Background: an optimization exercise with open tools, aiming at small area, a short achievable clock period and few clock cycles per item. Do not read the settings as production practice.
RTL that was checked went through simulation tests only; none was proved equivalent to the original.
Some runs may be left out. An edit can pass the tests and still lose a function that they never use.
The RTL of runs 2 to 4, 7 and 8 was laid out without a check of its function.

==> flow/design.v <==
module fir #(
    parameter TAPS = 32,
    parameter DECIMATION = 8,
    parameter DATA_SIZE = 32,
    parameter [TAPS*DATA_SIZE-1:0] GLOBAL_COEFF = '0,
    parameter UNROLL = 16
) (
    input   logic clock,
    input   logic reset,
    input   logic [DATA_SIZE-1:0] x_in,   
    output   logic x_rd_en,
    input  logic x_empty,
    output  logic y_wr_en,
    input   logic y_out_full,
    output  logic [DATA_SIZE-1:0] y_out 
);
typedef enum logic[2:0] {
    INIT, 
    COMPUTE, 
    WRITE
} state_t;
state_t state, next_state;
logic [0:TAPS-1] [DATA_SIZE-1:0] shift_reg;
logic [0:TAPS-1][DATA_SIZE-1:0] shift_reg_c;
logic [$clog2(DECIMATION)-1:0] decimation_counter, decimation_counter_c;
logic [$clog2(TAPS)-1:0] taps_counter, taps_counter_c;
logic [0:UNROLL-1][DATA_SIZE-1:0] tap_value, tap_value_c;
logic signed [0:UNROLL-1][DATA_SIZE-1:0] product, product_c;
logic [0:UNROLL-1][DATA_SIZE-1:0] y_sum, y_sum_c; 
logic last_cycle, last_cycle_c;
logic [$clog2(TAPS)-1:0] coefficient_counter, coefficient_counter_c;
logic [DATA_SIZE-1:0] total_sum;
logic [0:TAPS-1][DATA_SIZE-1:0] coeff;
assign coeff = GLOBAL_COEFF;
function logic signed [DATA_SIZE-1:0] DEQUANTIZE(logic signed [DATA_SIZE-1:0] val);
    if (val < 0) begin
        DEQUANTIZE = DATA_SIZE'(-(-val >>> 10));
    end else begin
        DEQUANTIZE = DATA_SIZE'(val >>> 10);
    end
endfunction
always_ff @(posedge clock or posedge reset) begin
    if (reset == 1'b1) begin
        state <= INIT;       
        product <= '0;
        last_cycle <= '0;
        coefficient_counter <= '0;
        taps_counter <= '0;        
        decimation_counter <= '0;       
        y_sum <= '0;
        tap_value <= '0;
        shift_reg <= '0;
    end else begin
        taps_counter <= taps_counter_c;
        coefficient_counter <= coefficient_counter_c;
        shift_reg <= shift_reg_c;
        state <= next_state;  
        y_sum <= y_sum_c;
        tap_value <= tap_value_c;
        product <= product_c;
        last_cycle <= last_cycle_c;        
        decimation_counter <= decimation_counter_c;
    end
end
always_comb begin
    next_state = state;
    x_rd_en = 1'b0;
    y_wr_en = 1'b0;
    decimation_counter_c = decimation_counter;
    shift_reg_c = shift_reg;
    taps_counter_c = taps_counter;
    y_sum_c = y_sum;
    tap_value_c = tap_value;
    product_c = product;
    last_cycle_c = last_cycle;
    coefficient_counter_c = coefficient_counter;
    total_sum = '0;
    y_out = '0;
    case(state)
        INIT: begin
            if (x_empty == 1'b0) begin
                x_rd_en = 1'b1;
                shift_reg_c[1:TAPS-1] = shift_reg[0:TAPS-2];
                shift_reg_c[0] = x_in;
                decimation_counter_c = decimation_counter + 1'b1;
                if (decimation_counter == DECIMATION - 1) begin
                    next_state = COMPUTE;
                    for (int i = 0; i < UNROLL; i++) begin
                        tap_value_c[i] = shift_reg_c[i];
                    end  
                    taps_counter_c = taps_counter + UNROLL;
                end else begin
                    next_state = INIT;
                end
            end
        end
        COMPUTE: begin
            if (last_cycle == 1'b0) begin
                for (int i = 0; i < UNROLL; i++) begin 
                    product_c[i] = $signed(tap_value[i]) * $signed(coeff[TAPS-coefficient_counter-i-1]);
                end
                if (taps_counter != UNROLL) begin
                    for (int i = 0; i < UNROLL; i++) begin
                        y_sum_c[i] = $signed(y_sum[i]) + DEQUANTIZE(product[i]);
                    end
                end
                taps_counter_c = taps_counter + UNROLL;
                coefficient_counter_c = coefficient_counter + UNROLL;
                for (int i = 0; i < UNROLL; i++)
                    tap_value_c[i] = shift_reg[taps_counter+i];
                if (taps_counter == 0) begin
                    last_cycle_c = 1'b1;
                end
            end else begin
                for (int i = 0; i < UNROLL; i++) begin
                    y_sum_c[i] = $signed(y_sum[i]) + DEQUANTIZE(product[i]);
                end  
                last_cycle_c = 1'b0;
                next_state = WRITE;
            end            
        end
        WRITE: begin
            if (y_out_full == 1'b0) begin
                y_wr_en = 1'b1;
                total_sum = '0;
                for (int i = 0; i < UNROLL; i++) begin
                    total_sum = $signed(total_sum) + $signed(y_sum[i]);
                end
                y_out = total_sum;
                taps_counter_c = '0;
                coefficient_counter_c = '0;
                decimation_counter_c = '0;
                y_sum_c = '0;
                next_state = INIT;
            end
        end
        default: begin
            next_state = INIT;
            x_rd_en = 1'bx;
            y_wr_en = 1'bx;
            y_out = 'x;
            decimation_counter_c = 'x;
            taps_counter_c = 'x;
            y_sum_c = 'x;
            shift_reg_c = 'x;
            product_c = 'x;
            last_cycle_c = 'x;
            coefficient_counter_c = 'x;
            tap_value_c = 'x;
        end
    endcase
end
endmodule
module fm_lpr_fir (
    input  logic        clock,
    input  logic        reset,
    input  logic [31:0] x_in,
    output logic        x_rd_en,
    input  logic        x_empty,
    output logic [31:0] y_out,
    input  logic        y_out_full,
    output logic        y_wr_en
);
localparam AUDIO_LPR_COEFF_TAPS = 32;
localparam [AUDIO_LPR_COEFF_TAPS*32-1:0] AUDIO_LPR_COEFFS = {
    32'hfffffffd, 32'hfffffffa, 32'hfffffff4, 32'hffffffed, 32'hffffffe5, 32'hffffffdf, 32'hffffffe2, 32'hfffffff3,
    32'h00000015, 32'h0000004e, 32'h0000009b, 32'h000000f9, 32'h0000015d, 32'h000001be, 32'h0000020e, 32'h00000243,
    32'h00000243, 32'h0000020e, 32'h000001be, 32'h0000015d, 32'h000000f9, 32'h0000009b, 32'h0000004e, 32'h00000015,
    32'hfffffff3, 32'hffffffe2, 32'hffffffdf, 32'hffffffe5, 32'hffffffed, 32'hfffffff4, 32'hfffffffa, 32'hfffffffd
};
fir #(
    .TAPS(AUDIO_LPR_COEFF_TAPS),
    .DECIMATION(8),
    .DATA_SIZE(32),
    .GLOBAL_COEFF(AUDIO_LPR_COEFFS),
    .UNROLL(4)
) fir_lpr_inst (
    .clock(clock),
    .reset(reset),
    .x_in(x_in),
    .x_rd_en(x_rd_en),
    .x_empty(x_empty),
    .y_out(y_out),
    .y_out_full(y_out_full),
    .y_wr_en(y_wr_en)
);
endmodule
==> flow/run.sh <==
#!/bin/bash
# synth_recipe.tcl (not shown) runs the flow's synth.tcl, then flattens the netlist and writes it again
# the make line also repeats each setting of config.mk as NAME=value (left out here)
make -C /OpenROAD-flow-scripts/flow DESIGN_CONFIG=/design/flow/config.mk WORK_HOME=/design/flow/orfs CLKGATE_MAP_FILE= SYNTH_SCRIPT=/design/flow/synth_recipe.tcl finish
==> flow/config.mk <==
export PLATFORM = sky130hd
export DESIGN_NAME = fm_lpr_fir
export DESIGN_NICKNAME = fm_lpr_fir
export VERILOG_FILES = /design/flow/design.v
export SDC_FILE = /design/flow/constraint.sdc
export NUM_CORES = 4
export LEC_CHECK = 0
export CAP_MARGIN = 20
export CORE_MARGIN = 2
export CORE_UTILIZATION = 40
export SLEW_MARGIN = 20
==> flow/constraint.sdc <==
create_clock -name core_clock -period 12.0 [get_ports {clock}]
set_input_delay 2.4000 -clock core_clock [delete_from_list [all_inputs] [get_ports {clock}]]
set_output_delay 2.4000 -clock core_clock [all_outputs]
set_load 0.01 [all_outputs]
Run 1, signal metal coverage by tile:
The die is cut into 28 by 28 equal tiles; white is low, dark blue is high, scaled to the fullest tile. Values are wire area over tile area, all layers added.
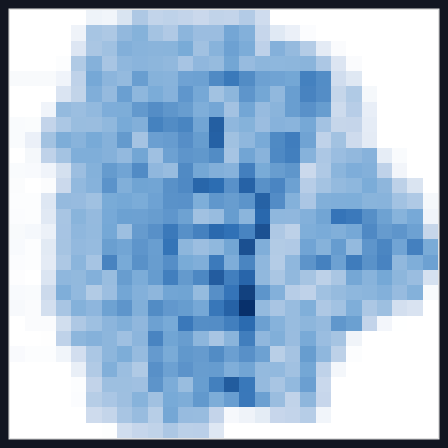
The fullest tile reaches 0.50. The densest ninth of the die: centre. 23% of the tiles are nearly empty. The mean over all tiles is 0.17. 27% of the tiles are over half the peak.

Run 1, clock wires, drivers and flops:
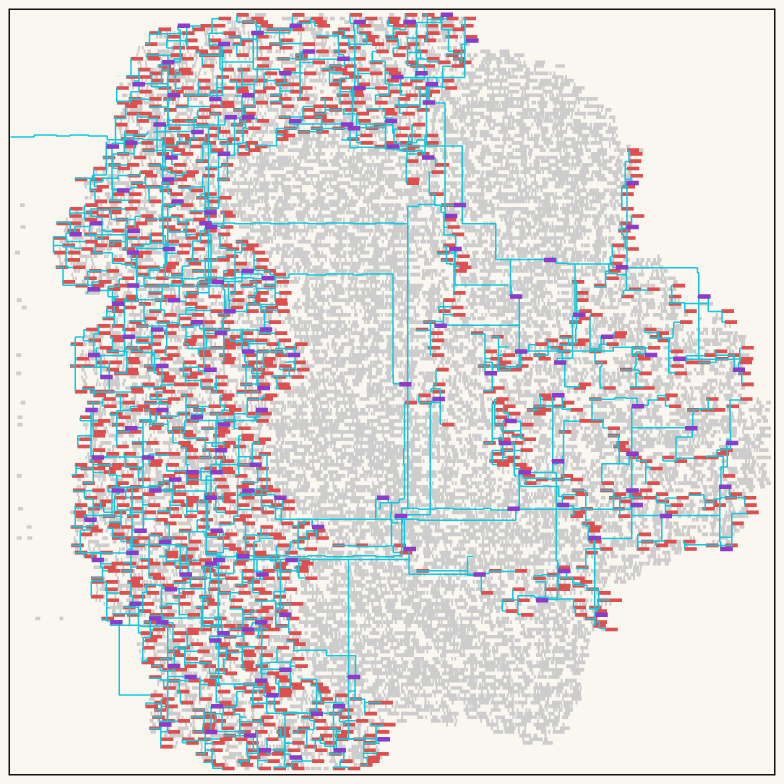
Key: cells driving clock nets = purple [count 167]; flip-flops = red [count 1,420]; clock wires = cyan [length 21.7 mm]
There are 168 routed clock nets. Position of the flops: spread over the die.

==> results.json, run 1 <==
{
  "totalNegativeSetupSlack_ns": 0,
  "dp_cells": 17840,
  "largest_register_ff_count": 1024,
  "grt.met1_usage": 0.3017,
  "root_buffer_master": "clkbuf_16",
  "worst_pin_slew_ns": 1.215,
  "ff_latch_area_sq_um": 35550,
  "fin_worst_skew_ns": 0.06934,
  "insertedDiodeCount": 19,
  "route.final.wire_length_microns": 336700,
  "report.final.setup_viol": 0,
  "grt_overflow_total": 0,
  "worst_relative_slew_slack": 0.1897,
  "dp.final_hpwl_microns": 257100,
  "final_layout_size_suffix_gt1_frac": 0.05301,
  "drt-initial-drc-count": 6771,
  "avgViaCountPerCell": 5.086,
  "critPathCaptureType": "register",
  "drcViolationCount": 0,
  "crit_type": "reg -> reg",
  "status": "finished clean",
  "synth_largest_type_area_fraction": 0.2793,
  "final.setup.worst_slack_ns": 0.6964,
  "largest_family_of_logic_cells_by_synthesized_area": "adder cells",
  "clock_cell_area_share": 0.04081,
  "worstPathBufferInverterCount": 8,
  "netlist-cell-type-count": 88,
  "postLayoutCellArea_sq_um": 137600,
  "mostFrequentLayoutCells": "4,539 x nand2_1, 1,845 x inv_1, 1,489 x fa_1",
  "critical_path.most_common_cell": "fa_1",
  "largest_cell_class": "multi-input gates",
  "synth_fa_ha_area_frac": 0.3080,
  "cp.depth": 33,
  "critical_path_peak_fanout": 21,
  "dr_wl_met3_microns": 16700,
  "hold_end": "fir_lpr_inst.shift_reg[243]$_DFFE_PP0P_",
  "synth-seq-area-share": 0.2793,
  "route.antenna.remaining_nets": 0,
  "grt_util_met3": 0.02568,
  "die-width_microns": 568.0,
  "timing.critical_path.to": "fir_lpr_inst.product[126]$_DFFE_PP0P_",
  "cts_post_setup_buffers_inserted": 0,
  "synth_simple_gate_area_frac": 0.1881,
  "synth_top_cells_by_area": "dfrtp_1 28%, fa_1 23%, nand2_1 13%",
  "grt_setup_unrepaired": "false",
  "wirelength_met1_microns": 155300,
  "yosys_warnings": 1,
  "fillCellCount": 30840,
  "worst_r2r_dst": "fir_lpr_inst.product[126]$_DFFE_PP0P_",
  "antenna_violations_before_repair": 21,
  "post_route_utilization": 0.4337,
  "synth_compound_gate_area_share": 0.06506,
  "max_freq_mhz": 88.47,
  "finalHoldViolations": 0,
  "grt_pass1_wl_microns": 541800,
  "syn-instance-count": 14160,
  "post_cts_hold_fix_bufs": 0,
  "count_of_multi_input_combinational_gates": 10190,
  "final_max_slew_viol_count": 0,
  "clkSinkCount": 1420,
  "syn-num-nets": 16430,
  "io-pin-count": 70,
  "drt_pass1_iterations": 6,
  "cp_data_arrival_time_ns": 12.04,
  "wire_per_inst_microns": 18.54,
  "syn2layout_area_growth_pct": 8.164,
  "layout.non_clock_buffers": 204,
  "grt_pass1_vias": 93710,
  "area_taken_by_multi_input_logic_gates_sq_um": 82260,
  "synth.top_cells.by_count": "4,542 x nand2_1, 1,847 x inv_1, 1,489 x fa_1, 1,420 x dfrtp_1, 749 x ha_1",
  "grt.met2_usage": 0.3353,
  "fp.dieH_microns": 568.0,
  "postSynth.topFlopCell": "dfrtp_1",
  "cap_violations": 0,
  "portBuffers": 69,
  "core_sq_um": 317300,
  "finalWorstPathRequiredPeriod_ns": 11.30,
  "worst_r2r_startpoint": "fir_lpr_inst.coefficient_counter[2]$_DFFE_PP0P_",
  "largest_area_contributor_in_the_netlist": "dfrtp_1",
  "worst_skew_pair.late_latency_ns": 0.86,
  "cts_max_level": 4,
  "async_set_or_reset_flop_fraction_in_the_synthesized_netlist": 1.000
}
Testbench counts for the RTL of run 1, summed over its fixed seeds: cycles 73,728, items 4,096.
Run 1, cell placement:
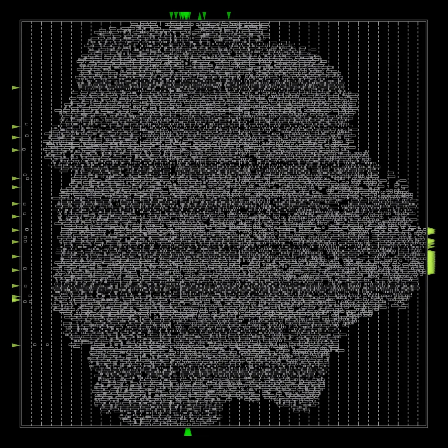
TAP cells: 4,180
layout sequential cell count: 1,420
Layout Cells excl Fill: 18,160
standard-cell rows: 207
fraction of standard cell area that is sequential: 0.2583

Run 1, pin map:
The bar under the picture is 200 microns long. Pins as bars across the die edge, other pins in grey.
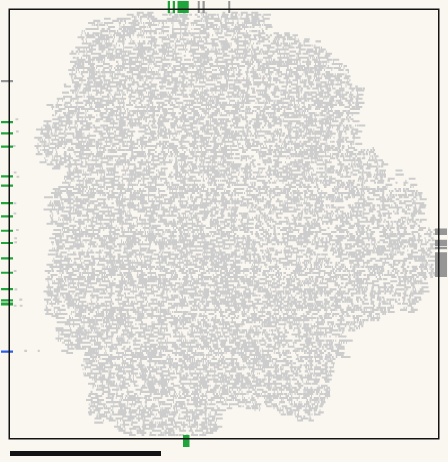
Key: reset = blue [pins 1, direction input, edge left]; x_in = green [pins 32, direction input, edge 15 left, 10 top, 7 bottom]

--- run 2 (changed files replaced; the others as in run 1) ---
==> flow/design.v <==
module fir_lane_add #(parameter bit NEGC = 1'b0) (
    input  logic [27:0] a,
    input  logic [31:0] sa,
    input  logic [31:0] sb,
    input  logic        nz,
    input  logic        sp,
    output logic [27:0] n
);
    logic [31:0] t;
    logic c31, c10, v31, hx, rnd;
    logic [27:0] u1, u2, pp, gg;
    logic [28:0] s;
    always_comb begin
        t = {1'b0, sa[30:0]} + {1'b0, sb[30:0]};
        c31 = t[31];
        c10 = t[10] ^ sa[10] ^ sb[10];
        hx = sa[31] ^ sb[31];
        v31 = hx ^ c31;
        rnd = v31 & nz;
        if (NEGC) begin
            u1 = {6'b111111, hx, ~sa[30:10]};
            u2 = {5'b00000, c31 & ~hx, 1'b0, ~sb[30:10]};
            gg[0] = ~c10;
        end else begin
            u1 = {{6{hx & ~sp}}, hx, sa[30:10]};
            u2 = {{6{c31 & ~hx & ~sp}}, 1'b0, sb[30:10]};
            gg[0] = c10;
        end
        pp = a ^ u1 ^ u2;
        gg[27:1] = (a[26:0] & u1[26:0]) | (a[26:0] & u2[26:0]) | (u1[26:0] & u2[26:0]);
        s = {pp, 1'b1} + {gg, NEGC ? ~rnd : rnd};
        n = s[28:1];
    end
endmodule
module fir (
    input  logic        clock,
    input  logic        reset,
    input  logic [31:0] x_in,
    output logic        x_rd_en,
    input  logic        x_empty,
    output logic [31:0] y_out,
    input  logic        y_out_full,
    output logic        y_wr_en
);
logic [31:0] x;           
logic [31:0] y;           
logic        xv;          
logic [2:0]  cnt;         
logic [7:0]  ph;          
logic        sh;          
logic        ov;          
logic [27:0] yreg;
logic [27:0] acc0;
logic [26:0] acc1, acc2;
logic [25:0] acc3;
logic        rd;
assign rd = x_rd_en & ~x_empty;
assign x_rd_en = ~(ov & (cnt == 3'd7));
assign y_wr_en = ov & ~y_out_full;
assign y_out = {{4{yreg[27]}}, yreg};
logic nz0, nz1, nz2, sp0, sp1;
assign nz0 = |x[9:0];
assign nz1 = |x[8:0];
assign nz2 = |x[7:0];
assign sp0 = x[31] & ~|x[30:0];
assign sp1 = x[30] & ~|x[29:0];
logic [31:0] sa0, sb0, sa1, sb1, sa2, sb2, sa3, sb3;
logic nz0l, nz1l, nz2l, nz3l;
logic sp0l, sp1l, sp2l, sp3l;
logic [31:0] s0_0;
logic [31:0] s0_1;
assign s0_0 = ({32{ph[0] | ph[2]}} & (x << 0))
    | ({32{ph[1] | ph[6]}} & (y << 1))
    | ({32{ph[3] | ph[4] | ph[7]}} & (y << 0))
    | ({32{ph[5]}} & (y << 2));
assign s0_1 = ({32{ph[0]}} & (y << 2))
    | ({32{ph[1] | ph[3]}} & (y << 3))
    | ({32{ph[2]}} & (x << 5))
    | ({32{ph[4]}} & (x << 4));
assign sa0 = s0_0;
assign sb0 = s0_1;
assign nz0l = ((ph[0] | ph[2] | ph[3] | ph[4] | ph[7]) & nz0) | ((ph[1] | ph[6]) & nz1) | ((ph[5]) & nz2);
logic [31:0] s1_0;
logic [31:0] s1_1;
logic [31:0] s1_2;
assign s1_0 = ({32{ph[0]}} & (x << 9))
    | ({32{ph[1]}} & ((x << 9) | 32'd2))
    | ({32{ph[2]}} & ((x << 9) | 32'd66))
    | ({32{ph[3]}} & ((x << 8) | 32'd1))
    | ({32{ph[4]}} & ((x << 8) | 32'd8))
    | ({32{ph[5]}} & (x << 7))
    | ({32{ph[6]}} & (x << 6))
    | ({32{ph[7]}} & (y << 3));
assign s1_1 = ({32{ph[0]}} & (x << 6))
    | ({32{ph[1]}} & (x << 4))
    | ({32{ph[2]}} & (~x << 6))
    | ({32{ph[3]}} & (y << 5))
    | ({32{ph[4]}} & (~x << 3))
    | ({32{ph[5]}} & (y << 3))
    | ({32{ph[6]}} & (y << 2))
    | ({32{ph[7]}} & 32'd1);
assign s1_2 = ({32{ph[0] | ph[5]}} & (y << 0))
    | ({32{ph[1] | ph[2]}} & (~x << 1))
    | ({32{ph[3] | ph[7]}} & (~y << 0))
    | ({32{ph[4]}} & (x << 0))
    | ({32{ph[6]}} & (x << 1));
assign sa1 = s1_0 ^ s1_1 ^ s1_2;
assign sb1 = {(s1_0[30:0] & s1_1[30:0]) | (s1_0[30:0] & s1_2[30:0]) | (s1_1[30:0] & s1_2[30:0]), 1'b0};
assign nz1l = ((ph[0] | ph[3] | ph[4] | ph[5] | ph[7]) & nz0) | ((ph[1] | ph[2] | ph[6]) & nz1);
assign sp1l = ((ph[0] | ph[3] | ph[4] | ph[5] | ph[7]) & sp0) | ((ph[1] | ph[2] | ph[6]) & sp1);
logic [31:0] s2_0;
logic [31:0] s2_1;
logic [31:0] s2_2;
assign s2_0 = ({32{ph[0]}} & (y << 3))
    | ({32{ph[1]}} & (x << 6))
    | ({32{ph[2]}} & (x << 7))
    | ({32{ph[3]}} & ((x << 8) | 32'd8))
    | ({32{ph[4]}} & ((x << 8) | 32'd1))
    | ({32{ph[5]}} & ((x << 9) | 32'd66))
    | ({32{ph[6]}} & ((x << 9) | 32'd2))
    | ({32{ph[7]}} & (x << 9));
assign s2_1 = ({32{ph[0]}} & 32'd1)
    | ({32{ph[1]}} & (y << 2))
    | ({32{ph[2]}} & (y << 3))
    | ({32{ph[3]}} & (~x << 3))
    | ({32{ph[4]}} & (y << 5))
    | ({32{ph[5]}} & (~x << 6))
    | ({32{ph[6]}} & (x << 4))
    | ({32{ph[7]}} & (x << 6));
assign s2_2 = ({32{ph[0] | ph[4]}} & (~y << 0))
    | ({32{ph[1]}} & (x << 1))
    | ({32{ph[2] | ph[7]}} & (y << 0))
    | ({32{ph[3]}} & (x << 0))
    | ({32{ph[5] | ph[6]}} & (~x << 1));
assign sa2 = s2_0 ^ s2_1 ^ s2_2;
assign sb2 = {(s2_0[30:0] & s2_1[30:0]) | (s2_0[30:0] & s2_2[30:0]) | (s2_1[30:0] & s2_2[30:0]), 1'b0};
assign nz2l = ((ph[0] | ph[2] | ph[3] | ph[4] | ph[7]) & nz0) | ((ph[1] | ph[5] | ph[6]) & nz1);
assign sp2l = ((ph[0] | ph[2] | ph[3] | ph[4] | ph[7]) & sp0) | ((ph[1] | ph[5] | ph[6]) & sp1);
logic [31:0] s3_0;
logic [31:0] s3_1;
assign s3_0 = ({32{ph[0] | ph[3] | ph[4]}} & (y << 0))
    | ({32{ph[1] | ph[6]}} & (y << 1))
    | ({32{ph[2]}} & (y << 2))
    | ({32{ph[5] | ph[7]}} & (x << 0));
assign s3_1 = ({32{ph[3]}} & (x << 4))
    | ({32{ph[4] | ph[6]}} & (y << 3))
    | ({32{ph[5]}} & (x << 5))
    | ({32{ph[7]}} & (y << 2));
assign sa3 = s3_0;
assign sb3 = s3_1;
assign nz3l = ((ph[0] | ph[3] | ph[4] | ph[5] | ph[7]) & nz0) | ((ph[1] | ph[6]) & nz1) | ((ph[2]) & nz2);
logic [27:0] a0, n0;
logic [26:0] a1, a2, n1, n2;
logic [25:0] a3, n3;
logic [27:0] n0w, n1w, n2w, n3w;
assign a0 = sh ? {acc1[26], acc1} : acc0;
assign a1 = sh ? {acc2[25], acc2} : acc1;
assign a2 = sh ? {acc3[25], acc3} : acc2;
assign a3 = sh ? '0 : acc3;
fir_lane_add #(1'b1) l0 (.a(a0), .sa(sa0), .sb(sb0), .nz(nz0l), .sp(1'b0), .n(n0w));
fir_lane_add #(1'b0) l1 (.a({{1{a1[26]}}, a1}), .sa(sa1), .sb(sb1), .nz(nz1l), .sp(sp1l), .n(n1w));
fir_lane_add #(1'b0) l2 (.a({{1{a2[26]}}, a2}), .sa(sa2), .sb(sb2), .nz(nz2l), .sp(sp2l), .n(n2w));
fir_lane_add #(1'b1) l3 (.a({{2{a3[25]}}, a3}), .sa(sa3), .sb(sb3), .nz(nz3l), .sp(1'b0), .n(n3w));
assign n0 = n0w;
assign n1 = n1w[26:0];
assign n2 = n2w[26:0];
assign n3 = n3w[25:0];
always_ff @(posedge clock or posedge reset) begin
    if (reset) begin
        x <= '0;
        y <= '0;
        xv <= 1'b0;
        cnt <= '0;
        ph <= 8'd1;
        sh <= 1'b0;
        ov <= 1'b0;
        acc0 <= '0;
        acc1 <= '0;
        acc2 <= '0;
        acc3 <= '0;
    end else begin
        x <= rd ? x_in : 32'd0;
        y <= rd ? x_in + {x_in[30:0], 1'b0} : 32'd0;
        xv <= rd;
        if (rd) begin
            cnt <= cnt + 3'd1;
            ph <= 8'd1 << cnt;
        end
        sh <= xv & ph[7];
        ov <= sh | (ov & y_out_full);
        acc0 <= n0;
        acc1 <= n1;
        acc2 <= n2;
        acc3 <= n3;
    end
end
always_ff @(posedge clock) begin
    if (sh) yreg <= acc0;
end
endmodule
module fm_lpr_fir (
    input  logic        clock,
    input  logic        reset,
    input  logic [31:0] x_in,
    output logic        x_rd_en,
    input  logic        x_empty,
    output logic [31:0] y_out,
    input  logic        y_out_full,
    output logic        y_wr_en
);
fir fir_lpr_inst (
    .clock(clock),
    .reset(reset),
    .x_in(x_in),
    .x_rd_en(x_rd_en),
    .x_empty(x_empty),
    .y_out(y_out),
    .y_out_full(y_out_full),
    .y_wr_en(y_wr_en)
);
endmodule
Run 2, pin map:
The bar under the picture is 100 microns long. Pins as bars across the die edge, other pins in grey.
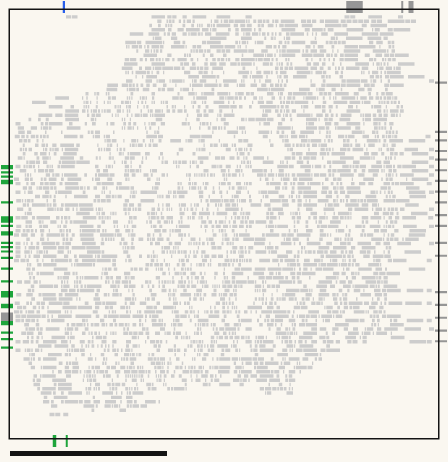
Key: x_in = green [pins 32, direction input, edge 29 left, 3 bottom]; reset = blue [pins 1, direction input, edge top]
All pins by edge: 33 left, 18 right, 16 top, 3 bottom.

Run 2, signal metal coverage by tile:
The die is cut into 27 by 27 equal tiles; white is low, dark blue is high, scaled to the fullest tile. Values are wire area over tile area, all layers added.
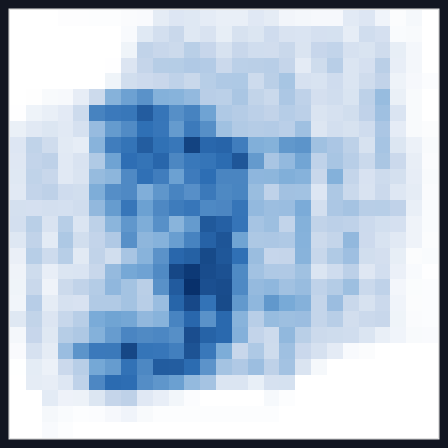
19% of the tiles are over half the peak. The fullest tile reaches 0.92. The densest ninth of the die: centre. The mean over all tiles is 0.26. 19% of the tiles are nearly empty. The emptiest ninth of the die: lower right.

==> run 2 against run 1 <==
Against the previous run:
- setup slack improved by 2.7 ns
- first-iteration DRC count fell by 39%
- core utilization fell by 0.097 points
- wire length fell by 68%
- critical path type unchanged
==> results.json, run 2 <==
{
  "syn-instance-count": 3580,
  "worstPathBufferInverterCount": 4,
  "antenna_violations_before_repair": 1,
  "drt-initial-drc-count": 4135,
  "final.setup.worst_slack_ns": 3.405,
  "worst_r2r_dst": "fir_lpr_inst.acc2[25]$_DFF_PP0_",
  "totalNegativeSetupSlack_ns": 0,
  "critical_path_peak_fanout": 45,
  "report.final.setup_viol": 0,
  "syn-num-nets": 4037,
  "post_cts_hold_fix_bufs": 0,
  "root_buffer_master": "clkbuf_16",
  "count_of_multi_input_combinational_gates": 2761,
  "netlist-cell-type-count": 97,
  "dr_wl_met3_microns": 13560,
  "cp.depth": 30,
  "final_max_slew_viol_count": 0,
  "grt.met1_usage": 0.3874,
  "grt_util_met3": 0.09389,
  "finalWorstPathRequiredPeriod_ns": 8.595,
  "worst_skew_pair.late_latency_ns": 0.61,
  "postSynth.topFlopCell": "dfrtp_1",
  "clkSinkCount": 213,
  "cap_violations": 0,
  "crit_type": "reg -> reg",
  "grt_setup_unrepaired": "false",
  "largest_register_ff_count": 32,
  "grt_overflow_total": 0,
  "timing.critical_path.to": "fir_lpr_inst.acc2[25]$_DFF_PP0_",
  "grt.met2_usage": 0.4308,
  "inv_count": 327,
  "finalHoldViolations": 0,
  "num_tap_cells": 950,
  "drt_pass1_iterations": 11,
  "min_delay_path_depth": 0,
  "final-instance-count-excl-fill": 4413,
  "wire_per_inst_microns": 24.68,
  "route.antenna.remaining_nets": 0,
  "wirelength_met1_microns": 44830,
  "avgViaCountPerCell": 6.263,
  "critPathCaptureType": "register",
  "status": "finished clean",
  "die-width_microns": 272.3,
  "worst_r2r_startpoint": "fir_lpr_inst.ph[0]$_DFFE_PP1P_",
  "area.share.sequential": 0.1777,
  "syn2layout_area_growth_pct": 7.262,
  "critical_path.most_common_cell": "a21o_1",
  "yosys_warnings": 3,
  "drcViolationCount": 0,
  "mostFrequentLayoutCells": "572 x nand2_1, 323 x inv_1, 268 x ha_1",
  "route.final.wire_length_microns": 108900,
  "worst_relative_slew_slack": 0.1852,
  "largest_area_contributor_in_the_netlist": "dfrtp_1",
  "synth.top_cells.by_count": "572 x nand2_1, 324 x inv_1, 268 x ha_1, 196 x clkbuf_1, 184 x dfrtp_1",
  "cts_post_setup_buffers_inserted": 0,
  "postLayoutCellArea_sq_um": 30880,
  "dp_cells": 4361,
  "row_count": 98,
  "layout.non_clock_buffers": 110,
  "synth_compound_gate_area_share": 0.2065,
  "area_taken_by_multi_input_logic_gates_sq_um": 20990,
  "ff_latch_area_sq_um": 5489,
  "synth_fa_ha_area_frac": 0.2235,
  "portBuffers": 69,
  "insertedDiodeCount": 0,
  "grt_pass1_wl_microns": 165100,
  "io-pin-count": 70,
  "cp_data_arrival_time_ns": 9.06,
  "clock_cell_area_share": 0.03172,
  "synth_largest_type_area_fraction": 0.1599,
  "cts_max_level": 1,
  "worst_pin_slew_ns": 1.214,
  "largest_family_of_logic_cells_by_synthesized_area": "adder cells",
  "largest_cell_class": "multi-input gates",
  "max_freq_mhz": 116.4,
  "required_ns": 12.47,
  "final_layout_size_suffix_gt1_frac": 0.04851
}
Run 2, cell placement:
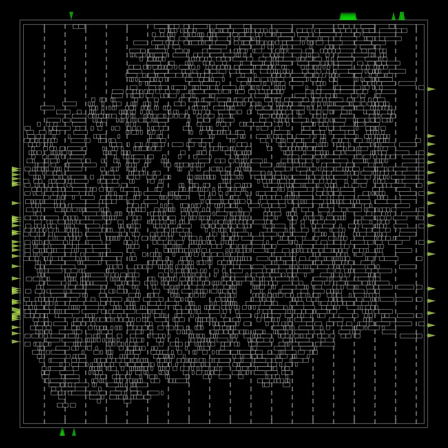
layout sequential cell count: 213
number of fillers in the final layout: 7,244
Core Region: 71,360 sq um

--- run 3 (changed files replaced; the others as in run 2) ---
==> flow/design.v <==
module fir_lane_add #(parameter bit NEGC = 1'b0) (
    input  logic [27:0] a,
    input  logic [6:1] acs,
    input  logic        ac10,
    input  logic        arnd,
    input  logic        acor,
    input  logic [31:0] sa,
    input  logic [31:0] sb,
    input  logic        nz,
    input  logic        sp,
    output logic [27:0] n,
    output logic [6:1] ncs,
    output logic        nc10,
    output logic        nrnd,
    output logic        ncor
);
    logic [31:0] cy;
    logic c31, c10, v31, hx, rnd;
    logic [27:0] u1, u2, pp, gg;
    logic [28:0] rc;
    always_comb begin
        cy = {1'b0, sa[30:0]} + {1'b0, sb[30:0]};
        c31 = cy[31];
        c10 = cy[10] ^ sa[10] ^ sb[10];
        hx = sa[31] ^ sb[31];
        v31 = hx ^ c31;
        rnd = v31 & nz;
        if (NEGC) begin
            u1 = {6'b111111, hx, ~sa[30:10]};
            u2 = {5'b00000, acor, 1'b0, ~sb[30:10]};
            nc10 = ~c10;
            nrnd = ~rnd;
            ncor = c31 & ~hx;
        end else begin
            u1 = {{6{~sp}}, hx, sa[30:10]};
            u2 = {5'b00000, acor, 1'b0, sb[30:10]};
            nc10 = c10;
            nrnd = rnd;
            ncor = ~c31 & ~hx;
        end
        pp = a ^ u1 ^ u2;
        gg = {(a[26:0] & u1[26:0]) | (a[26:0] & u2[26:0]) | (u1[26:0] & u2[26:0]), ac10};
        rc[0] = arnd;
        n[0] = pp[0] ^ gg[0] ^ rc[0];
        rc[1] = (pp[0] & gg[0]) | (pp[0] & rc[0]) | (gg[0] & rc[0]);
        n[1] = pp[1] ^ gg[1] ^ rc[1];
        rc[2] = (pp[1] & gg[1]) | (pp[1] & rc[1]) | (gg[1] & rc[1]);
        n[2] = pp[2] ^ gg[2] ^ rc[2];
        rc[3] = (pp[2] & gg[2]) | (pp[2] & rc[2]) | (gg[2] & rc[2]);
        n[3] = pp[3] ^ gg[3] ^ rc[3];
        ncs[1] = (pp[3] & gg[3]) | (pp[3] & rc[3]) | (gg[3] & rc[3]);
        rc[4] = acs[1];
        n[4] = pp[4] ^ gg[4] ^ rc[4];
        rc[5] = (pp[4] & gg[4]) | (pp[4] & rc[4]) | (gg[4] & rc[4]);
        n[5] = pp[5] ^ gg[5] ^ rc[5];
        rc[6] = (pp[5] & gg[5]) | (pp[5] & rc[5]) | (gg[5] & rc[5]);
        n[6] = pp[6] ^ gg[6] ^ rc[6];
        rc[7] = (pp[6] & gg[6]) | (pp[6] & rc[6]) | (gg[6] & rc[6]);
        n[7] = pp[7] ^ gg[7] ^ rc[7];
        ncs[2] = (pp[7] & gg[7]) | (pp[7] & rc[7]) | (gg[7] & rc[7]);
        rc[8] = acs[2];
        n[8] = pp[8] ^ gg[8] ^ rc[8];
        rc[9] = (pp[8] & gg[8]) | (pp[8] & rc[8]) | (gg[8] & rc[8]);
        n[9] = pp[9] ^ gg[9] ^ rc[9];
        rc[10] = (pp[9] & gg[9]) | (pp[9] & rc[9]) | (gg[9] & rc[9]);
        n[10] = pp[10] ^ gg[10] ^ rc[10];
        rc[11] = (pp[10] & gg[10]) | (pp[10] & rc[10]) | (gg[10] & rc[10]);
        n[11] = pp[11] ^ gg[11] ^ rc[11];
        ncs[3] = (pp[11] & gg[11]) | (pp[11] & rc[11]) | (gg[11] & rc[11]);
        rc[12] = acs[3];
        n[12] = pp[12] ^ gg[12] ^ rc[12];
        rc[13] = (pp[12] & gg[12]) | (pp[12] & rc[12]) | (gg[12] & rc[12]);
        n[13] = pp[13] ^ gg[13] ^ rc[13];
        rc[14] = (pp[13] & gg[13]) | (pp[13] & rc[13]) | (gg[13] & rc[13]);
        n[14] = pp[14] ^ gg[14] ^ rc[14];
        rc[15] = (pp[14] & gg[14]) | (pp[14] & rc[14]) | (gg[14] & rc[14]);
        n[15] = pp[15] ^ gg[15] ^ rc[15];
        ncs[4] = (pp[15] & gg[15]) | (pp[15] & rc[15]) | (gg[15] & rc[15]);
        rc[16] = acs[4];
        n[16] = pp[16] ^ gg[16] ^ rc[16];
        rc[17] = (pp[16] & gg[16]) | (pp[16] & rc[16]) | (gg[16] & rc[16]);
        n[17] = pp[17] ^ gg[17] ^ rc[17];
        rc[18] = (pp[17] & gg[17]) | (pp[17] & rc[17]) | (gg[17] & rc[17]);
        n[18] = pp[18] ^ gg[18] ^ rc[18];
        rc[19] = (pp[18] & gg[18]) | (pp[18] & rc[18]) | (gg[18] & rc[18]);
        n[19] = pp[19] ^ gg[19] ^ rc[19];
        ncs[5] = (pp[19] & gg[19]) | (pp[19] & rc[19]) | (gg[19] & rc[19]);
        rc[20] = acs[5];
        n[20] = pp[20] ^ gg[20] ^ rc[20];
        rc[21] = (pp[20] & gg[20]) | (pp[20] & rc[20]) | (gg[20] & rc[20]);
        n[21] = pp[21] ^ gg[21] ^ rc[21];
        rc[22] = (pp[21] & gg[21]) | (pp[21] & rc[21]) | (gg[21] & rc[21]);
        n[22] = pp[22] ^ gg[22] ^ rc[22];
        rc[23] = (pp[22] & gg[22]) | (pp[22] & rc[22]) | (gg[22] & rc[22]);
        n[23] = pp[23] ^ gg[23] ^ rc[23];
        ncs[6] = (pp[23] & gg[23]) | (pp[23] & rc[23]) | (gg[23] & rc[23]);
        rc[24] = acs[6];
        n[24] = pp[24] ^ gg[24] ^ rc[24];
        rc[25] = (pp[24] & gg[24]) | (pp[24] & rc[24]) | (gg[24] & rc[24]);
        n[25] = pp[25] ^ gg[25] ^ rc[25];
        rc[26] = (pp[25] & gg[25]) | (pp[25] & rc[25]) | (gg[25] & rc[25]);
        n[26] = pp[26] ^ gg[26] ^ rc[26];
        rc[27] = (pp[26] & gg[26]) | (pp[26] & rc[26]) | (gg[26] & rc[26]);
        n[27] = pp[27] ^ gg[27] ^ rc[27];
    end
endmodule
module fir (
    input  logic        clock,
    input  logic        reset,
    input  logic [31:0] x_in,
    output logic        x_rd_en,
    input  logic        x_empty,
    output logic [31:0] y_out,
    input  logic        y_out_full,
    output logic        y_wr_en
);
logic [31:0] x;           
logic [31:0] y;           
logic        xv;          
logic [2:0]  cnt;         
logic [7:0]  ph;          
logic        sh;          
logic        ov;          
logic [27:0] yreg;
logic        rd;
assign rd = x_rd_en & ~x_empty;
assign x_rd_en = ~(ov & (cnt == 3'd7));
assign y_wr_en = ov & ~y_out_full;
assign y_out = {{4{yreg[27]}}, yreg};
logic nz0, nz1, nz2, sp0, sp1;
assign nz0 = |x[9:0];
assign nz1 = |x[8:0];
assign nz2 = |x[7:0];
assign sp0 = x[31] & ~|x[30:0];
assign sp1 = x[30] & ~|x[29:0];
logic [31:0] sa0, sb0, sa1, sb1, sa2, sb2, sa3, sb3;
logic nz0l, nz1l, nz2l, nz3l;
logic sp0l, sp1l, sp2l, sp3l;
logic [31:0] s0_0;
logic [31:0] s0_1;
assign s0_0 = ({32{ph[0] | ph[2]}} & (x << 0))
    | ({32{ph[1] | ph[6]}} & (y << 1))
    | ({32{ph[3] | ph[4] | ph[7]}} & (y << 0));
assign s0_1 = ({32{ph[0] | ph[5]}} & (y << 2))
    | ({32{ph[1] | ph[3]}} & (y << 3))
    | ({32{ph[2]}} & (x << 5))
    | ({32{ph[4]}} & (x << 4));
assign sa0 = s0_0;
assign sb0 = s0_1;
assign nz0l = ((ph[0] | ph[2] | ph[3] | ph[4] | ph[7]) & nz0) | ((ph[1] | ph[6]) & nz1) | ((ph[5]) & nz2);
logic [31:0] s1_0;
logic [31:0] s1_1;
logic [31:0] s1_2;
assign s1_0 = ({32{ph[0] | ph[5]}} & (y << 0))
    | ({32{ph[1] | ph[2] | ph[6]}} & (~x << 1))
    | ({32{ph[3] | ph[4] | ph[7]}} & (~y << 0));
assign s1_1 = ({32{ph[0] | ph[2]}} & (x << 6))
    | ({32{ph[1]}} & ((x << 9) | 32'd2))
    | ({32{ph[3]}} & ((x << 8) | 32'd1))
    | ({32{ph[4]}} & ((x << 8) | 32'd5))
    | ({32{ph[5]}} & (x << 7))
    | ({32{ph[6]}} & ((x << 6) | 32'd2))
    | ({32{ph[7]}} & 32'd1);
assign s1_2 = ({32{ph[0]}} & (x << 9))
    | ({32{ph[1] | ph[6]}} & (x << 4))
    | ({32{ph[2]}} & ((y << 7) | 32'd2))
    | ({32{ph[3]}} & (y << 5))
    | ({32{ph[4]}} & (~x << 2))
    | ({32{ph[5] | ph[7]}} & (y << 3));
assign sa1 = s1_0 ^ s1_1 ^ s1_2;
assign sb1 = {(s1_0[30:0] & s1_1[30:0]) | (s1_0[30:0] & s1_2[30:0]) | (s1_1[30:0] & s1_2[30:0]), 1'b0};
assign nz1l = ((ph[0] | ph[3] | ph[4] | ph[5] | ph[7]) & nz0) | ((ph[1] | ph[2] | ph[6]) & nz1);
assign sp1l = ((ph[0] | ph[3] | ph[4] | ph[5] | ph[7]) & sp0) | ((ph[1] | ph[2] | ph[6]) & sp1);
logic [31:0] s2_0;
logic [31:0] s2_1;
logic [31:0] s2_2;
assign s2_0 = ({32{ph[0] | ph[3] | ph[4]}} & (~y << 0))
    | ({32{ph[1] | ph[5] | ph[6]}} & (~x << 1))
    | ({32{ph[2] | ph[7]}} & (y << 0));
assign s2_1 = ({32{ph[0]}} & 32'd1)
    | ({32{ph[1]}} & ((x << 6) | 32'd2))
    | ({32{ph[2]}} & (x << 7))
    | ({32{ph[3]}} & ((x << 8) | 32'd5))
    | ({32{ph[4]}} & ((x << 8) | 32'd1))
    | ({32{ph[5] | ph[7]}} & (x << 6))
    | ({32{ph[6]}} & ((x << 9) | 32'd2));
assign s2_2 = ({32{ph[0] | ph[2]}} & (y << 3))
    | ({32{ph[1] | ph[6]}} & (x << 4))
    | ({32{ph[3]}} & (~x << 2))
    | ({32{ph[4]}} & (y << 5))
    | ({32{ph[5]}} & ((y << 7) | 32'd2))
    | ({32{ph[7]}} & (x << 9));
assign sa2 = s2_0 ^ s2_1 ^ s2_2;
assign sb2 = {(s2_0[30:0] & s2_1[30:0]) | (s2_0[30:0] & s2_2[30:0]) | (s2_1[30:0] & s2_2[30:0]), 1'b0};
assign nz2l = ((ph[0] | ph[2] | ph[3] | ph[4] | ph[7]) & nz0) | ((ph[1] | ph[5] | ph[6]) & nz1);
assign sp2l = ((ph[0] | ph[2] | ph[3] | ph[4] | ph[7]) & sp0) | ((ph[1] | ph[5] | ph[6]) & sp1);
logic [31:0] s3_0;
logic [31:0] s3_1;
assign s3_0 = ({32{ph[0] | ph[3] | ph[4]}} & (y << 0))
    | ({32{ph[1] | ph[6]}} & (y << 1))
    | ({32{ph[5] | ph[7]}} & (x << 0));
assign s3_1 = ({32{ph[2] | ph[7]}} & (y << 2))
    | ({32{ph[3]}} & (x << 4))
    | ({32{ph[4] | ph[6]}} & (y << 3))
    | ({32{ph[5]}} & (x << 5));
assign sa3 = s3_0;
assign sb3 = s3_1;
assign nz3l = ((ph[0] | ph[3] | ph[4] | ph[5] | ph[7]) & nz0) | ((ph[1] | ph[6]) & nz1) | ((ph[2]) & nz2);
logic [27:0] acc  [4];
logic [6:1]  accs [4];
logic [3:0]  ac10, arnd, acor;
logic [27:0] ina  [4];
logic [6:1]  incs [4];
logic [3:0]  inc10, inrnd, incor;
logic [27:0] nxa  [4];
logic [6:1]  nxcs [4];
logic [3:0]  nxc10, nxrnd, nxcor;
always_comb begin
    for (int m = 0; m < 3; m++) begin
        ina[m]   = sh ? acc[m+1]  : acc[m];
        incs[m]  = sh ? accs[m+1] : accs[m];
        inc10[m] = sh ? ac10[m+1] : ac10[m];
        inrnd[m] = sh ? arnd[m+1] : arnd[m];
        incor[m] = sh ? acor[m+1] : acor[m];
    end
    ina[3]   = sh ? '0 : acc[3];
    incs[3]  = sh ? '0 : accs[3];
    inc10[3] = sh ? 1'b0 : ac10[3];
    inrnd[3] = sh ? 1'b0 : arnd[3];
    incor[3] = sh ? 1'b0 : acor[3];
end
fir_lane_add #(1'b1) l0 (.a(ina[0]), .acs(incs[0]), .ac10(inc10[0]), .arnd(inrnd[0]), .acor(incor[0]),
    .sa(sa0), .sb(sb0), .nz(nz0l), .sp(1'b0),
    .n(nxa[0]), .ncs(nxcs[0]), .nc10(nxc10[0]), .nrnd(nxrnd[0]), .ncor(nxcor[0]));
fir_lane_add #(1'b0) l1 (.a(ina[1]), .acs(incs[1]), .ac10(inc10[1]), .arnd(inrnd[1]), .acor(incor[1]),
    .sa(sa1), .sb(sb1), .nz(nz1l), .sp(sp1l),
    .n(nxa[1]), .ncs(nxcs[1]), .nc10(nxc10[1]), .nrnd(nxrnd[1]), .ncor(nxcor[1]));
fir_lane_add #(1'b0) l2 (.a(ina[2]), .acs(incs[2]), .ac10(inc10[2]), .arnd(inrnd[2]), .acor(incor[2]),
    .sa(sa2), .sb(sb2), .nz(nz2l), .sp(sp2l),
    .n(nxa[2]), .ncs(nxcs[2]), .nc10(nxc10[2]), .nrnd(nxrnd[2]), .ncor(nxcor[2]));
fir_lane_add #(1'b1) l3 (.a(ina[3]), .acs(incs[3]), .ac10(inc10[3]), .arnd(inrnd[3]), .acor(incor[3]),
    .sa(sa3), .sb(sb3), .nz(nz3l), .sp(1'b0),
    .n(nxa[3]), .ncs(nxcs[3]), .nc10(nxc10[3]), .nrnd(nxrnd[3]), .ncor(nxcor[3]));
logic [27:0] fin;
assign fin = acc[0] + ((28'(arnd[0]) << 0) | (28'(accs[0][1]) << 4) | (28'(accs[0][2]) << 8) | (28'(accs[0][3]) << 12) | (28'(accs[0][4]) << 16) | (28'(accs[0][5]) << 20) | (28'(acor[0]) << 22) | (28'(accs[0][6]) << 24)) + 28'(ac10[0]);
always_ff @(posedge clock or posedge reset) begin
    if (reset) begin
        x <= '0;
        y <= '0;
        xv <= 1'b0;
        cnt <= '0;
        ph <= 8'd1;
        sh <= 1'b0;
        ov <= 1'b0;
        for (int m = 0; m < 4; m++) begin
            acc[m] <= '0;
            accs[m] <= '0;
        end
        ac10 <= '0;
        arnd <= '0;
        acor <= '0;
    end else begin
        x <= rd ? x_in : 32'd0;
        y <= rd ? x_in + {x_in[30:0], 1'b0} : 32'd0;
        xv <= rd;
        if (rd) begin
            cnt <= cnt + 3'd1;
            ph <= 8'd1 << cnt;
        end
        sh <= xv & ph[7];
        ov <= sh | (ov & y_out_full);
        for (int m = 0; m < 4; m++) begin
            acc[m] <= nxa[m];
            accs[m] <= nxcs[m];
        end
        ac10 <= nxc10;
        arnd <= nxrnd;
        acor <= nxcor;
    end
end
always_ff @(posedge clock) begin
    if (sh) yreg <= fin;
end
endmodule
module fm_lpr_fir (
    input  logic        clock,
    input  logic        reset,
    input  logic [31:0] x_in,
    output logic        x_rd_en,
    input  logic        x_empty,
    output logic [31:0] y_out,
    input  logic        y_out_full,
    output logic        y_wr_en
);
fir fir_lpr_inst (
    .clock(clock),
    .reset(reset),
    .x_in(x_in),
    .x_rd_en(x_rd_en),
    .x_empty(x_empty),
    .y_out(y_out),
    .y_out_full(y_out_full),
    .y_wr_en(y_wr_en)
);
endmodule
==> flow/config.mk <==
export PLATFORM = sky130hd
export DESIGN_NAME = fm_lpr_fir
export DESIGN_NICKNAME = fm_lpr_fir
export VERILOG_FILES = /design/flow/design.v
export SDC_FILE = /design/flow/constraint.sdc
export NUM_CORES = 4
export LEC_CHECK = 0
export ABC_CLOCK_PERIOD_IN_PS = 4000
export CAP_MARGIN = 20
export CORE_MARGIN = 2
export CORE_UTILIZATION = 40
export SETUP_SLACK_MARGIN = 5
export SLEW_MARGIN = 20
Run 3, cells coloured by class:
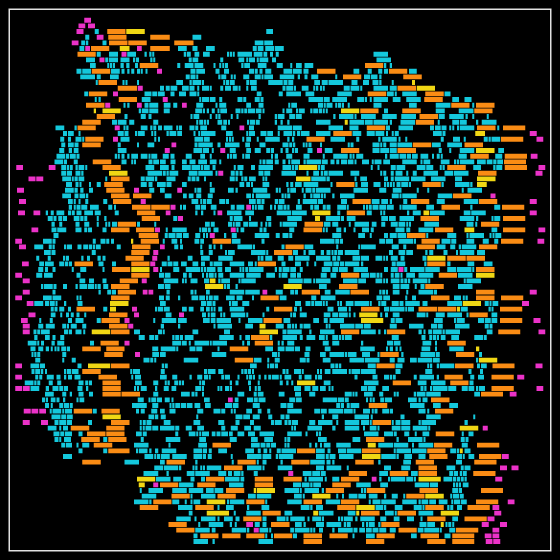
Key: flip-flops = orange [cells 253, share of their area 24%]; other buffers and delay cells = magenta [cells 123, share of their area 4.0%]; clock drivers and dummy loads = yellow [cells 58, share of their area 4.0%]; all other logic = cyan [cells 2,268, share of their area 68%]

Run 3, clock wires, drivers and flops:
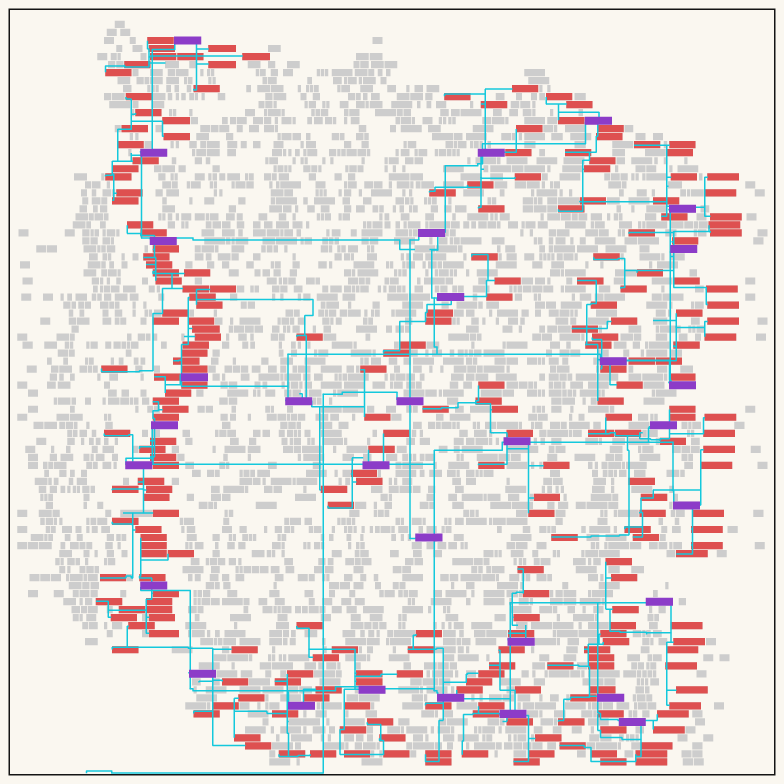
Key: clock wires = cyan [length 4,130 microns]; cells driving clock nets = purple [count 31]; flip-flops = red [count 253]
Position of the flops: spread over the die.

==> run 3 against run 2 <==
Against the previous run:
- final area shrank 8.2%
- count of clock-buffer cells in the layout fell by 3
- highest routed layer is now met5
- fmax grew 46%
- synthesized cell count is 23% lower
- critical path depth decreased by 27
- flip-flop and latch count grew 40
- die area decreased by 9.4%
==> results.json, run 3 <==
{
  "worstPathBufferInverterCount": 2,
  "syn2layout_area_growth_pct": 8.807,
  "grt_setup_unrepaired": "false",
  "num_tap_cells": 855,
  "route.antenna.remaining_nets": 0,
  "grt_util_met3": 0.05272,
  "postSynth.topFlopCell": "dfrtp_1",
  "final_max_slew_viol_count": 0,
  "avgViaCountPerCell": 6.227,
  "report.final.setup_viol": 0,
  "fin_worst_skew_ns": 0.01798,
  "dr_wl_met3_microns": 9689,
  "worst_r2r_dst": "fir_lpr_inst.acc[1][3]$_DFF_PP0_",
  "final.setup.worst_slack_ns": 6.123,
  "grt.met1_usage": 0.3714,
  "timing.critical_path.to": "y_wr_en",
  "delay_of_the_slowest_critical_path_stage_ns": 0.54,
  "worst_skew_pair.late_latency_ns": 0.62,
  "clkSinkCount": 253,
  "antenna_violations_before_repair": 1,
  "netlist-cell-type-count": 68,
  "cts_post_setup_buffers_inserted": 0,
  "insertedDiodeCount": 1,
  "finalWorstPathRequiredPeriod_ns": 5.877,
  "route.final.wire_length_microns": 87720,
  "die-width_microns": 259.2,
  "synth.top_cells.by_count": "314 x nand2_1, 296 x inv_1, 244 x fa_1, 224 x dfrtp_1, 193 x clkbuf_1",
  "totalNegativeSetupSlack_ns": 0,
  "timing.critical_path.from_type": "input pin",
  "mostFrequentLayoutCells": "314 x nand2_1, 295 x inv_1, 244 x fa_1",
  "row_count": 93,
  "core_sq_um": 64460,
  "synth_fa_ha_area_frac": 0.2766,
  "synth-seq-area-share": 0.2484,
  "post_cts_hold_fix_bufs": 0,
  "root_buffer_master": "clkbuf_16",
  "critPathCaptureType": "output port",
  "min_delay_path_depth": 1,
  "global_route.usage.total": 0.2616,
  "worst_r2r_startpoint": "fir_lpr_inst.ph[4]$_DFFE_PP0P_",
  "cts_max_level": 1,
  "postLayoutCellArea_sq_um": 28350,
  "grt.met2_usage": 0.3944,
  "largest_area_contributor_in_the_netlist": "dfrtp_1",
  "yosys_warnings": 13,
  "grt_overflow_total": 0,
  "post_route_utilization": 0.4398,
  "portBuffers": 69,
  "wire_per_inst_microns": 24.65,
  "dp.final_hpwl_microns": 61540,
  "dp_cells": 3499,
  "syn-instance-count": 2773,
  "hold_end": "fir_lpr_inst.sh$_DFF_PP0_",
  "cp.depth": 3,
  "critical_path_peak_fanout": 2,
  "wirelength_met1_microns": 36500,
  "fp.dieH_microns": 259.2,
  "worst_pin_slew_ns": 0.9710,
  "layout.non_clock_buffers": 123,
  "drt_pass1_iterations": 13,
  "area_taken_by_multi_input_logic_gates_sq_um": 17490,
  "ff_latch_area_sq_um": 6481,
  "clock_cell_area_share": 0.03835,
  "count_of_multi_input_combinational_gates": 1970,
  "io-pin-count": 70,
  "worst_relative_slew_slack": 0.3359,
  "largest_register_ff_count": 112,
  "fillCellCount": 6185,
  "grt_pass1_wl_microns": 137500,
  "largest_cell_class": "multi-input gates",
  "largest_family_of_logic_cells_by_synthesized_area": "adder cells",
  "synth_compound_gate_area_share": 0.1986,
  "cap_violations": 0,
  "async_set_or_reset_flop_fraction_in_the_synthesized_netlist": 0.8893,
  "final_layout_size_suffix_gt1_frac": 0.07439,
  "inv_count": 298,
  "status": "finished clean",
  "cp_data_arrival_time_ns": 3.48,
  "grt_pass1_vias": 22580,
  "drcViolationCount": 0,
  "synth_simple_gate_area_frac": 0.1202,
  "critical_path.most_common_cell": "clkdlybuf4s50_1",
  "required_ns": 9.60
}
Run 3, pin map:
The bar under the picture is 100 microns long. Pins as bars across the die edge, other pins in grey.
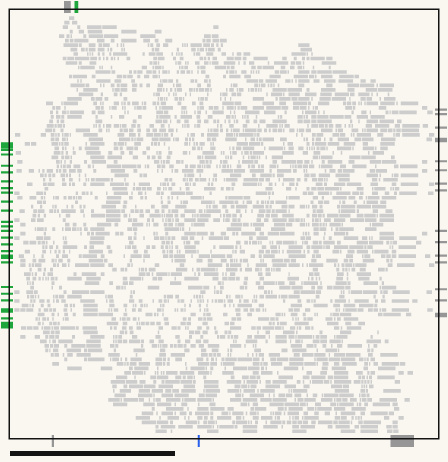
Key: reset = blue [pins 1, direction input, edge bottom]; x_in = green [pins 32, direction input, edge 30 left, 2 top]
All pins by edge: 30 left, 17 bottom, 17 right, 6 top.

==> run 4: changes to the inputs <==
==> flow/flow/run.sh (new file) <==
#!/bin/bash
# Standard layout, with faster port buffers and timing repair aimed below the clock period.
set -euo pipefail
bash standard.sh \
  BUFFER_PORTS_ARGS="-buffer_cell sky130_fd_sc_hd__buf_4" \
  SETUP_SLACK_MARGIN=6.6 \
  finish > flow_make.log 2>&1
==> flow/standard.sh (new file) <==
#!/bin/bash
# synth_recipe.tcl (not shown) runs the flow's synth.tcl, then flattens the netlist and writes it again
# the make line also repeats each setting of config.mk as NAME=value (left out here)
make -C /OpenROAD-flow-scripts/flow DESIGN_CONFIG=/design/flow/config.mk WORK_HOME=/design/flow/orfs CLKGATE_MAP_FILE= SYNTH_SCRIPT=/design/flow/synth_recipe.tcl "${@:-finish}"
--- a/flow/config.mk
+++ b/flow/config.mk
@@ -9,5 +9,4 @@
 export CAP_MARGIN = 20
 export CORE_MARGIN = 2
 export CORE_UTILIZATION = 40
-export SETUP_SLACK_MARGIN = 5
 export SLEW_MARGIN = 20
removed: flow/run.sh
Run 4, clock wires, drivers and flops:
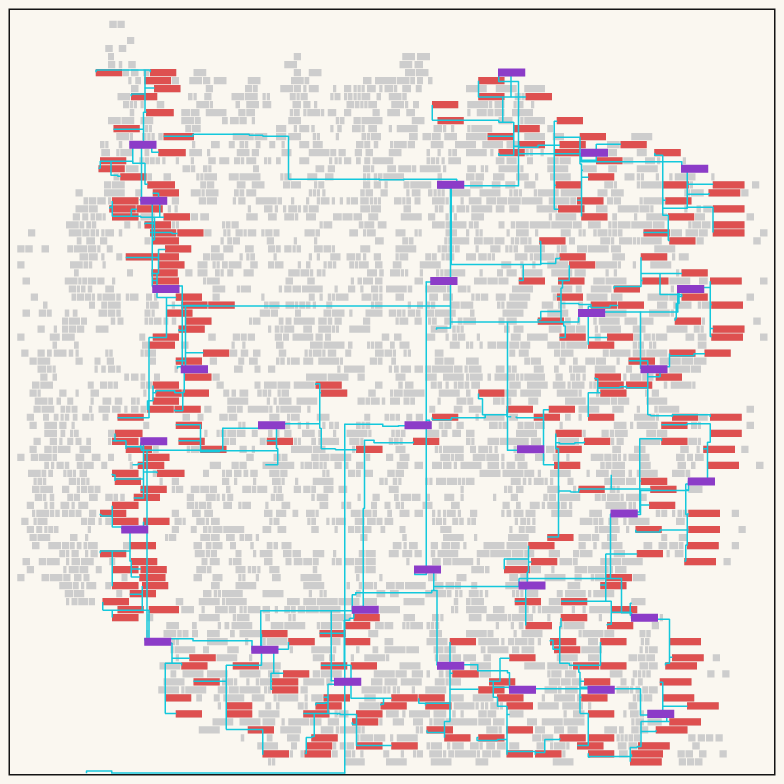
Key: flip-flops = red [count 253]; clock wires = cyan [length 4,020 microns]; cells driving clock nets = purple [count 30]
There are 31 routed clock nets.

Run 4, signal metal coverage by tile:
The die is cut into 26 by 26 equal tiles; white is low, dark blue is high, scaled to the fullest tile. Values are wire area over tile area, all layers added.
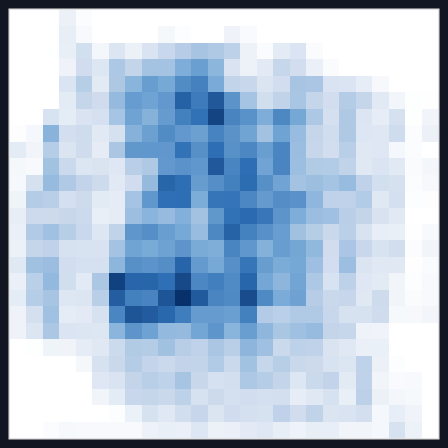
The densest ninth of the die: centre. The emptiest ninth of the die: upper right. The fullest tile reaches 0.84. 19% of the tiles are over half the peak. 19% of the tiles are nearly empty.

==> run 4 against run 3 <==
Against the previous run:
- still clean
- final cell count shrank 0.53%
- flip-flop and latch count is the same
- count of clock-buffer cells in the layout grew 9
- via count shrank 0.83%
- final area shrank 1.1%
- hold slack lost 0.011 ns
- core utilization shrank 0.48 points
- die area is the same
- register-to-register slack gained 0.40 ns
- non-clock buffer count shrank 14
- clock skew grew 0.011 ns
- global-route usage shrank 0.39 points
- highest routed layer is now met4
==> results.json, run 4 <==
{
  "grt.met2_usage": 0.3731,
  "final_max_slew_viol_count": 0,
  "max_freq_mhz": 186.0,
  "inv_count": 298,
  "totalNegativeSetupSlack_ns": 0,
  "syn-instance-count": 2773,
  "hold_end": "fir_lpr_inst.sh$_DFF_PP0_",
  "final-instance-count-excl-fill": 3539,
  "dr_wl_met3_microns": 9170,
  "worst_relative_slew_slack": 0.2323,
  "dp.final_hpwl_microns": 62240,
  "layout.non_clock_buffers": 109,
  "fp.dieH_microns": 259.2,
  "grt_pass1_vias": 21990,
  "layout_sequential_cell_count": 253,
  "report.final.setup_viol": 0,
  "largest_family_of_logic_cells_by_synthesized_area": "adder cells",
  "yosys_warnings": 13,
  "clkSinkCount": 253,
  "drt-initial-drc-count": 3148,
  "fin_worst_skew_ns": 0.02945,
  "grt.met1_usage": 0.3770,
  "delay_of_the_slowest_critical_path_stage_ns": 1.00,
  "synth_simple_gate_area_frac": 0.1202,
  "required_ns": 12.49,
  "postLayoutCellArea_sq_um": 28040,
  "io-pin-count": 70,
  "area_taken_by_multi_input_logic_gates_sq_um": 17500,
  "grt_util_met3": 0.05351,
  "route.final.wire_length_microns": 86650,
  "timing.critical_path.from_type": "register",
  "synth_compound_gate_area_share": 0.1986,
  "cp.depth": 14,
  "grt_overflow_total": 0,
  "crit_type": "reg -> reg",
  "root_buffer_master": "clkbuf_16",
  "status": "finished clean",
  "antenna_violations_before_repair": 0,
  "async_set_or_reset_flop_fraction_in_the_synthesized_netlist": 0.8893,
  "drt_pass1_iterations": 12,
  "grt_pass1_wl_microns": 134900,
  "finalWorstPathRequiredPeriod_ns": 5.378,
  "row_count": 93,
  "largest_cell_class": "multi-input gates",
  "largest_register_ff_count": 112,
  "post_cts_hold_fix_bufs": 0,
  "worst_r2r_startpoint": "fir_lpr_inst.ph[0]$_DFFE_PP1P_",
  "drcViolationCount": 0,
  "worstPathBufferInverterCount": 2,
  "cts_post_setup_buffers_inserted": 0,
  "fillCellCount": 6276
}
Run 4, cells coloured by class:
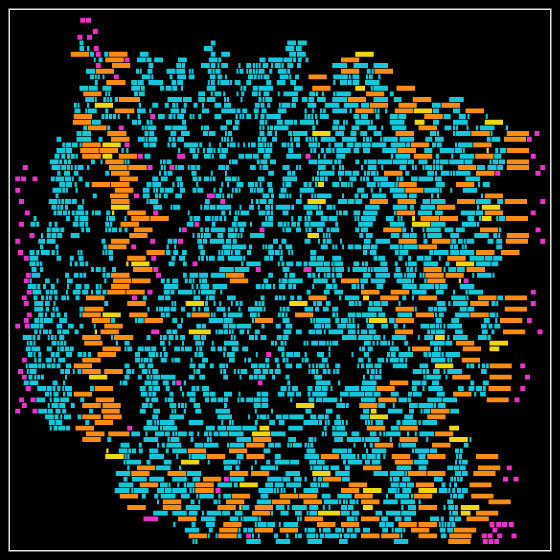
Key: flip-flops = orange [cells 253, share of their area 24%]; other buffers and delay cells = magenta [cells 109, share of their area 3.1%]; clock drivers and dummy loads = yellow [cells 54, share of their area 3.8%]; all other logic = cyan [cells 2,268, share of their area 69%]

==> run 5: changes to the inputs <==
--- a/flow/design.v
+++ b/flow/design.v
@@ -118,7 +118,7 @@
 logic [31:0] y;           
 logic        xv;          
 logic [2:0]  cnt;         
-logic [7:0]  ph;          
+logic [20:0] sel;
 logic        sh;          
 logic        ov;          
 logic [27:0] yreg;
@@ -138,74 +138,74 @@
 logic sp0l, sp1l, sp2l, sp3l;
 logic [31:0] s0_0;
 logic [31:0] s0_1;
-assign s0_0 = ({32{ph[0] | ph[2]}} & (x << 0))
-    | ({32{ph[1] | ph[6]}} & (y << 1))
-    | ({32{ph[3] | ph[4] | ph[7]}} & (y << 0));
-assign s0_1 = ({32{ph[0] | ph[5]}} & (y << 2))
-    | ({32{ph[1] | ph[3]}} & (y << 3))
-    | ({32{ph[2]}} & (x << 5))
-    | ({32{ph[4]}} & (x << 4));
+assign s0_0 = ({32{sel[0]}} & (x << 0))
+    | ({32{sel[1]}} & (y << 1))
+    | ({32{sel[2]}} & (y << 0));
+assign s0_1 = ({32{sel[3]}} & (y << 2))
+    | ({32{sel[4]}} & (y << 3))
+    | ({32{sel[5]}} & (x << 5))
+    | ({32{sel[6]}} & (x << 4));
 assign sa0 = s0_0;
 assign sb0 = s0_1;
-assign nz0l = ((ph[0] | ph[2] | ph[3] | ph[4] | ph[7]) & nz0) | ((ph[1] | ph[6]) & nz1) | ((ph[5]) & nz2);
+assign nz0l = (sel[7] & nz0) | (sel[1] & nz1) | (sel[8] & nz2);
 logic [31:0] s1_0;
 logic [31:0] s1_1;
 logic [31:0] s1_2;
-assign s1_0 = ({32{ph[0] | ph[5]}} & (y << 0))
-    | ({32{ph[1] | ph[2] | ph[6]}} & (~x << 1))
-    | ({32{ph[3] | ph[4] | ph[7]}} & (~y << 0));
-assign s1_1 = ({32{ph[0] | ph[2]}} & (x << 6))
-    | ({32{ph[1]}} & ((x << 9) | 32'd2))
-    | ({32{ph[3]}} & ((x << 8) | 32'd1))
-    | ({32{ph[4]}} & ((x << 8) | 32'd5))
-    | ({32{ph[5]}} & (x << 7))
-    | ({32{ph[6]}} & ((x << 6) | 32'd2))
-    | ({32{ph[7]}} & 32'd1);
-assign s1_2 = ({32{ph[0]}} & (x << 9))
-    | ({32{ph[1] | ph[6]}} & (x << 4))
-    | ({32{ph[2]}} & ((y << 7) | 32'd2))
-    | ({32{ph[3]}} & (y << 5))
-    | ({32{ph[4]}} & (~x << 2))
-    | ({32{ph[5] | ph[7]}} & (y << 3));
+assign s1_0 = ({32{sel[3]}} & (y << 0))
+    | ({32{sel[9]}} & (~x << 1))
+    | ({32{sel[2]}} & (~y << 0));
+assign s1_1 = ({32{sel[0]}} & (x << 6))
+    | ({32{sel[10]}} & ((x << 9) | 32'd2))
+    | ({32{sel[11]}} & ((x << 8) | 32'd1))
+    | ({32{sel[6]}} & ((x << 8) | 32'd5))
+    | ({32{sel[8]}} & (x << 7))
+    | ({32{sel[12]}} & ((x << 6) | 32'd2))
+    | ({32{sel[13]}} & 32'd1);
+assign s1_2 = ({32{sel[14]}} & (x << 9))
+    | ({32{sel[1]}} & (x << 4))
+    | ({32{sel[5]}} & ((y << 7) | 32'd2))
+    | ({32{sel[11]}} & (y << 5))
+    | ({32{sel[6]}} & (~x << 2))
+    | ({32{sel[15]}} & (y << 3));
 assign sa1 = s1_0 ^ s1_1 ^ s1_2;
 assign sb1 = {(s1_0[30:0] & s1_1[30:0]) | (s1_0[30:0] & s1_2[30:0]) | (s1_1[30:0] & s1_2[30:0]), 1'b0};
-assign nz1l = ((ph[0] | ph[3] | ph[4] | ph[5] | ph[7]) & nz0) | ((ph[1] | ph[2] | ph[6]) & nz1);
-assign sp1l = ((ph[0] | ph[3] | ph[4] | ph[5] | ph[7]) & sp0) | ((ph[1] | ph[2] | ph[6]) & sp1);
+assign nz1l = (sel[16] & nz0) | (sel[9] & nz1);
+assign sp1l = (sel[16] & sp0) | (sel[9] & sp1);
 logic [31:0] s2_0;
 logic [31:0] s2_1;
 logic [31:0] s2_2;
-assign s2_0 = ({32{ph[0] | ph[3] | ph[4]}} & (~y << 0))
-    | ({32{ph[1] | ph[5] | ph[6]}} & (~x << 1))
-    | ({32{ph[2] | ph[7]}} & (y << 0));
-assign s2_1 = ({32{ph[0]}} & 32'd1)
-    | ({32{ph[1]}} & ((x << 6) | 32'd2))
-    | ({32{ph[2]}} & (x << 7))
-    | ({32{ph[3]}} & ((x << 8) | 32'd5))
-    | ({32{ph[4]}} & ((x << 8) | 32'd1))
-    | ({32{ph[5] | ph[7]}} & (x << 6))
-    | ({32{ph[6]}} & ((x << 9) | 32'd2));
-assign s2_2 = ({32{ph[0] | ph[2]}} & (y << 3))
-    | ({32{ph[1] | ph[6]}} & (x << 4))
-    | ({32{ph[3]}} & (~x << 2))
-    | ({32{ph[4]}} & (y << 5))
-    | ({32{ph[5]}} & ((y << 7) | 32'd2))
-    | ({32{ph[7]}} & (x << 9));
+assign s2_0 = ({32{sel[17]}} & (~y << 0))
+    | ({32{sel[18]}} & (~x << 1))
+    | ({32{sel[19]}} & (y << 0));
+assign s2_1 = ({32{sel[14]}} & 32'd1)
+    | ({32{sel[10]}} & ((x << 6) | 32'd2))
+    | ({32{sel[5]}} & (x << 7))
+    | ({32{sel[11]}} & ((x << 8) | 32'd5))
+    | ({32{sel[6]}} & ((x << 8) | 32'd1))
+    | ({32{sel[15]}} & (x << 6))
+    | ({32{sel[12]}} & ((x << 9) | 32'd2));
+assign s2_2 = ({32{sel[0]}} & (y << 3))
+    | ({32{sel[1]}} & (x << 4))
+    | ({32{sel[11]}} & (~x << 2))
+    | ({32{sel[6]}} & (y << 5))
+    | ({32{sel[8]}} & ((y << 7) | 32'd2))
+    | ({32{sel[13]}} & (x << 9));
 assign sa2 = s2_0 ^ s2_1 ^ s2_2;
 assign sb2 = {(s2_0[30:0] & s2_1[30:0]) | (s2_0[30:0] & s2_2[30:0]) | (s2_1[30:0] & s2_2[30:0]), 1'b0};
-assign nz2l = ((ph[0] | ph[2] | ph[3] | ph[4] | ph[7]) & nz0) | ((ph[1] | ph[5] | ph[6]) & nz1);
-assign sp2l = ((ph[0] | ph[2] | ph[3] | ph[4] | ph[7]) & sp0) | ((ph[1] | ph[5] | ph[6]) & sp1);
+assign nz2l = (sel[7] & nz0) | (sel[18] & nz1);
+assign sp2l = (sel[7] & sp0) | (sel[18] & sp1);
 logic [31:0] s3_0;
 logic [31:0] s3_1;
-assign s3_0 = ({32{ph[0] | ph[3] | ph[4]}} & (y << 0))
-    | ({32{ph[1] | ph[6]}} & (y << 1))
-    | ({32{ph[5] | ph[7]}} & (x << 0));
-assign s3_1 = ({32{ph[2] | ph[7]}} & (y << 2))
-    | ({32{ph[3]}} & (x << 4))
-    | ({32{ph[4] | ph[6]}} & (y << 3))
-    | ({32{ph[5]}} & (x << 5));
+assign s3_0 = ({32{sel[17]}} & (y << 0))
+    | ({32{sel[1]}} & (y << 1))
+    | ({32{sel[15]}} & (x << 0));
+assign s3_1 = ({32{sel[19]}} & (y << 2))
+    | ({32{sel[11]}} & (x << 4))
+    | ({32{sel[20]}} & (y << 3))
+    | ({32{sel[8]}} & (x << 5));
 assign sa3 = s3_0;
 assign sb3 = s3_1;
-assign nz3l = ((ph[0] | ph[3] | ph[4] | ph[5] | ph[7]) & nz0) | ((ph[1] | ph[6]) & nz1) | ((ph[2]) & nz2);
+assign nz3l = (sel[16] & nz0) | (sel[1] & nz1) | (sel[5] & nz2);
 logic [27:0] acc  [4];
 logic [6:1]  accs [4];
 logic [3:0]  ac10, arnd, acor;
@@ -249,7 +249,7 @@
         y <= '0;
         xv <= 1'b0;
         cnt <= '0;
-        ph <= 8'd1;
+        sel <= 21'b000110100000010001001;
         sh <= 1'b0;
         ov <= 1'b0;
         for (int m = 0; m < 4; m++) begin
@@ -265,9 +265,29 @@
         xv <= rd;
         if (rd) begin
             cnt <= cnt + 3'd1;
-            ph <= 8'd1 << cnt;
         end
-        sh <= xv & ph[7];
+        sel[0] <= (cnt == 3'd0) | (cnt == 3'd2);
+        sel[1] <= (cnt == 3'd1) | (cnt == 3'd6);
+        sel[2] <= (cnt == 3'd3) | (cnt == 3'd4) | (cnt == 3'd7);
+        sel[3] <= (cnt == 3'd0) | (cnt == 3'd5);
+        sel[4] <= (cnt == 3'd1) | (cnt == 3'd3);
+        sel[5] <= (cnt == 3'd2);
+        sel[6] <= (cnt == 3'd4);
+        sel[7] <= (cnt == 3'd0) | (cnt == 3'd2) | (cnt == 3'd3) | (cnt == 3'd4) | (cnt == 3'd7);
+        sel[8] <= (cnt == 3'd5);
+        sel[9] <= (cnt == 3'd1) | (cnt == 3'd2) | (cnt == 3'd6);
+        sel[10] <= (cnt == 3'd1);
+        sel[11] <= (cnt == 3'd3);
+        sel[12] <= (cnt == 3'd6);
+        sel[13] <= (cnt == 3'd7);
+        sel[14] <= (cnt == 3'd0);
+        sel[15] <= (cnt == 3'd5) | (cnt == 3'd7);
+        sel[16] <= (cnt == 3'd0) | (cnt == 3'd3) | (cnt == 3'd4) | (cnt == 3'd5) | (cnt == 3'd7);
+        sel[17] <= (cnt == 3'd0) | (cnt == 3'd3) | (cnt == 3'd4);
+        sel[18] <= (cnt == 3'd1) | (cnt == 3'd5) | (cnt == 3'd6);
+        sel[19] <= (cnt == 3'd2) | (cnt == 3'd7);
+        sel[20] <= (cnt == 3'd4) | (cnt == 3'd6);
+        sh <= xv & sel[13];
         ov <= sh | (ov & y_out_full);
         for (int m = 0; m < 4; m++) begin
             acc[m] <= nxa[m];
--- a/flow/flow/run.sh
+++ b/flow/flow/run.sh
@@ -3,5 +3,5 @@
 set -euo pipefail
 bash standard.sh \
   BUFFER_PORTS_ARGS="-buffer_cell sky130_fd_sc_hd__buf_4" \
-  SETUP_SLACK_MARGIN=6.6 \
+  SETUP_SLACK_MARGIN=6.9 \
   finish > flow_make.log 2>&1
Run 5, signal metal coverage by tile:
The die is cut into 26 by 26 equal tiles; white is low, dark blue is high, scaled to the fullest tile. Values are wire area over tile area, all layers added.
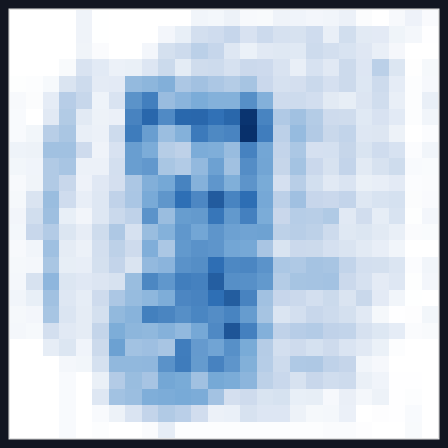
The fullest tile reaches 0.91. The emptiest ninth of the die: lower right. The densest ninth of the die: centre. 14% of the tiles are over half the peak. 16% of the tiles are nearly empty.

Run 5, pin map:
The bar under the picture is 100 microns long. Pins as bars across the die edge, other pins in grey.
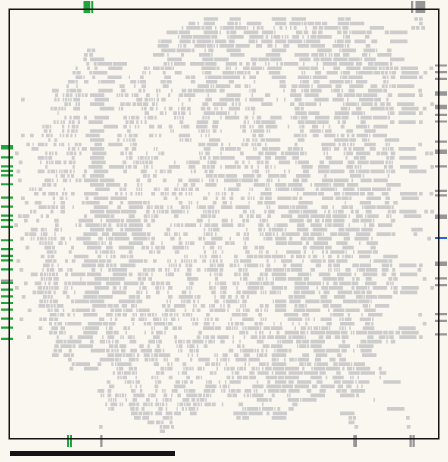
Key: reset = blue [pins 1, direction input, edge right]; x_in = green [pins 32, direction input, edge 25 left, 5 top, 2 bottom]

==> run 5 against run 4 <==
Against the previous run:
- count of clock-buffer cells in the layout fell by 10
- register-to-register slack improved by 0.40 ns
- largest cell class unchanged
- still clean on timing, DRC and antenna
- setup slack improved by 0.26 ns
==> results.json, run 5 <==
{
  "worst_skew_pair.late_latency_ns": 0.60,
  "layout.non_clock_buffers": 100,
  "status": "finished clean",
  "fraction_of_standard_cell_area_in_multi_input_logic": 0.6150,
  "timing.critical_path.to": "y_wr_en",
  "postSynth.topFlopCell": "dfrtp_1",
  "syn-num-nets": 3291,
  "cp.depth": 3,
  "async_set_or_reset_flop_fraction_in_the_synthesized_netlist": 0.8947,
  "ff_latch_area_sq_um": 6817,
  "count_of_multi_input_combinational_gates": 2018,
  "grt_setup_unrepaired": "true",
  "largest_cell_class": "multi-input gates",
  "largest_area_contributor_in_the_netlist": "dfrtp_1",
  "final_max_slew_viol_count": 0,
  "wirelength_met1_microns": 37010,
  "dp.final_hpwl_microns": 62700,
  "synth.top_cells.by_count": "392 x nand2_1, 302 x inv_1, 243 x fa_1, 232 x dfrtp_1, 187 x a22oi_1",
  "netlist-cell-type-count": 71,
  "clock_cell_area_share": 0.03610,
  "largest_register_ff_count": 112,
  "critical_path_peak_fanout": 2,
  "hold_end": "fir_lpr_inst.sh$_DFF_PP0_",
  "worstPathBufferInverterCount": 2,
  "mostFrequentLayoutCells": "392 x nand2_1, 300 x inv_1, 243 x fa_1",
  "synth_simple_gate_area_frac": 0.1345,
  "synth-seq-area-share": 0.2600,
  "grt.met2_usage": 0.3826,
  "min_delay_path_depth": 1,
  "avgViaCountPerCell": 6.037,
  "totalNegativeSetupSlack_ns": 0,
  "layout_sequential_cell_count": 266,
  "antenna_violations_before_repair": 0,
  "worst_pin_slew_ns": 1.135,
  "fp.dieH_microns": 259.8,
  "inv_count": 303,
  "insertedDiodeCount": 0,
  "grt_overflow_total": 0,
  "grt.met1_usage": 0.3608,
  "drcViolationCount": 0,
  "grt_pass1_wl_microns": 134600,
  "largest_family_of_logic_cells_by_synthesized_area": "adder cells",
  "die-width_microns": 259.8,
  "dr_wl_met3_microns": 8964,
  "worst_r2r_startpoint": "fir_lpr_inst.sel[6]$_DFF_PP0_",
  "max_freq_mhz": 195.4,
  "cp_data_arrival_time_ns": 2.72,
  "global_route.usage.total": 0.2574,
  "portBuffers": 69,
  "crit_type": "in -> out",
  "clkSinkCount": 266,
  "final_layout_size_suffix_gt1_frac": 0.09807,
  "num_tap_cells": 855,
  "root_buffer_master": "clkbuf_16",
  "report.final.setup_viol": 0,
  "io-pin-count": 70,
  "timing.critical_path.from_type": "input pin",
  "yosys_warnings": 13,
  "synth_fa_ha_area_frac": 0.2750,
  "area.share.sequential": 0.2422,
  "synth_compound_gate_area_share": 0.1756,
  "final.setup.worst_slack_ns": 6.883,
  "worst_r2r_dst": "fir_lpr_inst.acc[1][3]$_DFF_PP0_",
  "critPathCaptureType": "output port",
  "drt-initial-drc-count": 2705,
  "syn2layout_area_growth_pct": 7.535,
  "wire_per_inst_microns": 24.14,
  "cap_violations": 0,
  "grt_util_met3": 0.06160,
  "drt_pass1_iterations": 10,
  "post_route_utilization": 0.4357,
  "synth_largest_type_area_fraction": 0.2219,
  "route.final.wire_length_microns": 86850,
  "cts_post_setup_buffers_inserted": 0,
  "required_ns": 9.60,
  "finalWorstPathRequiredPeriod_ns": 5.117,
  "grt_pass1_vias": 22050,
  "syn_area_per_cell_sq_um": 9.253
}
Testbench counts for the RTL of run 5, summed over its fixed seeds: cycles 32,792, items 4,096.
Run 5, cell placement:
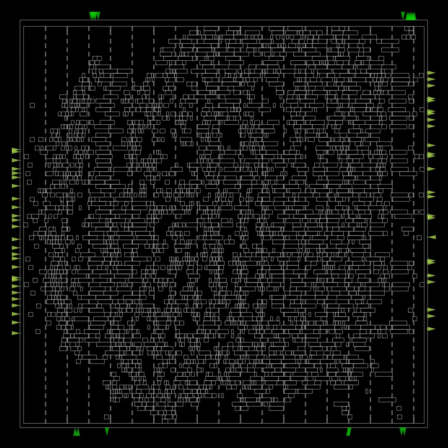
number of fillers in the final layout: 6,192
Layout Cells excl Fill: 3,598
standard-cell rows: 93
Core Region: 64,580 sq um

==> run 6: changes to the inputs <==
--- a/flow/config.mk
+++ b/flow/config.mk
@@ -8,5 +8,5 @@
 export ABC_CLOCK_PERIOD_IN_PS = 4000
 export CAP_MARGIN = 20
 export CORE_MARGIN = 2
-export CORE_UTILIZATION = 40
+export CORE_UTILIZATION = 50
 export SLEW_MARGIN = 20
Run 6, cell placement:
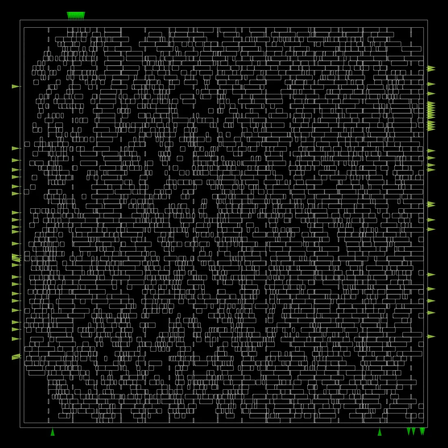
layout sequential cell count: 266
Core Region: 51,510 sq um
fraction of standard cell area that is sequential: 0.2430

Run 6, signal metal coverage by tile:
The die is cut into 23 by 23 equal tiles; white is low, dark blue is high, scaled to the fullest tile. Values are wire area over tile area, all layers added.
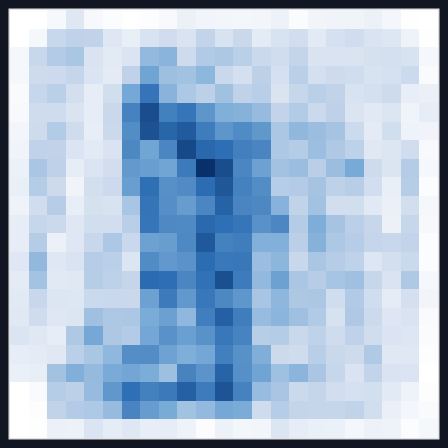
The fullest tile reaches 0.88. The mean over all tiles is 0.28. 22% of the tiles are over half the peak.

==> run 6 against run 5 <==
Against the previous run:
- critical path depth unchanged
- final area down 0.30%
- synthesized cell count stayed put
- critical path type unchanged
- final cell count fell by 4.6%
- setup slack better by 0.023 ns
- highest routed layer is now met5
==> results.json, run 6 <==
{
  "clock_cell_area_share": 0.03960,
  "fp.dieH_microns": 232.8,
  "synth-seq-area-share": 0.2600,
  "grt_pass1_vias": 22510,
  "synth_simple_gate_area_frac": 0.1345,
  "critPathCaptureType": "output port",
  "row_count": 83,
  "cap_violations": 0,
  "layout.non_clock_buffers": 103,
  "cp.depth": 3,
  "grt_overflow_total": 0,
  "required_ns": 9.60,
  "grt.met2_usage": 0.4807,
  "status": "finished clean",
  "postLayoutCellArea_sq_um": 28060,
  "fraction_of_standard_cell_area_in_multi_input_logic": 0.6172,
  "final-instance-count-excl-fill": 3434,
  "postSynth.topFlopCell": "dfrtp_1",
  "crit_type": "in -> out",
  "finalHoldViolations": 0,
  "critical_path.most_common_cell": "buf_6",
  "critical_path_peak_fanout": 2,
  "synth.top_cells.by_count": "392 x nand2_1, 302 x inv_1, 243 x fa_1, 232 x dfrtp_1, 187 x a22oi_1",
  "fin_worst_skew_ns": 0.01979,
  "largest_cell_class": "multi-input gates",
  "report.final.setup_viol": 0,
  "yosys_warnings": 13,
  "worst_skew_pair.late_latency_ns": 0.56,
  "drt_pass1_iterations": 6,
  "delay_of_the_slowest_critical_path_stage_ns": 0.10,
  "drt-initial-drc-count": 2746,
  "post_route_utilization": 0.5447,
  "mostFrequentLayoutCells": "390 x nand2_1, 301 x inv_1, 243 x fa_1",
  "global_route.usage.total": 0.3278,
  "syn_area_per_cell_sq_um": 9.253,
  "max_freq_mhz": 196.3,
  "count_of_multi_input_combinational_gates": 2018,
  "cts_max_level": 2,
  "worst_relative_slew_slack": 0.2510,
  "root_buffer_master": "clkbuf_16",
  "wire_per_inst_microns": 25.24,
  "grt_setup_unrepaired": "true",
  "final_max_slew_viol_count": 0,
  "synth_largest_type_area_fraction": 0.2219,
  "cp_data_arrival_time_ns": 2.69,
  "dr_wl_met3_microns": 10300,
  "syn-instance-count": 2828,
  "grt_pass1_wl_microns": 135200,
  "route.antenna.remaining_nets": 0,
  "avgViaCountPerCell": 6.429,
  "syn2layout_area_growth_pct": 7.215,
  "io-pin-count": 70,
  "largest_area_contributor_in_the_netlist": "dfrtp_1",
  "portBuffers": 69,
  "route.final.wire_length_microns": 86660,
  "routabilityCongestion": 1.028,
  "insertedDiodeCount": 1,
  "dp.final_hpwl_microns": 62680,
  "worst_r2r_startpoint": "fir_lpr_inst.sel[11]$_DFF_PP0_",
  "post_cts_hold_fix_bufs": 0,
  "finalWorstPathRequiredPeriod_ns": 5.094,
  "async_set_or_reset_flop_fraction_in_the_synthesized_netlist": 0.8947,
  "min_delay_path_depth": 1,
  "netlist-cell-type-count": 71,
  "worst_r2r_dst": "fir_lpr_inst.acc[1][7]$_DFF_PP0_",
  "largest_family_of_logic_cells_by_synthesized_area": "adder cells"
}
Run 6, cells coloured by class:
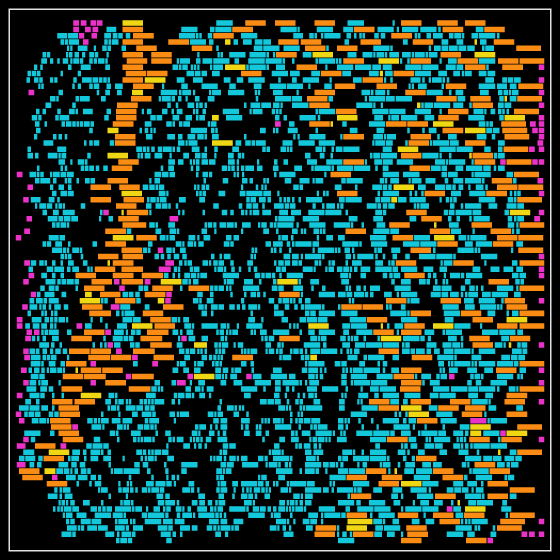
Key: other buffers and delay cells = magenta [cells 103, share of their area 3.0%]; all other logic = cyan [cells 2,321, share of their area 68%]; flip-flops = orange [cells 266, share of their area 25%]; clock drivers and dummy loads = yellow [cells 63, share of their area 4.1%]

==> run 7: changes to the inputs <==
--- a/flow/design.v
+++ b/flow/design.v
@@ -1,3 +1,21 @@
+function automatic logic [32:0] add32(input logic [31:0] a, input logic [31:0] b, input logic cin);
+    logic [31:0] g, p, t;
+    g = a & b;
+    p = a ^ b;
+    t = p;
+    g[0] = g[0] | (p[0] & cin);
+    for (int l = 0; l < 5; l++)
+        for (int i = (2 << l) - 1; i < 32; i += (2 << l)) begin
+            g[i] = g[i] | (t[i] & g[i - (1 << l)]);
+            t[i] = t[i] & t[i - (1 << l)];
+        end
+    for (int l = 3; l >= 0; l--)
+        for (int i = (3 << l) - 1; i < 32; i += (2 << l)) begin
+            g[i] = g[i] | (t[i] & g[i - (1 << l)]);
+            t[i] = t[i] & t[i - (1 << l)];
+        end
+    add32 = {g[31], p ^ {g[30:0], cin}};
+endfunction
 module fir_lane_add #(parameter bit NEGC = 1'b0) (
     input  logic [27:0] a,
     input  logic [6:1] acs,
@@ -123,6 +141,8 @@
 logic        ov;          
 logic [27:0] yreg;
 logic        rd;
+logic [32:0] y_in;
+assign y_in = add32(x_in, {x_in[30:0], 1'b0}, 1'b0);
 assign rd = x_rd_en & ~x_empty;
 assign x_rd_en = ~(ov & (cnt == 3'd7));
 assign y_wr_en = ov & ~y_out_full;
@@ -261,7 +281,7 @@
         acor <= '0;
     end else begin
         x <= rd ? x_in : 32'd0;
-        y <= rd ? x_in + {x_in[30:0], 1'b0} : 32'd0;
+        y <= rd ? y_in[31:0] : 32'd0;
         xv <= rd;
         if (rd) begin
             cnt <= cnt + 3'd1;
==> flow/flow/run.sh (replaced) <==
#!/bin/bash
# Standard layout, with faster port buffers and timing repair aimed below the clock period.
set -euo pipefail
bash standard.sh \
  BUFFER_PORTS_ARGS="-buffer_cell sky130_fd_sc_hd__buf_2" \
  SETUP_SLACK_MARGIN=6.9 \
  finish > flow_make.log 2>&1
--- a/flow/config.mk
+++ b/flow/config.mk
@@ -9,4 +9,6 @@
 export CAP_MARGIN = 20
 export CORE_MARGIN = 2
 export CORE_UTILIZATION = 50
+export CTS_BUF_LIST = sky130_fd_sc_hd__clkbuf_4 sky130_fd_sc_hd__clkbuf_8
+export CTS_CLUSTER_SIZE = 20
 export SLEW_MARGIN = 20
Run 7, cell placement:
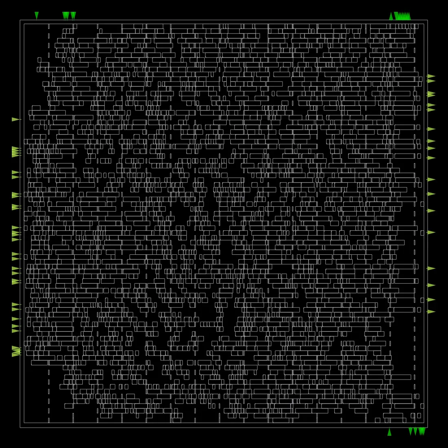
Core Region: 51,090 sq um
standard-cell rows: 83

Run 7, signal metal coverage by tile:
The die is cut into 23 by 23 equal tiles; white is low, dark blue is high, scaled to the fullest tile. Values are wire area over tile area, all layers added.
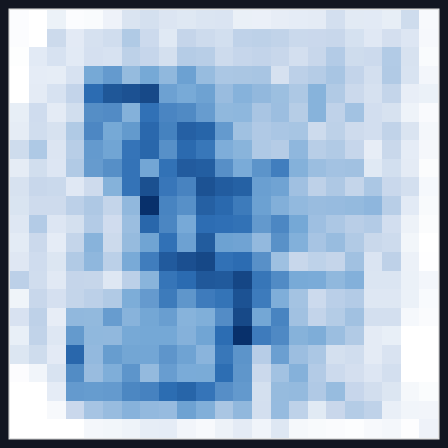
The mean over all tiles is 0.26. 26% of the tiles are over half the peak. The emptiest ninth of the die: lower right. 5.5% of the tiles are nearly empty.

==> run 7 against run 6 <==
Against the previous run:
- still clean
- area after synthesis fell by 1.8%
- count of clock-buffer cells in the layout rose by 19
- clock skew rose by 0.036 ns
- hold slack got worse by 0.0020 ns
- critical path depth did not move
- sequential share of layout area rose by 0.55 points
- global-route usage fell by 1.4 points
- setup slack got worse by 0.037 ns
- die area fell by 1.8%
- wire length fell by 5.2%
- non-clock buffer count rose by 2
- largest cell class unchanged
==> results.json, run 7 <==
{
  "status": "finished clean",
  "postLayoutCellArea_sq_um": 27440,
  "die-width_microns": 230.7,
  "finalWorstPathRequiredPeriod_ns": 5.131,
  "grt_setup_unrepaired": "true",
  "grt_overflow_total": 0,
  "area_taken_by_multi_input_logic_gates_sq_um": 16840,
  "cp.depth": 3,
  "area.share.sequential": 0.2485,
  "max_freq_mhz": 194.9,
  "fillCellCount": 4608,
  "final-instance-count-excl-fill": 3353,
  "dp_cells": 3257,
  "synth.top_cells.by_count": "392 x nand2_1, 306 x inv_1, 257 x fa_1, 232 x dfrtp_1",
  "clkSinkCount": 266,
  "delay_of_the_slowest_critical_path_stage_ns": 0.14,
  "grt_pass1_vias": 21190,
  "post_cts_hold_fix_bufs": 0,
  "grt.met1_usage": 0.4508,
  "worst_skew_pair.late_latency_ns": 0.67,
  "report.final.setup_viol": 0,
  "count_of_multi_input_combinational_gates": 1902,
  "async_set_or_reset_flop_fraction_in_the_synthesized_netlist": 0.8947,
  "layout_sequential_cell_count": 266,
  "post_route_utilization": 0.5370,
  "critPathCaptureType": "output port",
  "antenna_violations_before_repair": 0,
  "largest_area_contributor_in_the_netlist": "dfrtp_1",
  "critical_path_peak_fanout": 2,
  "global_route.usage.total": 0.3142,
  "cp_data_arrival_time_ns": 2.73,
  "wirelength_met1_microns": 35000,
  "totalNegativeSetupSlack_ns": 0,
  "yosys_warnings": 13,
  "worst_pin_slew_ns": 1.171,
  "routabilityCongestion": 0.9559,
  "route.final.wire_length_microns": 82120,
  "syn2layout_area_growth_pct": 6.778,
  "worst_r2r_startpoint": "fir_lpr_inst.sel[9]$_DFF_PP0_",
  "worst_relative_slew_slack": 0.2193,
  "largest_cell_class": "multi-input gates"
}
Run 7, pin map:
The bar under the picture is 50 microns long. Pins as bars across the die edge, other pins in grey.
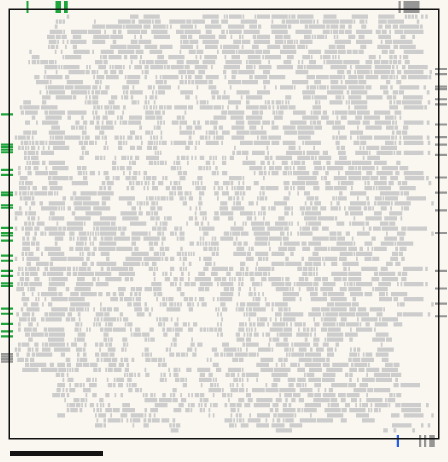
Key: reset = blue [pins 1, direction input, edge bottom]; x_in = green [pins 32, direction input, edge 26 left, 6 top]
All pins by edge: 30 left, 18 right, 16 top, 6 bottom.

==> run 8: changes to the inputs <==
--- a/flow/design.v
+++ b/flow/design.v
@@ -134,7 +134,6 @@
 );
 logic [31:0] x;           
 logic [31:0] y;           
-logic        xv;          
 logic [2:0]  cnt;         
 logic [20:0] sel;
 logic        sh;          
@@ -171,45 +170,45 @@
 logic [31:0] s1_0;
 logic [31:0] s1_1;
 logic [31:0] s1_2;
-assign s1_0 = ({32{sel[3]}} & (y << 0))
-    | ({32{sel[9]}} & (~x << 1))
-    | ({32{sel[2]}} & (~y << 0));
-assign s1_1 = ({32{sel[0]}} & (x << 6))
-    | ({32{sel[10]}} & ((x << 9) | 32'd2))
-    | ({32{sel[11]}} & ((x << 8) | 32'd1))
-    | ({32{sel[6]}} & ((x << 8) | 32'd5))
+assign s1_0 = ({32{sel[0]}} & (x << 6))
+    | ({32{sel[9]}} & ((x << 9) | 32'd2))
+    | ({32{sel[10]}} & (y << 5))
+    | ({32{sel[6]}} & (~x << 2))
     | ({32{sel[8]}} & (x << 7))
-    | ({32{sel[12]}} & ((x << 6) | 32'd2))
-    | ({32{sel[13]}} & 32'd1);
-assign s1_2 = ({32{sel[14]}} & (x << 9))
+    | ({32{sel[11]}} & ((x << 6) | 32'd2))
+    | ({32{sel[12]}} & 32'd1);
+assign s1_1 = ({32{sel[13]}} & (x << 9))
     | ({32{sel[1]}} & (x << 4))
     | ({32{sel[5]}} & ((y << 7) | 32'd2))
-    | ({32{sel[11]}} & (y << 5))
-    | ({32{sel[6]}} & (~x << 2))
-    | ({32{sel[15]}} & (y << 3));
+    | ({32{sel[10]}} & ((x << 8) | 32'd1))
+    | ({32{sel[6]}} & ((x << 8) | 32'd5))
+    | ({32{sel[14]}} & (y << 3));
+assign s1_2 = ({32{sel[3]}} & (y << 0))
+    | ({32{sel[15]}} & (~x << 1))
+    | ({32{sel[2]}} & (~y << 0));
 assign sa1 = s1_0 ^ s1_1 ^ s1_2;
 assign sb1 = {(s1_0[30:0] & s1_1[30:0]) | (s1_0[30:0] & s1_2[30:0]) | (s1_1[30:0] & s1_2[30:0]), 1'b0};
-assign nz1l = (sel[16] & nz0) | (sel[9] & nz1);
-assign sp1l = (sel[16] & sp0) | (sel[9] & sp1);
+assign nz1l = (sel[16] & nz0) | (sel[15] & nz1);
+assign sp1l = (sel[16] & sp0) | (sel[15] & sp1);
 logic [31:0] s2_0;
 logic [31:0] s2_1;
 logic [31:0] s2_2;
-assign s2_0 = ({32{sel[17]}} & (~y << 0))
-    | ({32{sel[18]}} & (~x << 1))
-    | ({32{sel[19]}} & (y << 0));
-assign s2_1 = ({32{sel[14]}} & 32'd1)
-    | ({32{sel[10]}} & ((x << 6) | 32'd2))
+assign s2_0 = ({32{sel[13]}} & 32'd1)
+    | ({32{sel[9]}} & ((x << 6) | 32'd2))
     | ({32{sel[5]}} & (x << 7))
-    | ({32{sel[11]}} & ((x << 8) | 32'd5))
-    | ({32{sel[6]}} & ((x << 8) | 32'd1))
-    | ({32{sel[15]}} & (x << 6))
-    | ({32{sel[12]}} & ((x << 9) | 32'd2));
-assign s2_2 = ({32{sel[0]}} & (y << 3))
-    | ({32{sel[1]}} & (x << 4))
-    | ({32{sel[11]}} & (~x << 2))
+    | ({32{sel[10]}} & (~x << 2))
     | ({32{sel[6]}} & (y << 5))
+    | ({32{sel[14]}} & (x << 6))
+    | ({32{sel[11]}} & ((x << 9) | 32'd2));
+assign s2_1 = ({32{sel[0]}} & (y << 3))
+    | ({32{sel[1]}} & (x << 4))
+    | ({32{sel[10]}} & ((x << 8) | 32'd5))
+    | ({32{sel[6]}} & ((x << 8) | 32'd1))
     | ({32{sel[8]}} & ((y << 7) | 32'd2))
-    | ({32{sel[13]}} & (x << 9));
+    | ({32{sel[12]}} & (x << 9));
+assign s2_2 = ({32{sel[17]}} & (~y << 0))
+    | ({32{sel[18]}} & (~x << 1))
+    | ({32{sel[19]}} & (y << 0));
 assign sa2 = s2_0 ^ s2_1 ^ s2_2;
 assign sb2 = {(s2_0[30:0] & s2_1[30:0]) | (s2_0[30:0] & s2_2[30:0]) | (s2_1[30:0] & s2_2[30:0]), 1'b0};
 assign nz2l = (sel[7] & nz0) | (sel[18] & nz1);
@@ -218,9 +217,9 @@
 logic [31:0] s3_1;
 assign s3_0 = ({32{sel[17]}} & (y << 0))
     | ({32{sel[1]}} & (y << 1))
-    | ({32{sel[15]}} & (x << 0));
+    | ({32{sel[14]}} & (x << 0));
 assign s3_1 = ({32{sel[19]}} & (y << 2))
-    | ({32{sel[11]}} & (x << 4))
+    | ({32{sel[10]}} & (x << 4))
     | ({32{sel[20]}} & (y << 3))
     | ({32{sel[8]}} & (x << 5));
 assign sa3 = s3_0;
@@ -265,11 +264,8 @@
 assign fin = acc[0] + ((28'(arnd[0]) << 0) | (28'(accs[0][1]) << 4) | (28'(accs[0][2]) << 8) | (28'(accs[0][3]) << 12) | (28'(accs[0][4]) << 16) | (28'(accs[0][5]) << 20) | (28'(acor[0]) << 22) | (28'(accs[0][6]) << 24)) + 28'(ac10[0]);
 always_ff @(posedge clock or posedge reset) begin
     if (reset) begin
-        x <= '0;
-        y <= '0;
-        xv <= 1'b0;
         cnt <= '0;
-        sel <= 21'b000110100000010001001;
+        sel <= 21'b000000000000000000000;
         sh <= 1'b0;
         ov <= 1'b0;
         for (int m = 0; m < 4; m++) begin
@@ -280,34 +276,31 @@
         arnd <= '0;
         acor <= '0;
     end else begin
-        x <= rd ? x_in : 32'd0;
-        y <= rd ? y_in[31:0] : 32'd0;
-        xv <= rd;
         if (rd) begin
             cnt <= cnt + 3'd1;
         end
-        sel[0] <= (cnt == 3'd0) | (cnt == 3'd2);
-        sel[1] <= (cnt == 3'd1) | (cnt == 3'd6);
-        sel[2] <= (cnt == 3'd3) | (cnt == 3'd4) | (cnt == 3'd7);
-        sel[3] <= (cnt == 3'd0) | (cnt == 3'd5);
-        sel[4] <= (cnt == 3'd1) | (cnt == 3'd3);
-        sel[5] <= (cnt == 3'd2);
-        sel[6] <= (cnt == 3'd4);
-        sel[7] <= (cnt == 3'd0) | (cnt == 3'd2) | (cnt == 3'd3) | (cnt == 3'd4) | (cnt == 3'd7);
-        sel[8] <= (cnt == 3'd5);
-        sel[9] <= (cnt == 3'd1) | (cnt == 3'd2) | (cnt == 3'd6);
-        sel[10] <= (cnt == 3'd1);
-        sel[11] <= (cnt == 3'd3);
-        sel[12] <= (cnt == 3'd6);
-        sel[13] <= (cnt == 3'd7);
-        sel[14] <= (cnt == 3'd0);
-        sel[15] <= (cnt == 3'd5) | (cnt == 3'd7);
-        sel[16] <= (cnt == 3'd0) | (cnt == 3'd3) | (cnt == 3'd4) | (cnt == 3'd5) | (cnt == 3'd7);
-        sel[17] <= (cnt == 3'd0) | (cnt == 3'd3) | (cnt == 3'd4);
-        sel[18] <= (cnt == 3'd1) | (cnt == 3'd5) | (cnt == 3'd6);
-        sel[19] <= (cnt == 3'd2) | (cnt == 3'd7);
-        sel[20] <= (cnt == 3'd4) | (cnt == 3'd6);
-        sh <= xv & sel[13];
+        sel[0] <= rd & ((cnt == 3'd0) | (cnt == 3'd2));
+        sel[1] <= rd & ((cnt == 3'd1) | (cnt == 3'd6));
+        sel[2] <= rd & ((cnt == 3'd3) | (cnt == 3'd4) | (cnt == 3'd7));
+        sel[3] <= rd & ((cnt == 3'd0) | (cnt == 3'd5));
+        sel[4] <= rd & ((cnt == 3'd1) | (cnt == 3'd3));
+        sel[5] <= rd & ((cnt == 3'd2));
+        sel[6] <= rd & ((cnt == 3'd4));
+        sel[7] <= rd & ((cnt == 3'd0) | (cnt == 3'd2) | (cnt == 3'd3) | (cnt == 3'd4) | (cnt == 3'd7));
+        sel[8] <= rd & ((cnt == 3'd5));
+        sel[9] <= rd & ((cnt == 3'd1));
+        sel[10] <= rd & ((cnt == 3'd3));
+        sel[11] <= rd & ((cnt == 3'd6));
+        sel[12] <= rd & ((cnt == 3'd7));
+        sel[13] <= rd & ((cnt == 3'd0));
+        sel[14] <= rd & ((cnt == 3'd5) | (cnt == 3'd7));
+        sel[15] <= rd & ((cnt == 3'd1) | (cnt == 3'd2) | (cnt == 3'd6));
+        sel[16] <= rd & ((cnt == 3'd0) | (cnt == 3'd3) | (cnt == 3'd4) | (cnt == 3'd5) | (cnt == 3'd7));
+        sel[17] <= rd & ((cnt == 3'd0) | (cnt == 3'd3) | (cnt == 3'd4));
+        sel[18] <= rd & ((cnt == 3'd1) | (cnt == 3'd5) | (cnt == 3'd6));
+        sel[19] <= rd & ((cnt == 3'd2) | (cnt == 3'd7));
+        sel[20] <= rd & ((cnt == 3'd4) | (cnt == 3'd6));
+        sh <= sel[12];
         ov <= sh | (ov & y_out_full);
         for (int m = 0; m < 4; m++) begin
             acc[m] <= nxa[m];
@@ -319,6 +312,8 @@
     end
 end
 always_ff @(posedge clock) begin
+    x <= x_in;
+    y <= y_in[31:0];
     if (sh) yreg <= fin;
 end
 endmodule
Run 8, pin map:
The bar under the picture is 50 microns long. Pins as bars across the die edge, other pins in grey.
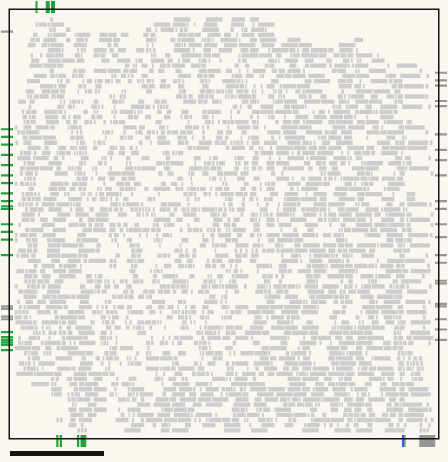
Key: x_in = green [pins 32, direction input, edge 21 left, 6 bottom, 5 top]; reset = blue [pins 1, direction input, edge bottom]

Run 8, clock wires, drivers and flops:
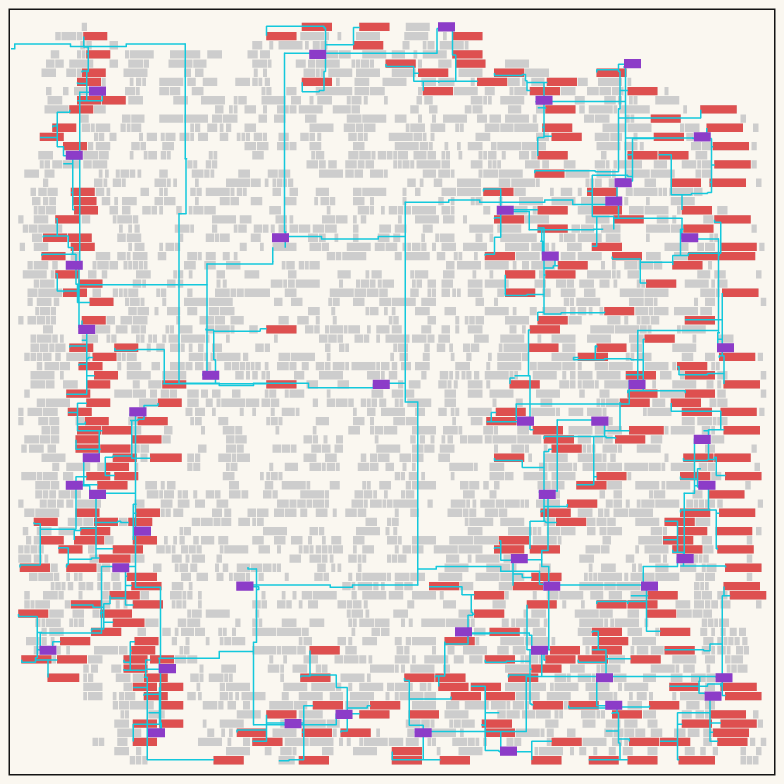
Key: clock wires = cyan [length 4,220 microns]; flip-flops = red [count 265]; cells driving clock nets = purple [count 48]
Position of the flops: spread over the die. There are 49 routed clock nets.

==> run 8 against run 7 <==
Against the previous run:
- die area shrank 3.4%
- sequential share of layout area down 0.53 points
- largest cell class unchanged
- highest routed layer is now met5
==> results.json, run 8 <==
{
  "grt_pass1_wl_microns": 123200,
  "final-instance-count-excl-fill": 3168,
  "cts_max_level": 2,
  "grt_setup_unrepaired": "true",
  "largest_family_of_logic_cells_by_synthesized_area": "adder cells",
  "dr_wl_met3_microns": 9722,
  "status": "finished clean",
  "worst_relative_slew_slack": 0.2552,
  "area_taken_by_multi_input_logic_gates_sq_um": 16450,
  "grt_pass1_vias": 20460,
  "fraction_of_standard_cell_area_in_multi_input_logic": 0.6185,
  "syn-instance-count": 2514,
  "portBuffers": 69,
  "routabilityCongestion": 0.9625,
  "crit_type": "in -> out",
  "mostFrequentLayoutCells": "298 x nand2_1, 289 x inv_1, 264 x fa_1",
  "critPathCaptureType": "output port",
  "syn-num-nets": 2989,
  "route.antenna.remaining_nets": 0,
  "grt.met2_usage": 0.4607,
  "worst_skew_pair.late_latency_ns": 0.67,
  "avgViaCountPerCell": 6.380,
  "count_of_multi_input_combinational_gates": 1749,
  "final.setup.worst_slack_ns": 6.879,
  "inv_count": 292,
  "drt-initial-drc-count": 3302,
  "fin_worst_skew_ns": 0.01971,
  "worst_r2r_startpoint": "fir_lpr_inst.sel[6]$_DFF_PP0_",
  "root_buffer_master": "clkbuf_8",
  "critical_path_peak_fanout": 2,
  "report.final.setup_viol": 0,
  "largest_area_contributor_in_the_netlist": "fa_1",
  "finalHoldViolations": 0,
  "row_count": 81,
  "insertedDiodeCount": 0,
  "clkSinkCount": 265,
  "die-width_microns": 226.7,
  "syn2layout_area_growth_pct": 7.251,
  "final_max_slew_viol_count": 0,
  "postLayoutCellArea_sq_um": 26590,
  "drcViolationCount": 0,
  "worst_r2r_dst": "fir_lpr_inst.acc[1][3]$_DFF_PP0_",
  "cts_post_setup_buffers_inserted": 1,
  "final_layout_size_suffix_gt1_frac": 0.1254,
  "cap_violations": 0,
  "syn_area_per_cell_sq_um": 9.863,
  "antenna_violations_before_repair": 2,
  "worst_pin_slew_ns": 1.117,
  "ff_latch_area_sq_um": 6466,
  "required_ns": 9.60
}
Run 8, cell placement:
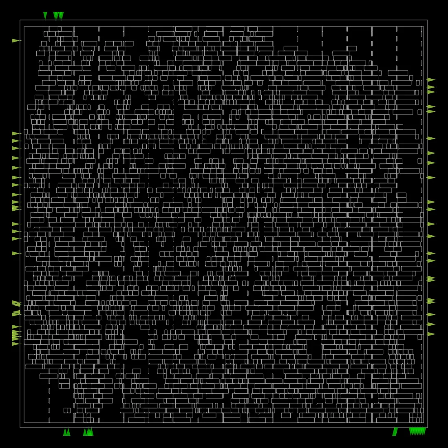
Core Region: 48,950 sq um
number of fillers in the final layout: 4,413
Post-Route Utilization: 0.5433

==> run 9: changes to the inputs <==
--- a/flow/design.v
+++ b/flow/design.v
@@ -177,38 +177,38 @@
     | ({32{sel[8]}} & (x << 7))
     | ({32{sel[11]}} & ((x << 6) | 32'd2))
     | ({32{sel[12]}} & 32'd1);
-assign s1_1 = ({32{sel[13]}} & (x << 9))
+assign s1_1 = ({32{sel[3]}} & (y << 0))
+    | ({32{sel[13]}} & (~x << 1))
+    | ({32{sel[2]}} & (~y << 0));
+assign s1_2 = ({32{sel[14]}} & (x << 9))
     | ({32{sel[1]}} & (x << 4))
     | ({32{sel[5]}} & ((y << 7) | 32'd2))
     | ({32{sel[10]}} & ((x << 8) | 32'd1))
     | ({32{sel[6]}} & ((x << 8) | 32'd5))
-    | ({32{sel[14]}} & (y << 3));
-assign s1_2 = ({32{sel[3]}} & (y << 0))
-    | ({32{sel[15]}} & (~x << 1))
-    | ({32{sel[2]}} & (~y << 0));
+    | ({32{sel[15]}} & (y << 3));
 assign sa1 = s1_0 ^ s1_1 ^ s1_2;
 assign sb1 = {(s1_0[30:0] & s1_1[30:0]) | (s1_0[30:0] & s1_2[30:0]) | (s1_1[30:0] & s1_2[30:0]), 1'b0};
-assign nz1l = (sel[16] & nz0) | (sel[15] & nz1);
-assign sp1l = (sel[16] & sp0) | (sel[15] & sp1);
+assign nz1l = (sel[16] & nz0) | (sel[13] & nz1);
+assign sp1l = (sel[16] & sp0) | (sel[13] & sp1);
 logic [31:0] s2_0;
 logic [31:0] s2_1;
 logic [31:0] s2_2;
-assign s2_0 = ({32{sel[13]}} & 32'd1)
+assign s2_0 = ({32{sel[14]}} & 32'd1)
     | ({32{sel[9]}} & ((x << 6) | 32'd2))
     | ({32{sel[5]}} & (x << 7))
     | ({32{sel[10]}} & (~x << 2))
     | ({32{sel[6]}} & (y << 5))
-    | ({32{sel[14]}} & (x << 6))
+    | ({32{sel[15]}} & (x << 6))
     | ({32{sel[11]}} & ((x << 9) | 32'd2));
-assign s2_1 = ({32{sel[0]}} & (y << 3))
+assign s2_1 = ({32{sel[17]}} & (~y << 0))
+    | ({32{sel[18]}} & (~x << 1))
+    | ({32{sel[19]}} & (y << 0));
+assign s2_2 = ({32{sel[0]}} & (y << 3))
     | ({32{sel[1]}} & (x << 4))
     | ({32{sel[10]}} & ((x << 8) | 32'd5))
     | ({32{sel[6]}} & ((x << 8) | 32'd1))
     | ({32{sel[8]}} & ((y << 7) | 32'd2))
     | ({32{sel[12]}} & (x << 9));
-assign s2_2 = ({32{sel[17]}} & (~y << 0))
-    | ({32{sel[18]}} & (~x << 1))
-    | ({32{sel[19]}} & (y << 0));
 assign sa2 = s2_0 ^ s2_1 ^ s2_2;
 assign sb2 = {(s2_0[30:0] & s2_1[30:0]) | (s2_0[30:0] & s2_2[30:0]) | (s2_1[30:0] & s2_2[30:0]), 1'b0};
 assign nz2l = (sel[7] & nz0) | (sel[18] & nz1);
@@ -217,7 +217,7 @@
 logic [31:0] s3_1;
 assign s3_0 = ({32{sel[17]}} & (y << 0))
     | ({32{sel[1]}} & (y << 1))
-    | ({32{sel[14]}} & (x << 0));
+    | ({32{sel[15]}} & (x << 0));
 assign s3_1 = ({32{sel[19]}} & (y << 2))
     | ({32{sel[10]}} & (x << 4))
     | ({32{sel[20]}} & (y << 3))
@@ -261,7 +261,29 @@
     .sa(sa3), .sb(sb3), .nz(nz3l), .sp(1'b0),
     .n(nxa[3]), .ncs(nxcs[3]), .nc10(nxc10[3]), .nrnd(nxrnd[3]), .ncor(nxcor[3]));
 logic [27:0] fin;
-assign fin = acc[0] + ((28'(arnd[0]) << 0) | (28'(accs[0][1]) << 4) | (28'(accs[0][2]) << 8) | (28'(accs[0][3]) << 12) | (28'(accs[0][4]) << 16) | (28'(accs[0][5]) << 20) | (28'(acor[0]) << 22) | (28'(accs[0][6]) << 24)) + 28'(ac10[0]);
+logic [27:0] finx, finp, fing;
+logic [7:0] finc;
+assign finx = (28'(arnd[0]) << 0) | (28'(accs[0][1]) << 4) | (28'(accs[0][2]) << 8) | (28'(accs[0][3]) << 12) | (28'(accs[0][4]) << 16) | (28'(accs[0][5]) << 20) | (28'(acor[0]) << 22) | (28'(accs[0][6]) << 24);
+assign finp = acc[0] ^ finx;
+assign fing = acc[0] & finx;
+assign finc[0] = ac10[0];
+assign finc[1] = (fing[3] | (finp[3] & (fing[2] | (finp[2] & (fing[1] | (finp[1] & fing[0])))))) | (finp[0] & finp[1] & finp[2] & finp[3] & finc[0]);
+assign finc[2] = (fing[7] | (finp[7] & (fing[6] | (finp[6] & (fing[5] | (finp[5] & fing[4])))))) | (finp[4] & finp[5] & finp[6] & finp[7] & finc[1]);
+assign finc[3] = (fing[11] | (finp[11] & (fing[10] | (finp[10] & (fing[9] | (finp[9] & fing[8])))))) | (finp[8] & finp[9] & finp[10] & finp[11] & finc[2]);
+assign finc[4] = (fing[15] | (finp[15] & (fing[14] | (finp[14] & (fing[13] | (finp[13] & fing[12])))))) | (finp[12] & finp[13] & finp[14] & finp[15] & finc[3]);
+assign finc[5] = (fing[19] | (finp[19] & (fing[18] | (finp[18] & (fing[17] | (finp[17] & fing[16])))))) | (finp[16] & finp[17] & finp[18] & finp[19] & finc[4]);
+assign finc[6] = (fing[23] | (finp[23] & (fing[22] | (finp[22] & (fing[21] | (finp[21] & fing[20])))))) | (finp[20] & finp[21] & finp[22] & finp[23] & finc[5]);
+assign finc[7] = (fing[27] | (finp[27] & (fing[26] | (finp[26] & (fing[25] | (finp[25] & fing[24])))))) | (finp[24] & finp[25] & finp[26] & finp[27] & finc[6]);
+always_comb begin
+    for (int k = 0; k < 7; k++) begin
+        logic cc;
+        cc = finc[k];
+        for (int i = 4 * k; i < 4 * k + 4; i++) begin
+            fin[i] = finp[i] ^ cc;
+            cc = fing[i] | (finp[i] & cc);
+        end
+    end
+end
 always_ff @(posedge clock or posedge reset) begin
     if (reset) begin
         cnt <= '0;
@@ -292,9 +314,9 @@
         sel[10] <= rd & ((cnt == 3'd3));
         sel[11] <= rd & ((cnt == 3'd6));
         sel[12] <= rd & ((cnt == 3'd7));
-        sel[13] <= rd & ((cnt == 3'd0));
-        sel[14] <= rd & ((cnt == 3'd5) | (cnt == 3'd7));
-        sel[15] <= rd & ((cnt == 3'd1) | (cnt == 3'd2) | (cnt == 3'd6));
+        sel[13] <= rd & ((cnt == 3'd1) | (cnt == 3'd2) | (cnt == 3'd6));
+        sel[14] <= rd & ((cnt == 3'd0));
+        sel[15] <= rd & ((cnt == 3'd5) | (cnt == 3'd7));
         sel[16] <= rd & ((cnt == 3'd0) | (cnt == 3'd3) | (cnt == 3'd4) | (cnt == 3'd5) | (cnt == 3'd7));
         sel[17] <= rd & ((cnt == 3'd0) | (cnt == 3'd3) | (cnt == 3'd4));
         sel[18] <= rd & ((cnt == 3'd1) | (cnt == 3'd5) | (cnt == 3'd6));
==> flow/flow/run.sh (replaced) <==
#!/bin/bash
# Standard layout with: small port buffers (strong ones on the y_out_full -> y_wr_en
# path, set after global placement by io_buffers.tcl) and timing repair aimed below
# the clock period. make's output goes to flow_make.log, each step's to orfs/logs.
set -euo pipefail
bash standard.sh \
  BUFFER_PORTS_ARGS="-buffer_cell sky130_fd_sc_hd__buf_1" \
  POST_GLOBAL_PLACE_TCL="$(pwd)/flow/io_buffers.tcl" \
  SETUP_SLACK_MARGIN=6.9 \
  finish > flow_make.log 2>&1
==> flow/flow/io_buffers.tcl (new file) <==
# Give the combinational path from y_out_full to y_wr_en strong port buffers.
set block [ord::get_db_block]
foreach pname {y_out_full y_wr_en} {
  set bterm [$block findBTerm $pname]
  if { $bterm == "NULL" } { continue }
  set net [$bterm getNet]
  foreach iterm [$net getITerms] {
    set inst [$iterm getInst]
    set mname [[$inst getMaster] getName]
    if { [string match "sky130_fd_sc_hd__buf_*" $mname] } {
      puts "io_buffers: [$inst getName] $mname -> sky130_fd_sc_hd__buf_8"
      replace_cell [get_cells [$inst getName]] sky130_fd_sc_hd__buf_8
    }
  }
}
--- a/flow/config.mk
+++ b/flow/config.mk
@@ -8,7 +8,8 @@
 export ABC_CLOCK_PERIOD_IN_PS = 4000
 export CAP_MARGIN = 20
 export CORE_MARGIN = 2
-export CORE_UTILIZATION = 50
-export CTS_BUF_LIST = sky130_fd_sc_hd__clkbuf_4 sky130_fd_sc_hd__clkbuf_8
-export CTS_CLUSTER_SIZE = 20
+export CORE_UTILIZATION = 55
+export CTS_BUF_LIST = sky130_fd_sc_hd__clkbuf_8 sky130_fd_sc_hd__clkbuf_16
+export CTS_CLUSTER_DIAMETER = 80
+export CTS_CLUSTER_SIZE = 16
 export SLEW_MARGIN = 20
Run 9, signal metal coverage by tile:
The die is cut into 22 by 22 equal tiles; white is low, dark blue is high, scaled to the fullest tile. Values are wire area over tile area, all layers added.
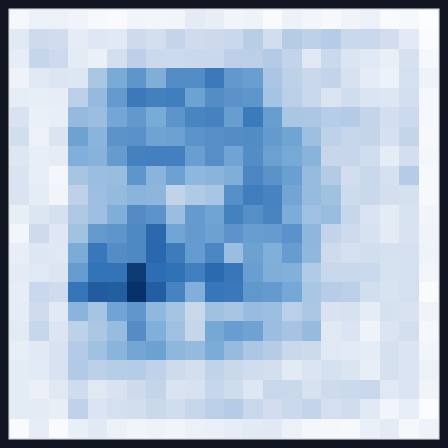
The emptiest ninth of the die: lower right. 22% of the tiles are over half the peak. The mean over all tiles is 0.31. The densest ninth of the die: centre. The fullest tile reaches 1.0. 0.20% of the tiles are nearly empty.

Run 9, cells coloured by class:
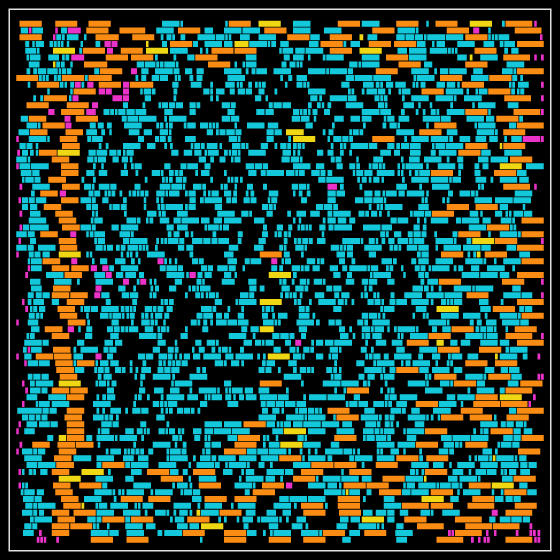
Key: clock drivers and dummy loads = yellow [cells 41, share of their area 2.8%]; flip-flops = orange [cells 265, share of their area 26%]; all other logic = cyan [cells 2,038, share of their area 69%]; other buffers and delay cells = magenta [cells 108, share of their area 2.4%]

==> run 9 against run 8 <==
Against the previous run:
- register-to-register slack got worse by 0.02 ns
- hold slack improved by 0.019 ns
- core utilization rose by 4.5 points
- count of clock-buffer cells in the layout fell by 50
- clock skew is 0.022 ns higher
- area after synthesis barely moved
- first-iteration DRC count increased by 6.8%
- synthesized cell count increased by 0.12%
- setup slack better by 0.011 ns
- highest routed layer unchanged
==> results.json, run 9 <==
{
  "totalNegativeSetupSlack_ns": 0,
  "cp.depth": 3,
  "synth_top_cells_by_area": "fa_1 22%, dfrtp_1 18%, ha_1 9.4%",
  "layout.non_clock_buffers": 108,
  "grt.met1_usage": 0.4959,
  "dp.final_hpwl_microns": 57530,
  "final.setup.worst_slack_ns": 6.889,
  "critPathCaptureType": "output port",
  "avgViaCountPerCell": 6.608,
  "drt_pass1_iterations": 13,
  "route.antenna.remaining_nets": 0,
  "critical_path_peak_fanout": 2,
  "final_layout_size_suffix_gt1_frac": 0.07667,
  "worst_relative_slew_slack": 0.2703,
  "row_count": 77,
  "syn-instance-count": 2517,
  "wire_per_inst_microns": 26.86,
  "dp_cells": 2999,
  "syn_area_per_cell_sq_um": 9.846,
  "max_freq_mhz": 195.7,
  "critical_path.most_common_cell": "buf_8",
  "count_of_multi_input_combinational_gates": 1726,
  "required_ns": 9.60,
  "final_max_slew_viol_count": 0,
  "inv_count": 312,
  "synth.top_cells.by_count": "310 x inv_1, 295 x nand2_1, 270 x fa_1, 187 x ha_1, 174 x dfrtp_1",
  "portBuffers": 69,
  "num_tap_cells": 592,
  "status": "finished clean",
  "post_cts_hold_fix_bufs": 0,
  "layout_sequential_cell_count": 265,
  "global_route.usage.total": 0.3534,
  "worst_pin_slew_ns": 1.093,
  "worst_skew_pair.late_latency_ns": 0.59,
  "core_sq_um": 44320,
  "worst_r2r_dst": "fir_lpr_inst.arnd[2]$_DFF_PP0_",
  "dr_wl_met3_microns": 10230,
  "synth_simple_gate_area_frac": 0.1055,
  "worstPathBufferInverterCount": 2,
  "ff_latch_area_sq_um": 6467,
  "synth_fa_ha_area_frac": 0.3142
}
Testbench counts for the RTL of run 9, summed over its fixed seeds: cycles 32,792, items 4,096.
Run 9, clock wires, drivers and flops:
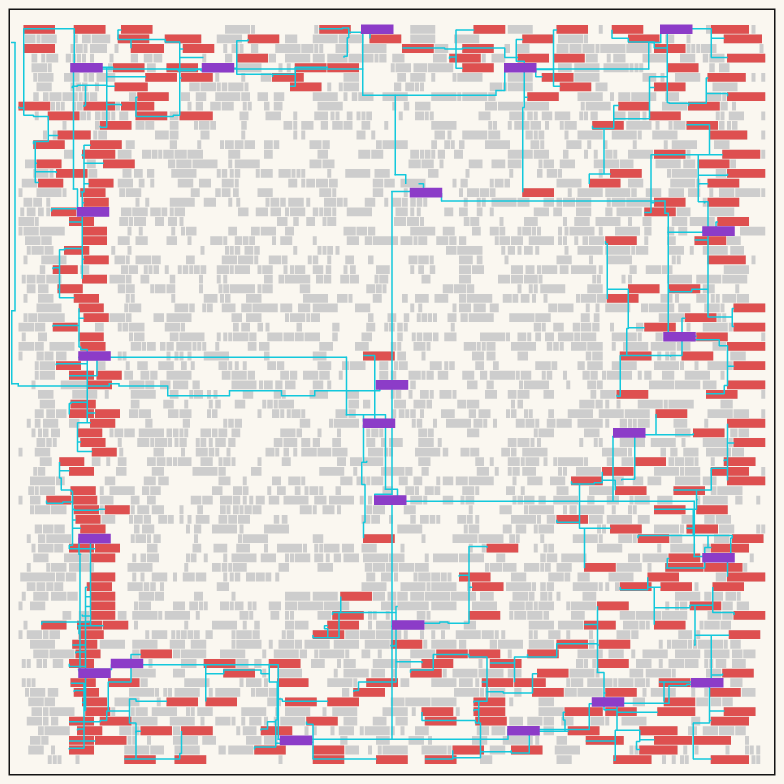
Key: flip-flops = red [count 265]; clock wires = cyan [length 3,680 microns]; cells driving clock nets = purple [count 23]
Position of the flops: spread over the die. There are 24 routed clock nets.

==> run 10: changes to the inputs <==
--- a/flow/config.mk
+++ b/flow/config.mk
@@ -9,7 +9,7 @@
 export CAP_MARGIN = 20
 export CORE_MARGIN = 2
 export CORE_UTILIZATION = 55
-export CTS_BUF_LIST = sky130_fd_sc_hd__clkbuf_8 sky130_fd_sc_hd__clkbuf_16
+export CTS_BUF_LIST = sky130_fd_sc_hd__clkbuf_8
 export CTS_CLUSTER_DIAMETER = 80
 export CTS_CLUSTER_SIZE = 16
 export SLEW_MARGIN = 20
Run 10, signal metal coverage by tile:
The die is cut into 22 by 22 equal tiles; white is low, dark blue is high, scaled to the fullest tile. Values are wire area over tile area, all layers added.
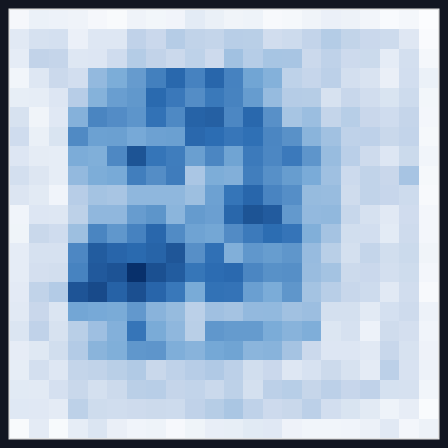
The emptiest ninth of the die: lower right. The densest ninth of the die: centre. 25% of the tiles are over half the peak.

Run 10, clock wires, drivers and flops:
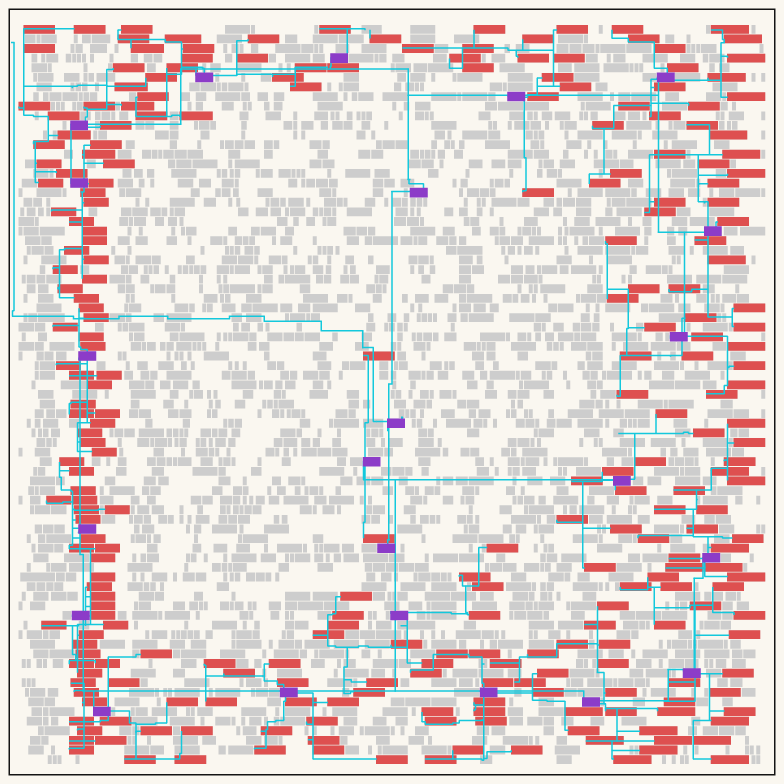
Key: flip-flops = red [count 265]; cells driving clock nets = purple [count 23]; clock wires = cyan [length 3,500 microns]
Position of the flops: spread over the die.

==> run 10 against run 9 <==
Against the previous run:
- area after synthesis is the same
- global-route usage shrank 0.072 points
- final area shrank 1.1%
- critical path depth is the same
- first-iteration DRC count shrank 2.2%
- count of clock-buffer cells in the layout shrank 1
- register-to-register slack lost 0.06 ns
- hold slack gained 0.014 ns
- flip-flop and latch count is the same
- non-clock buffer count shrank 2
- fmax is essentially flat
- largest cell class unchanged
- highest routed layer unchanged
==> results.json, run 10 <==
{
  "async_set_or_reset_flop_fraction_in_the_synthesized_netlist": 0.6566,
  "grt_setup_unrepaired": "true",
  "cts_max_level": 1,
  "io-pin-count": 70,
  "dp.final_hpwl_microns": 57530,
  "drcViolationCount": 0,
  "post_route_utilization": 0.5815,
  "synth_simple_gate_area_frac": 0.1055,
  "wirelength_met1_microns": 32990,
  "worst_skew_pair.late_latency_ns": 0.64,
  "critPathCaptureType": "output port",
  "largest_register_ff_count": 112,
  "postSynth.topFlopCell": "dfrtp_1",
  "syn_area_per_cell_sq_um": 9.846,
  "largest_cell_class": "multi-input gates",
  "synth-seq-area-share": 0.2605,
  "yosys_warnings": 13,
  "layout_sequential_cell_count": 265,
  "inv_count": 312,
  "route.antenna.remaining_nets": 0,
  "final.setup.worst_slack_ns": 6.889,
  "wire_per_inst_microns": 26.61,
  "global_route.usage.total": 0.3526,
  "clock_cell_area_share": 0.01772,
  "worst_relative_slew_slack": 0.2941,
  "cap_violations": 0,
  "syn2layout_area_growth_pct": 3.984,
  "synth_fa_ha_area_frac": 0.3142,
  "worst_r2r_dst": "fir_lpr_inst.arnd[1]$_DFF_PP0_",
  "layout.non_clock_buffers": 106,
  "synth_top_cells_by_area": "fa_1 22%, dfrtp_1 18%, ha_1 9.4%",
  "status": "finished clean",
  "grt_util_met3": 0.09193,
  "root_buffer_master": "clkbuf_8",
  "max_freq_mhz": 195.7,
  "grt.met1_usage": 0.5001,
  "critical_path_peak_fanout": 2,
  "insertedDiodeCount": 1,
  "post_cts_hold_fix_bufs": 0,
  "cts_post_setup_buffers_inserted": 0,
  "synth.top_cells.by_count": "310 x inv_1, 295 x nand2_1, 270 x fa_1, 187 x ha_1, 174 x dfrtp_1",
  "finalHoldViolations": 0,
  "fp.dieH_microns": 216.3,
  "worstPathBufferInverterCount": 2,
  "required_ns": 9.60,
  "min_delay_path_depth": 1,
  "syn-num-nets": 3010,
  "largest_area_contributor_in_the_netlist": "fa_1",
  "fillCellCount": 3898,
  "netlist-cell-type-count": 70,
  "avgViaCountPerCell": 6.591,
  "die-width_microns": 216.3,
  "final-instance-count-excl-fill": 3042,
  "core_sq_um": 44320,
  "final_max_slew_viol_count": 0
}
Run 10, pin map:
The bar under the picture is 50 microns long. Pins as bars across the die edge, other pins in grey.
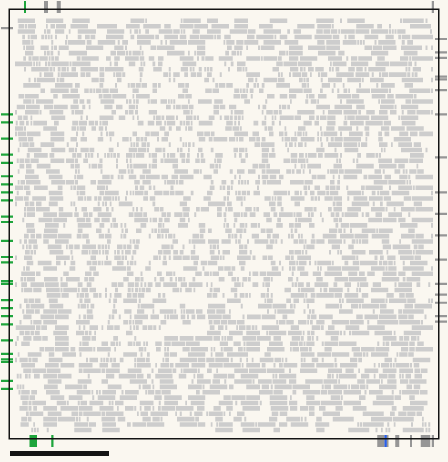
Key: reset = blue [pins 1, direction input, edge bottom]; x_in = green [pins 32, direction input, edge 26 left, 5 bottom, 1 top]

[separate check: timing with driven ports]
Ports are ideal in the flow. The routed layouts listed here were re-timed in OpenROAD.
Step 1 (the two cells are an assumption about what drives the block):
set clk [get_ports {clock}]
set_driving_cell -lib_cell sky130_fd_sc_hd__clkbuf_16 $clk
set_driving_cell -lib_cell sky130_fd_sc_hd__buf_2 [delete_from_list [all_inputs] $clk]
Step 2 times the ports against the registers' clock, not the clock port: input delays grow and output delays shrink by t, the midpoint of the rising clock arrivals with the driver on.
a / b / c = no drivers / after step 1 / after step 2; a / b = the first two.
| run | shift t [ns] | slack for setup (ns) | slew at the worst register clock pin (ns) |
|---|---|---|---|
| run 1 | 0.924 | 0.696 / 0.696 / 0.696 | 0.07 / 0.07 |
| run 2 | 0.653 | 3.405 / 3.405 / 3.405 | 0.06 / 0.06 |
| run 3 | 0.673 | 6.123 / 6.093 / 6.093 | 0.07 / 0.07 |
| run 4 | 0.653 | 6.622 / 6.622 / 6.622 | 0.08 / 0.08 |
| run 5 | 0.653 | 6.883 / 6.849 / 6.849 | 0.08 / 0.08 |
| run 6 | 0.607 | 6.906 / 6.873 / 6.873 | 0.07 / 0.07 |
| run 7 | 0.703 | 6.869 / 6.838 / 6.838 | 0.07 / 0.07 |
| run 8 | 0.712 | 6.879 / 6.848 / 6.585 | 0.07 / 0.07 |
| run 9 | 0.623 | 6.889 / 6.850 / 6.684 | 0.08 / 0.08 |
| run 10 | 0.659 | 6.889 / 6.850 / 6.684 | 0.11 / 0.11 |
After both steps setup and hold are still met in every run listed. The setup slack of run 8, which loses most, moves by -0.031 ns with the drivers and by -0.294 ns with both steps.
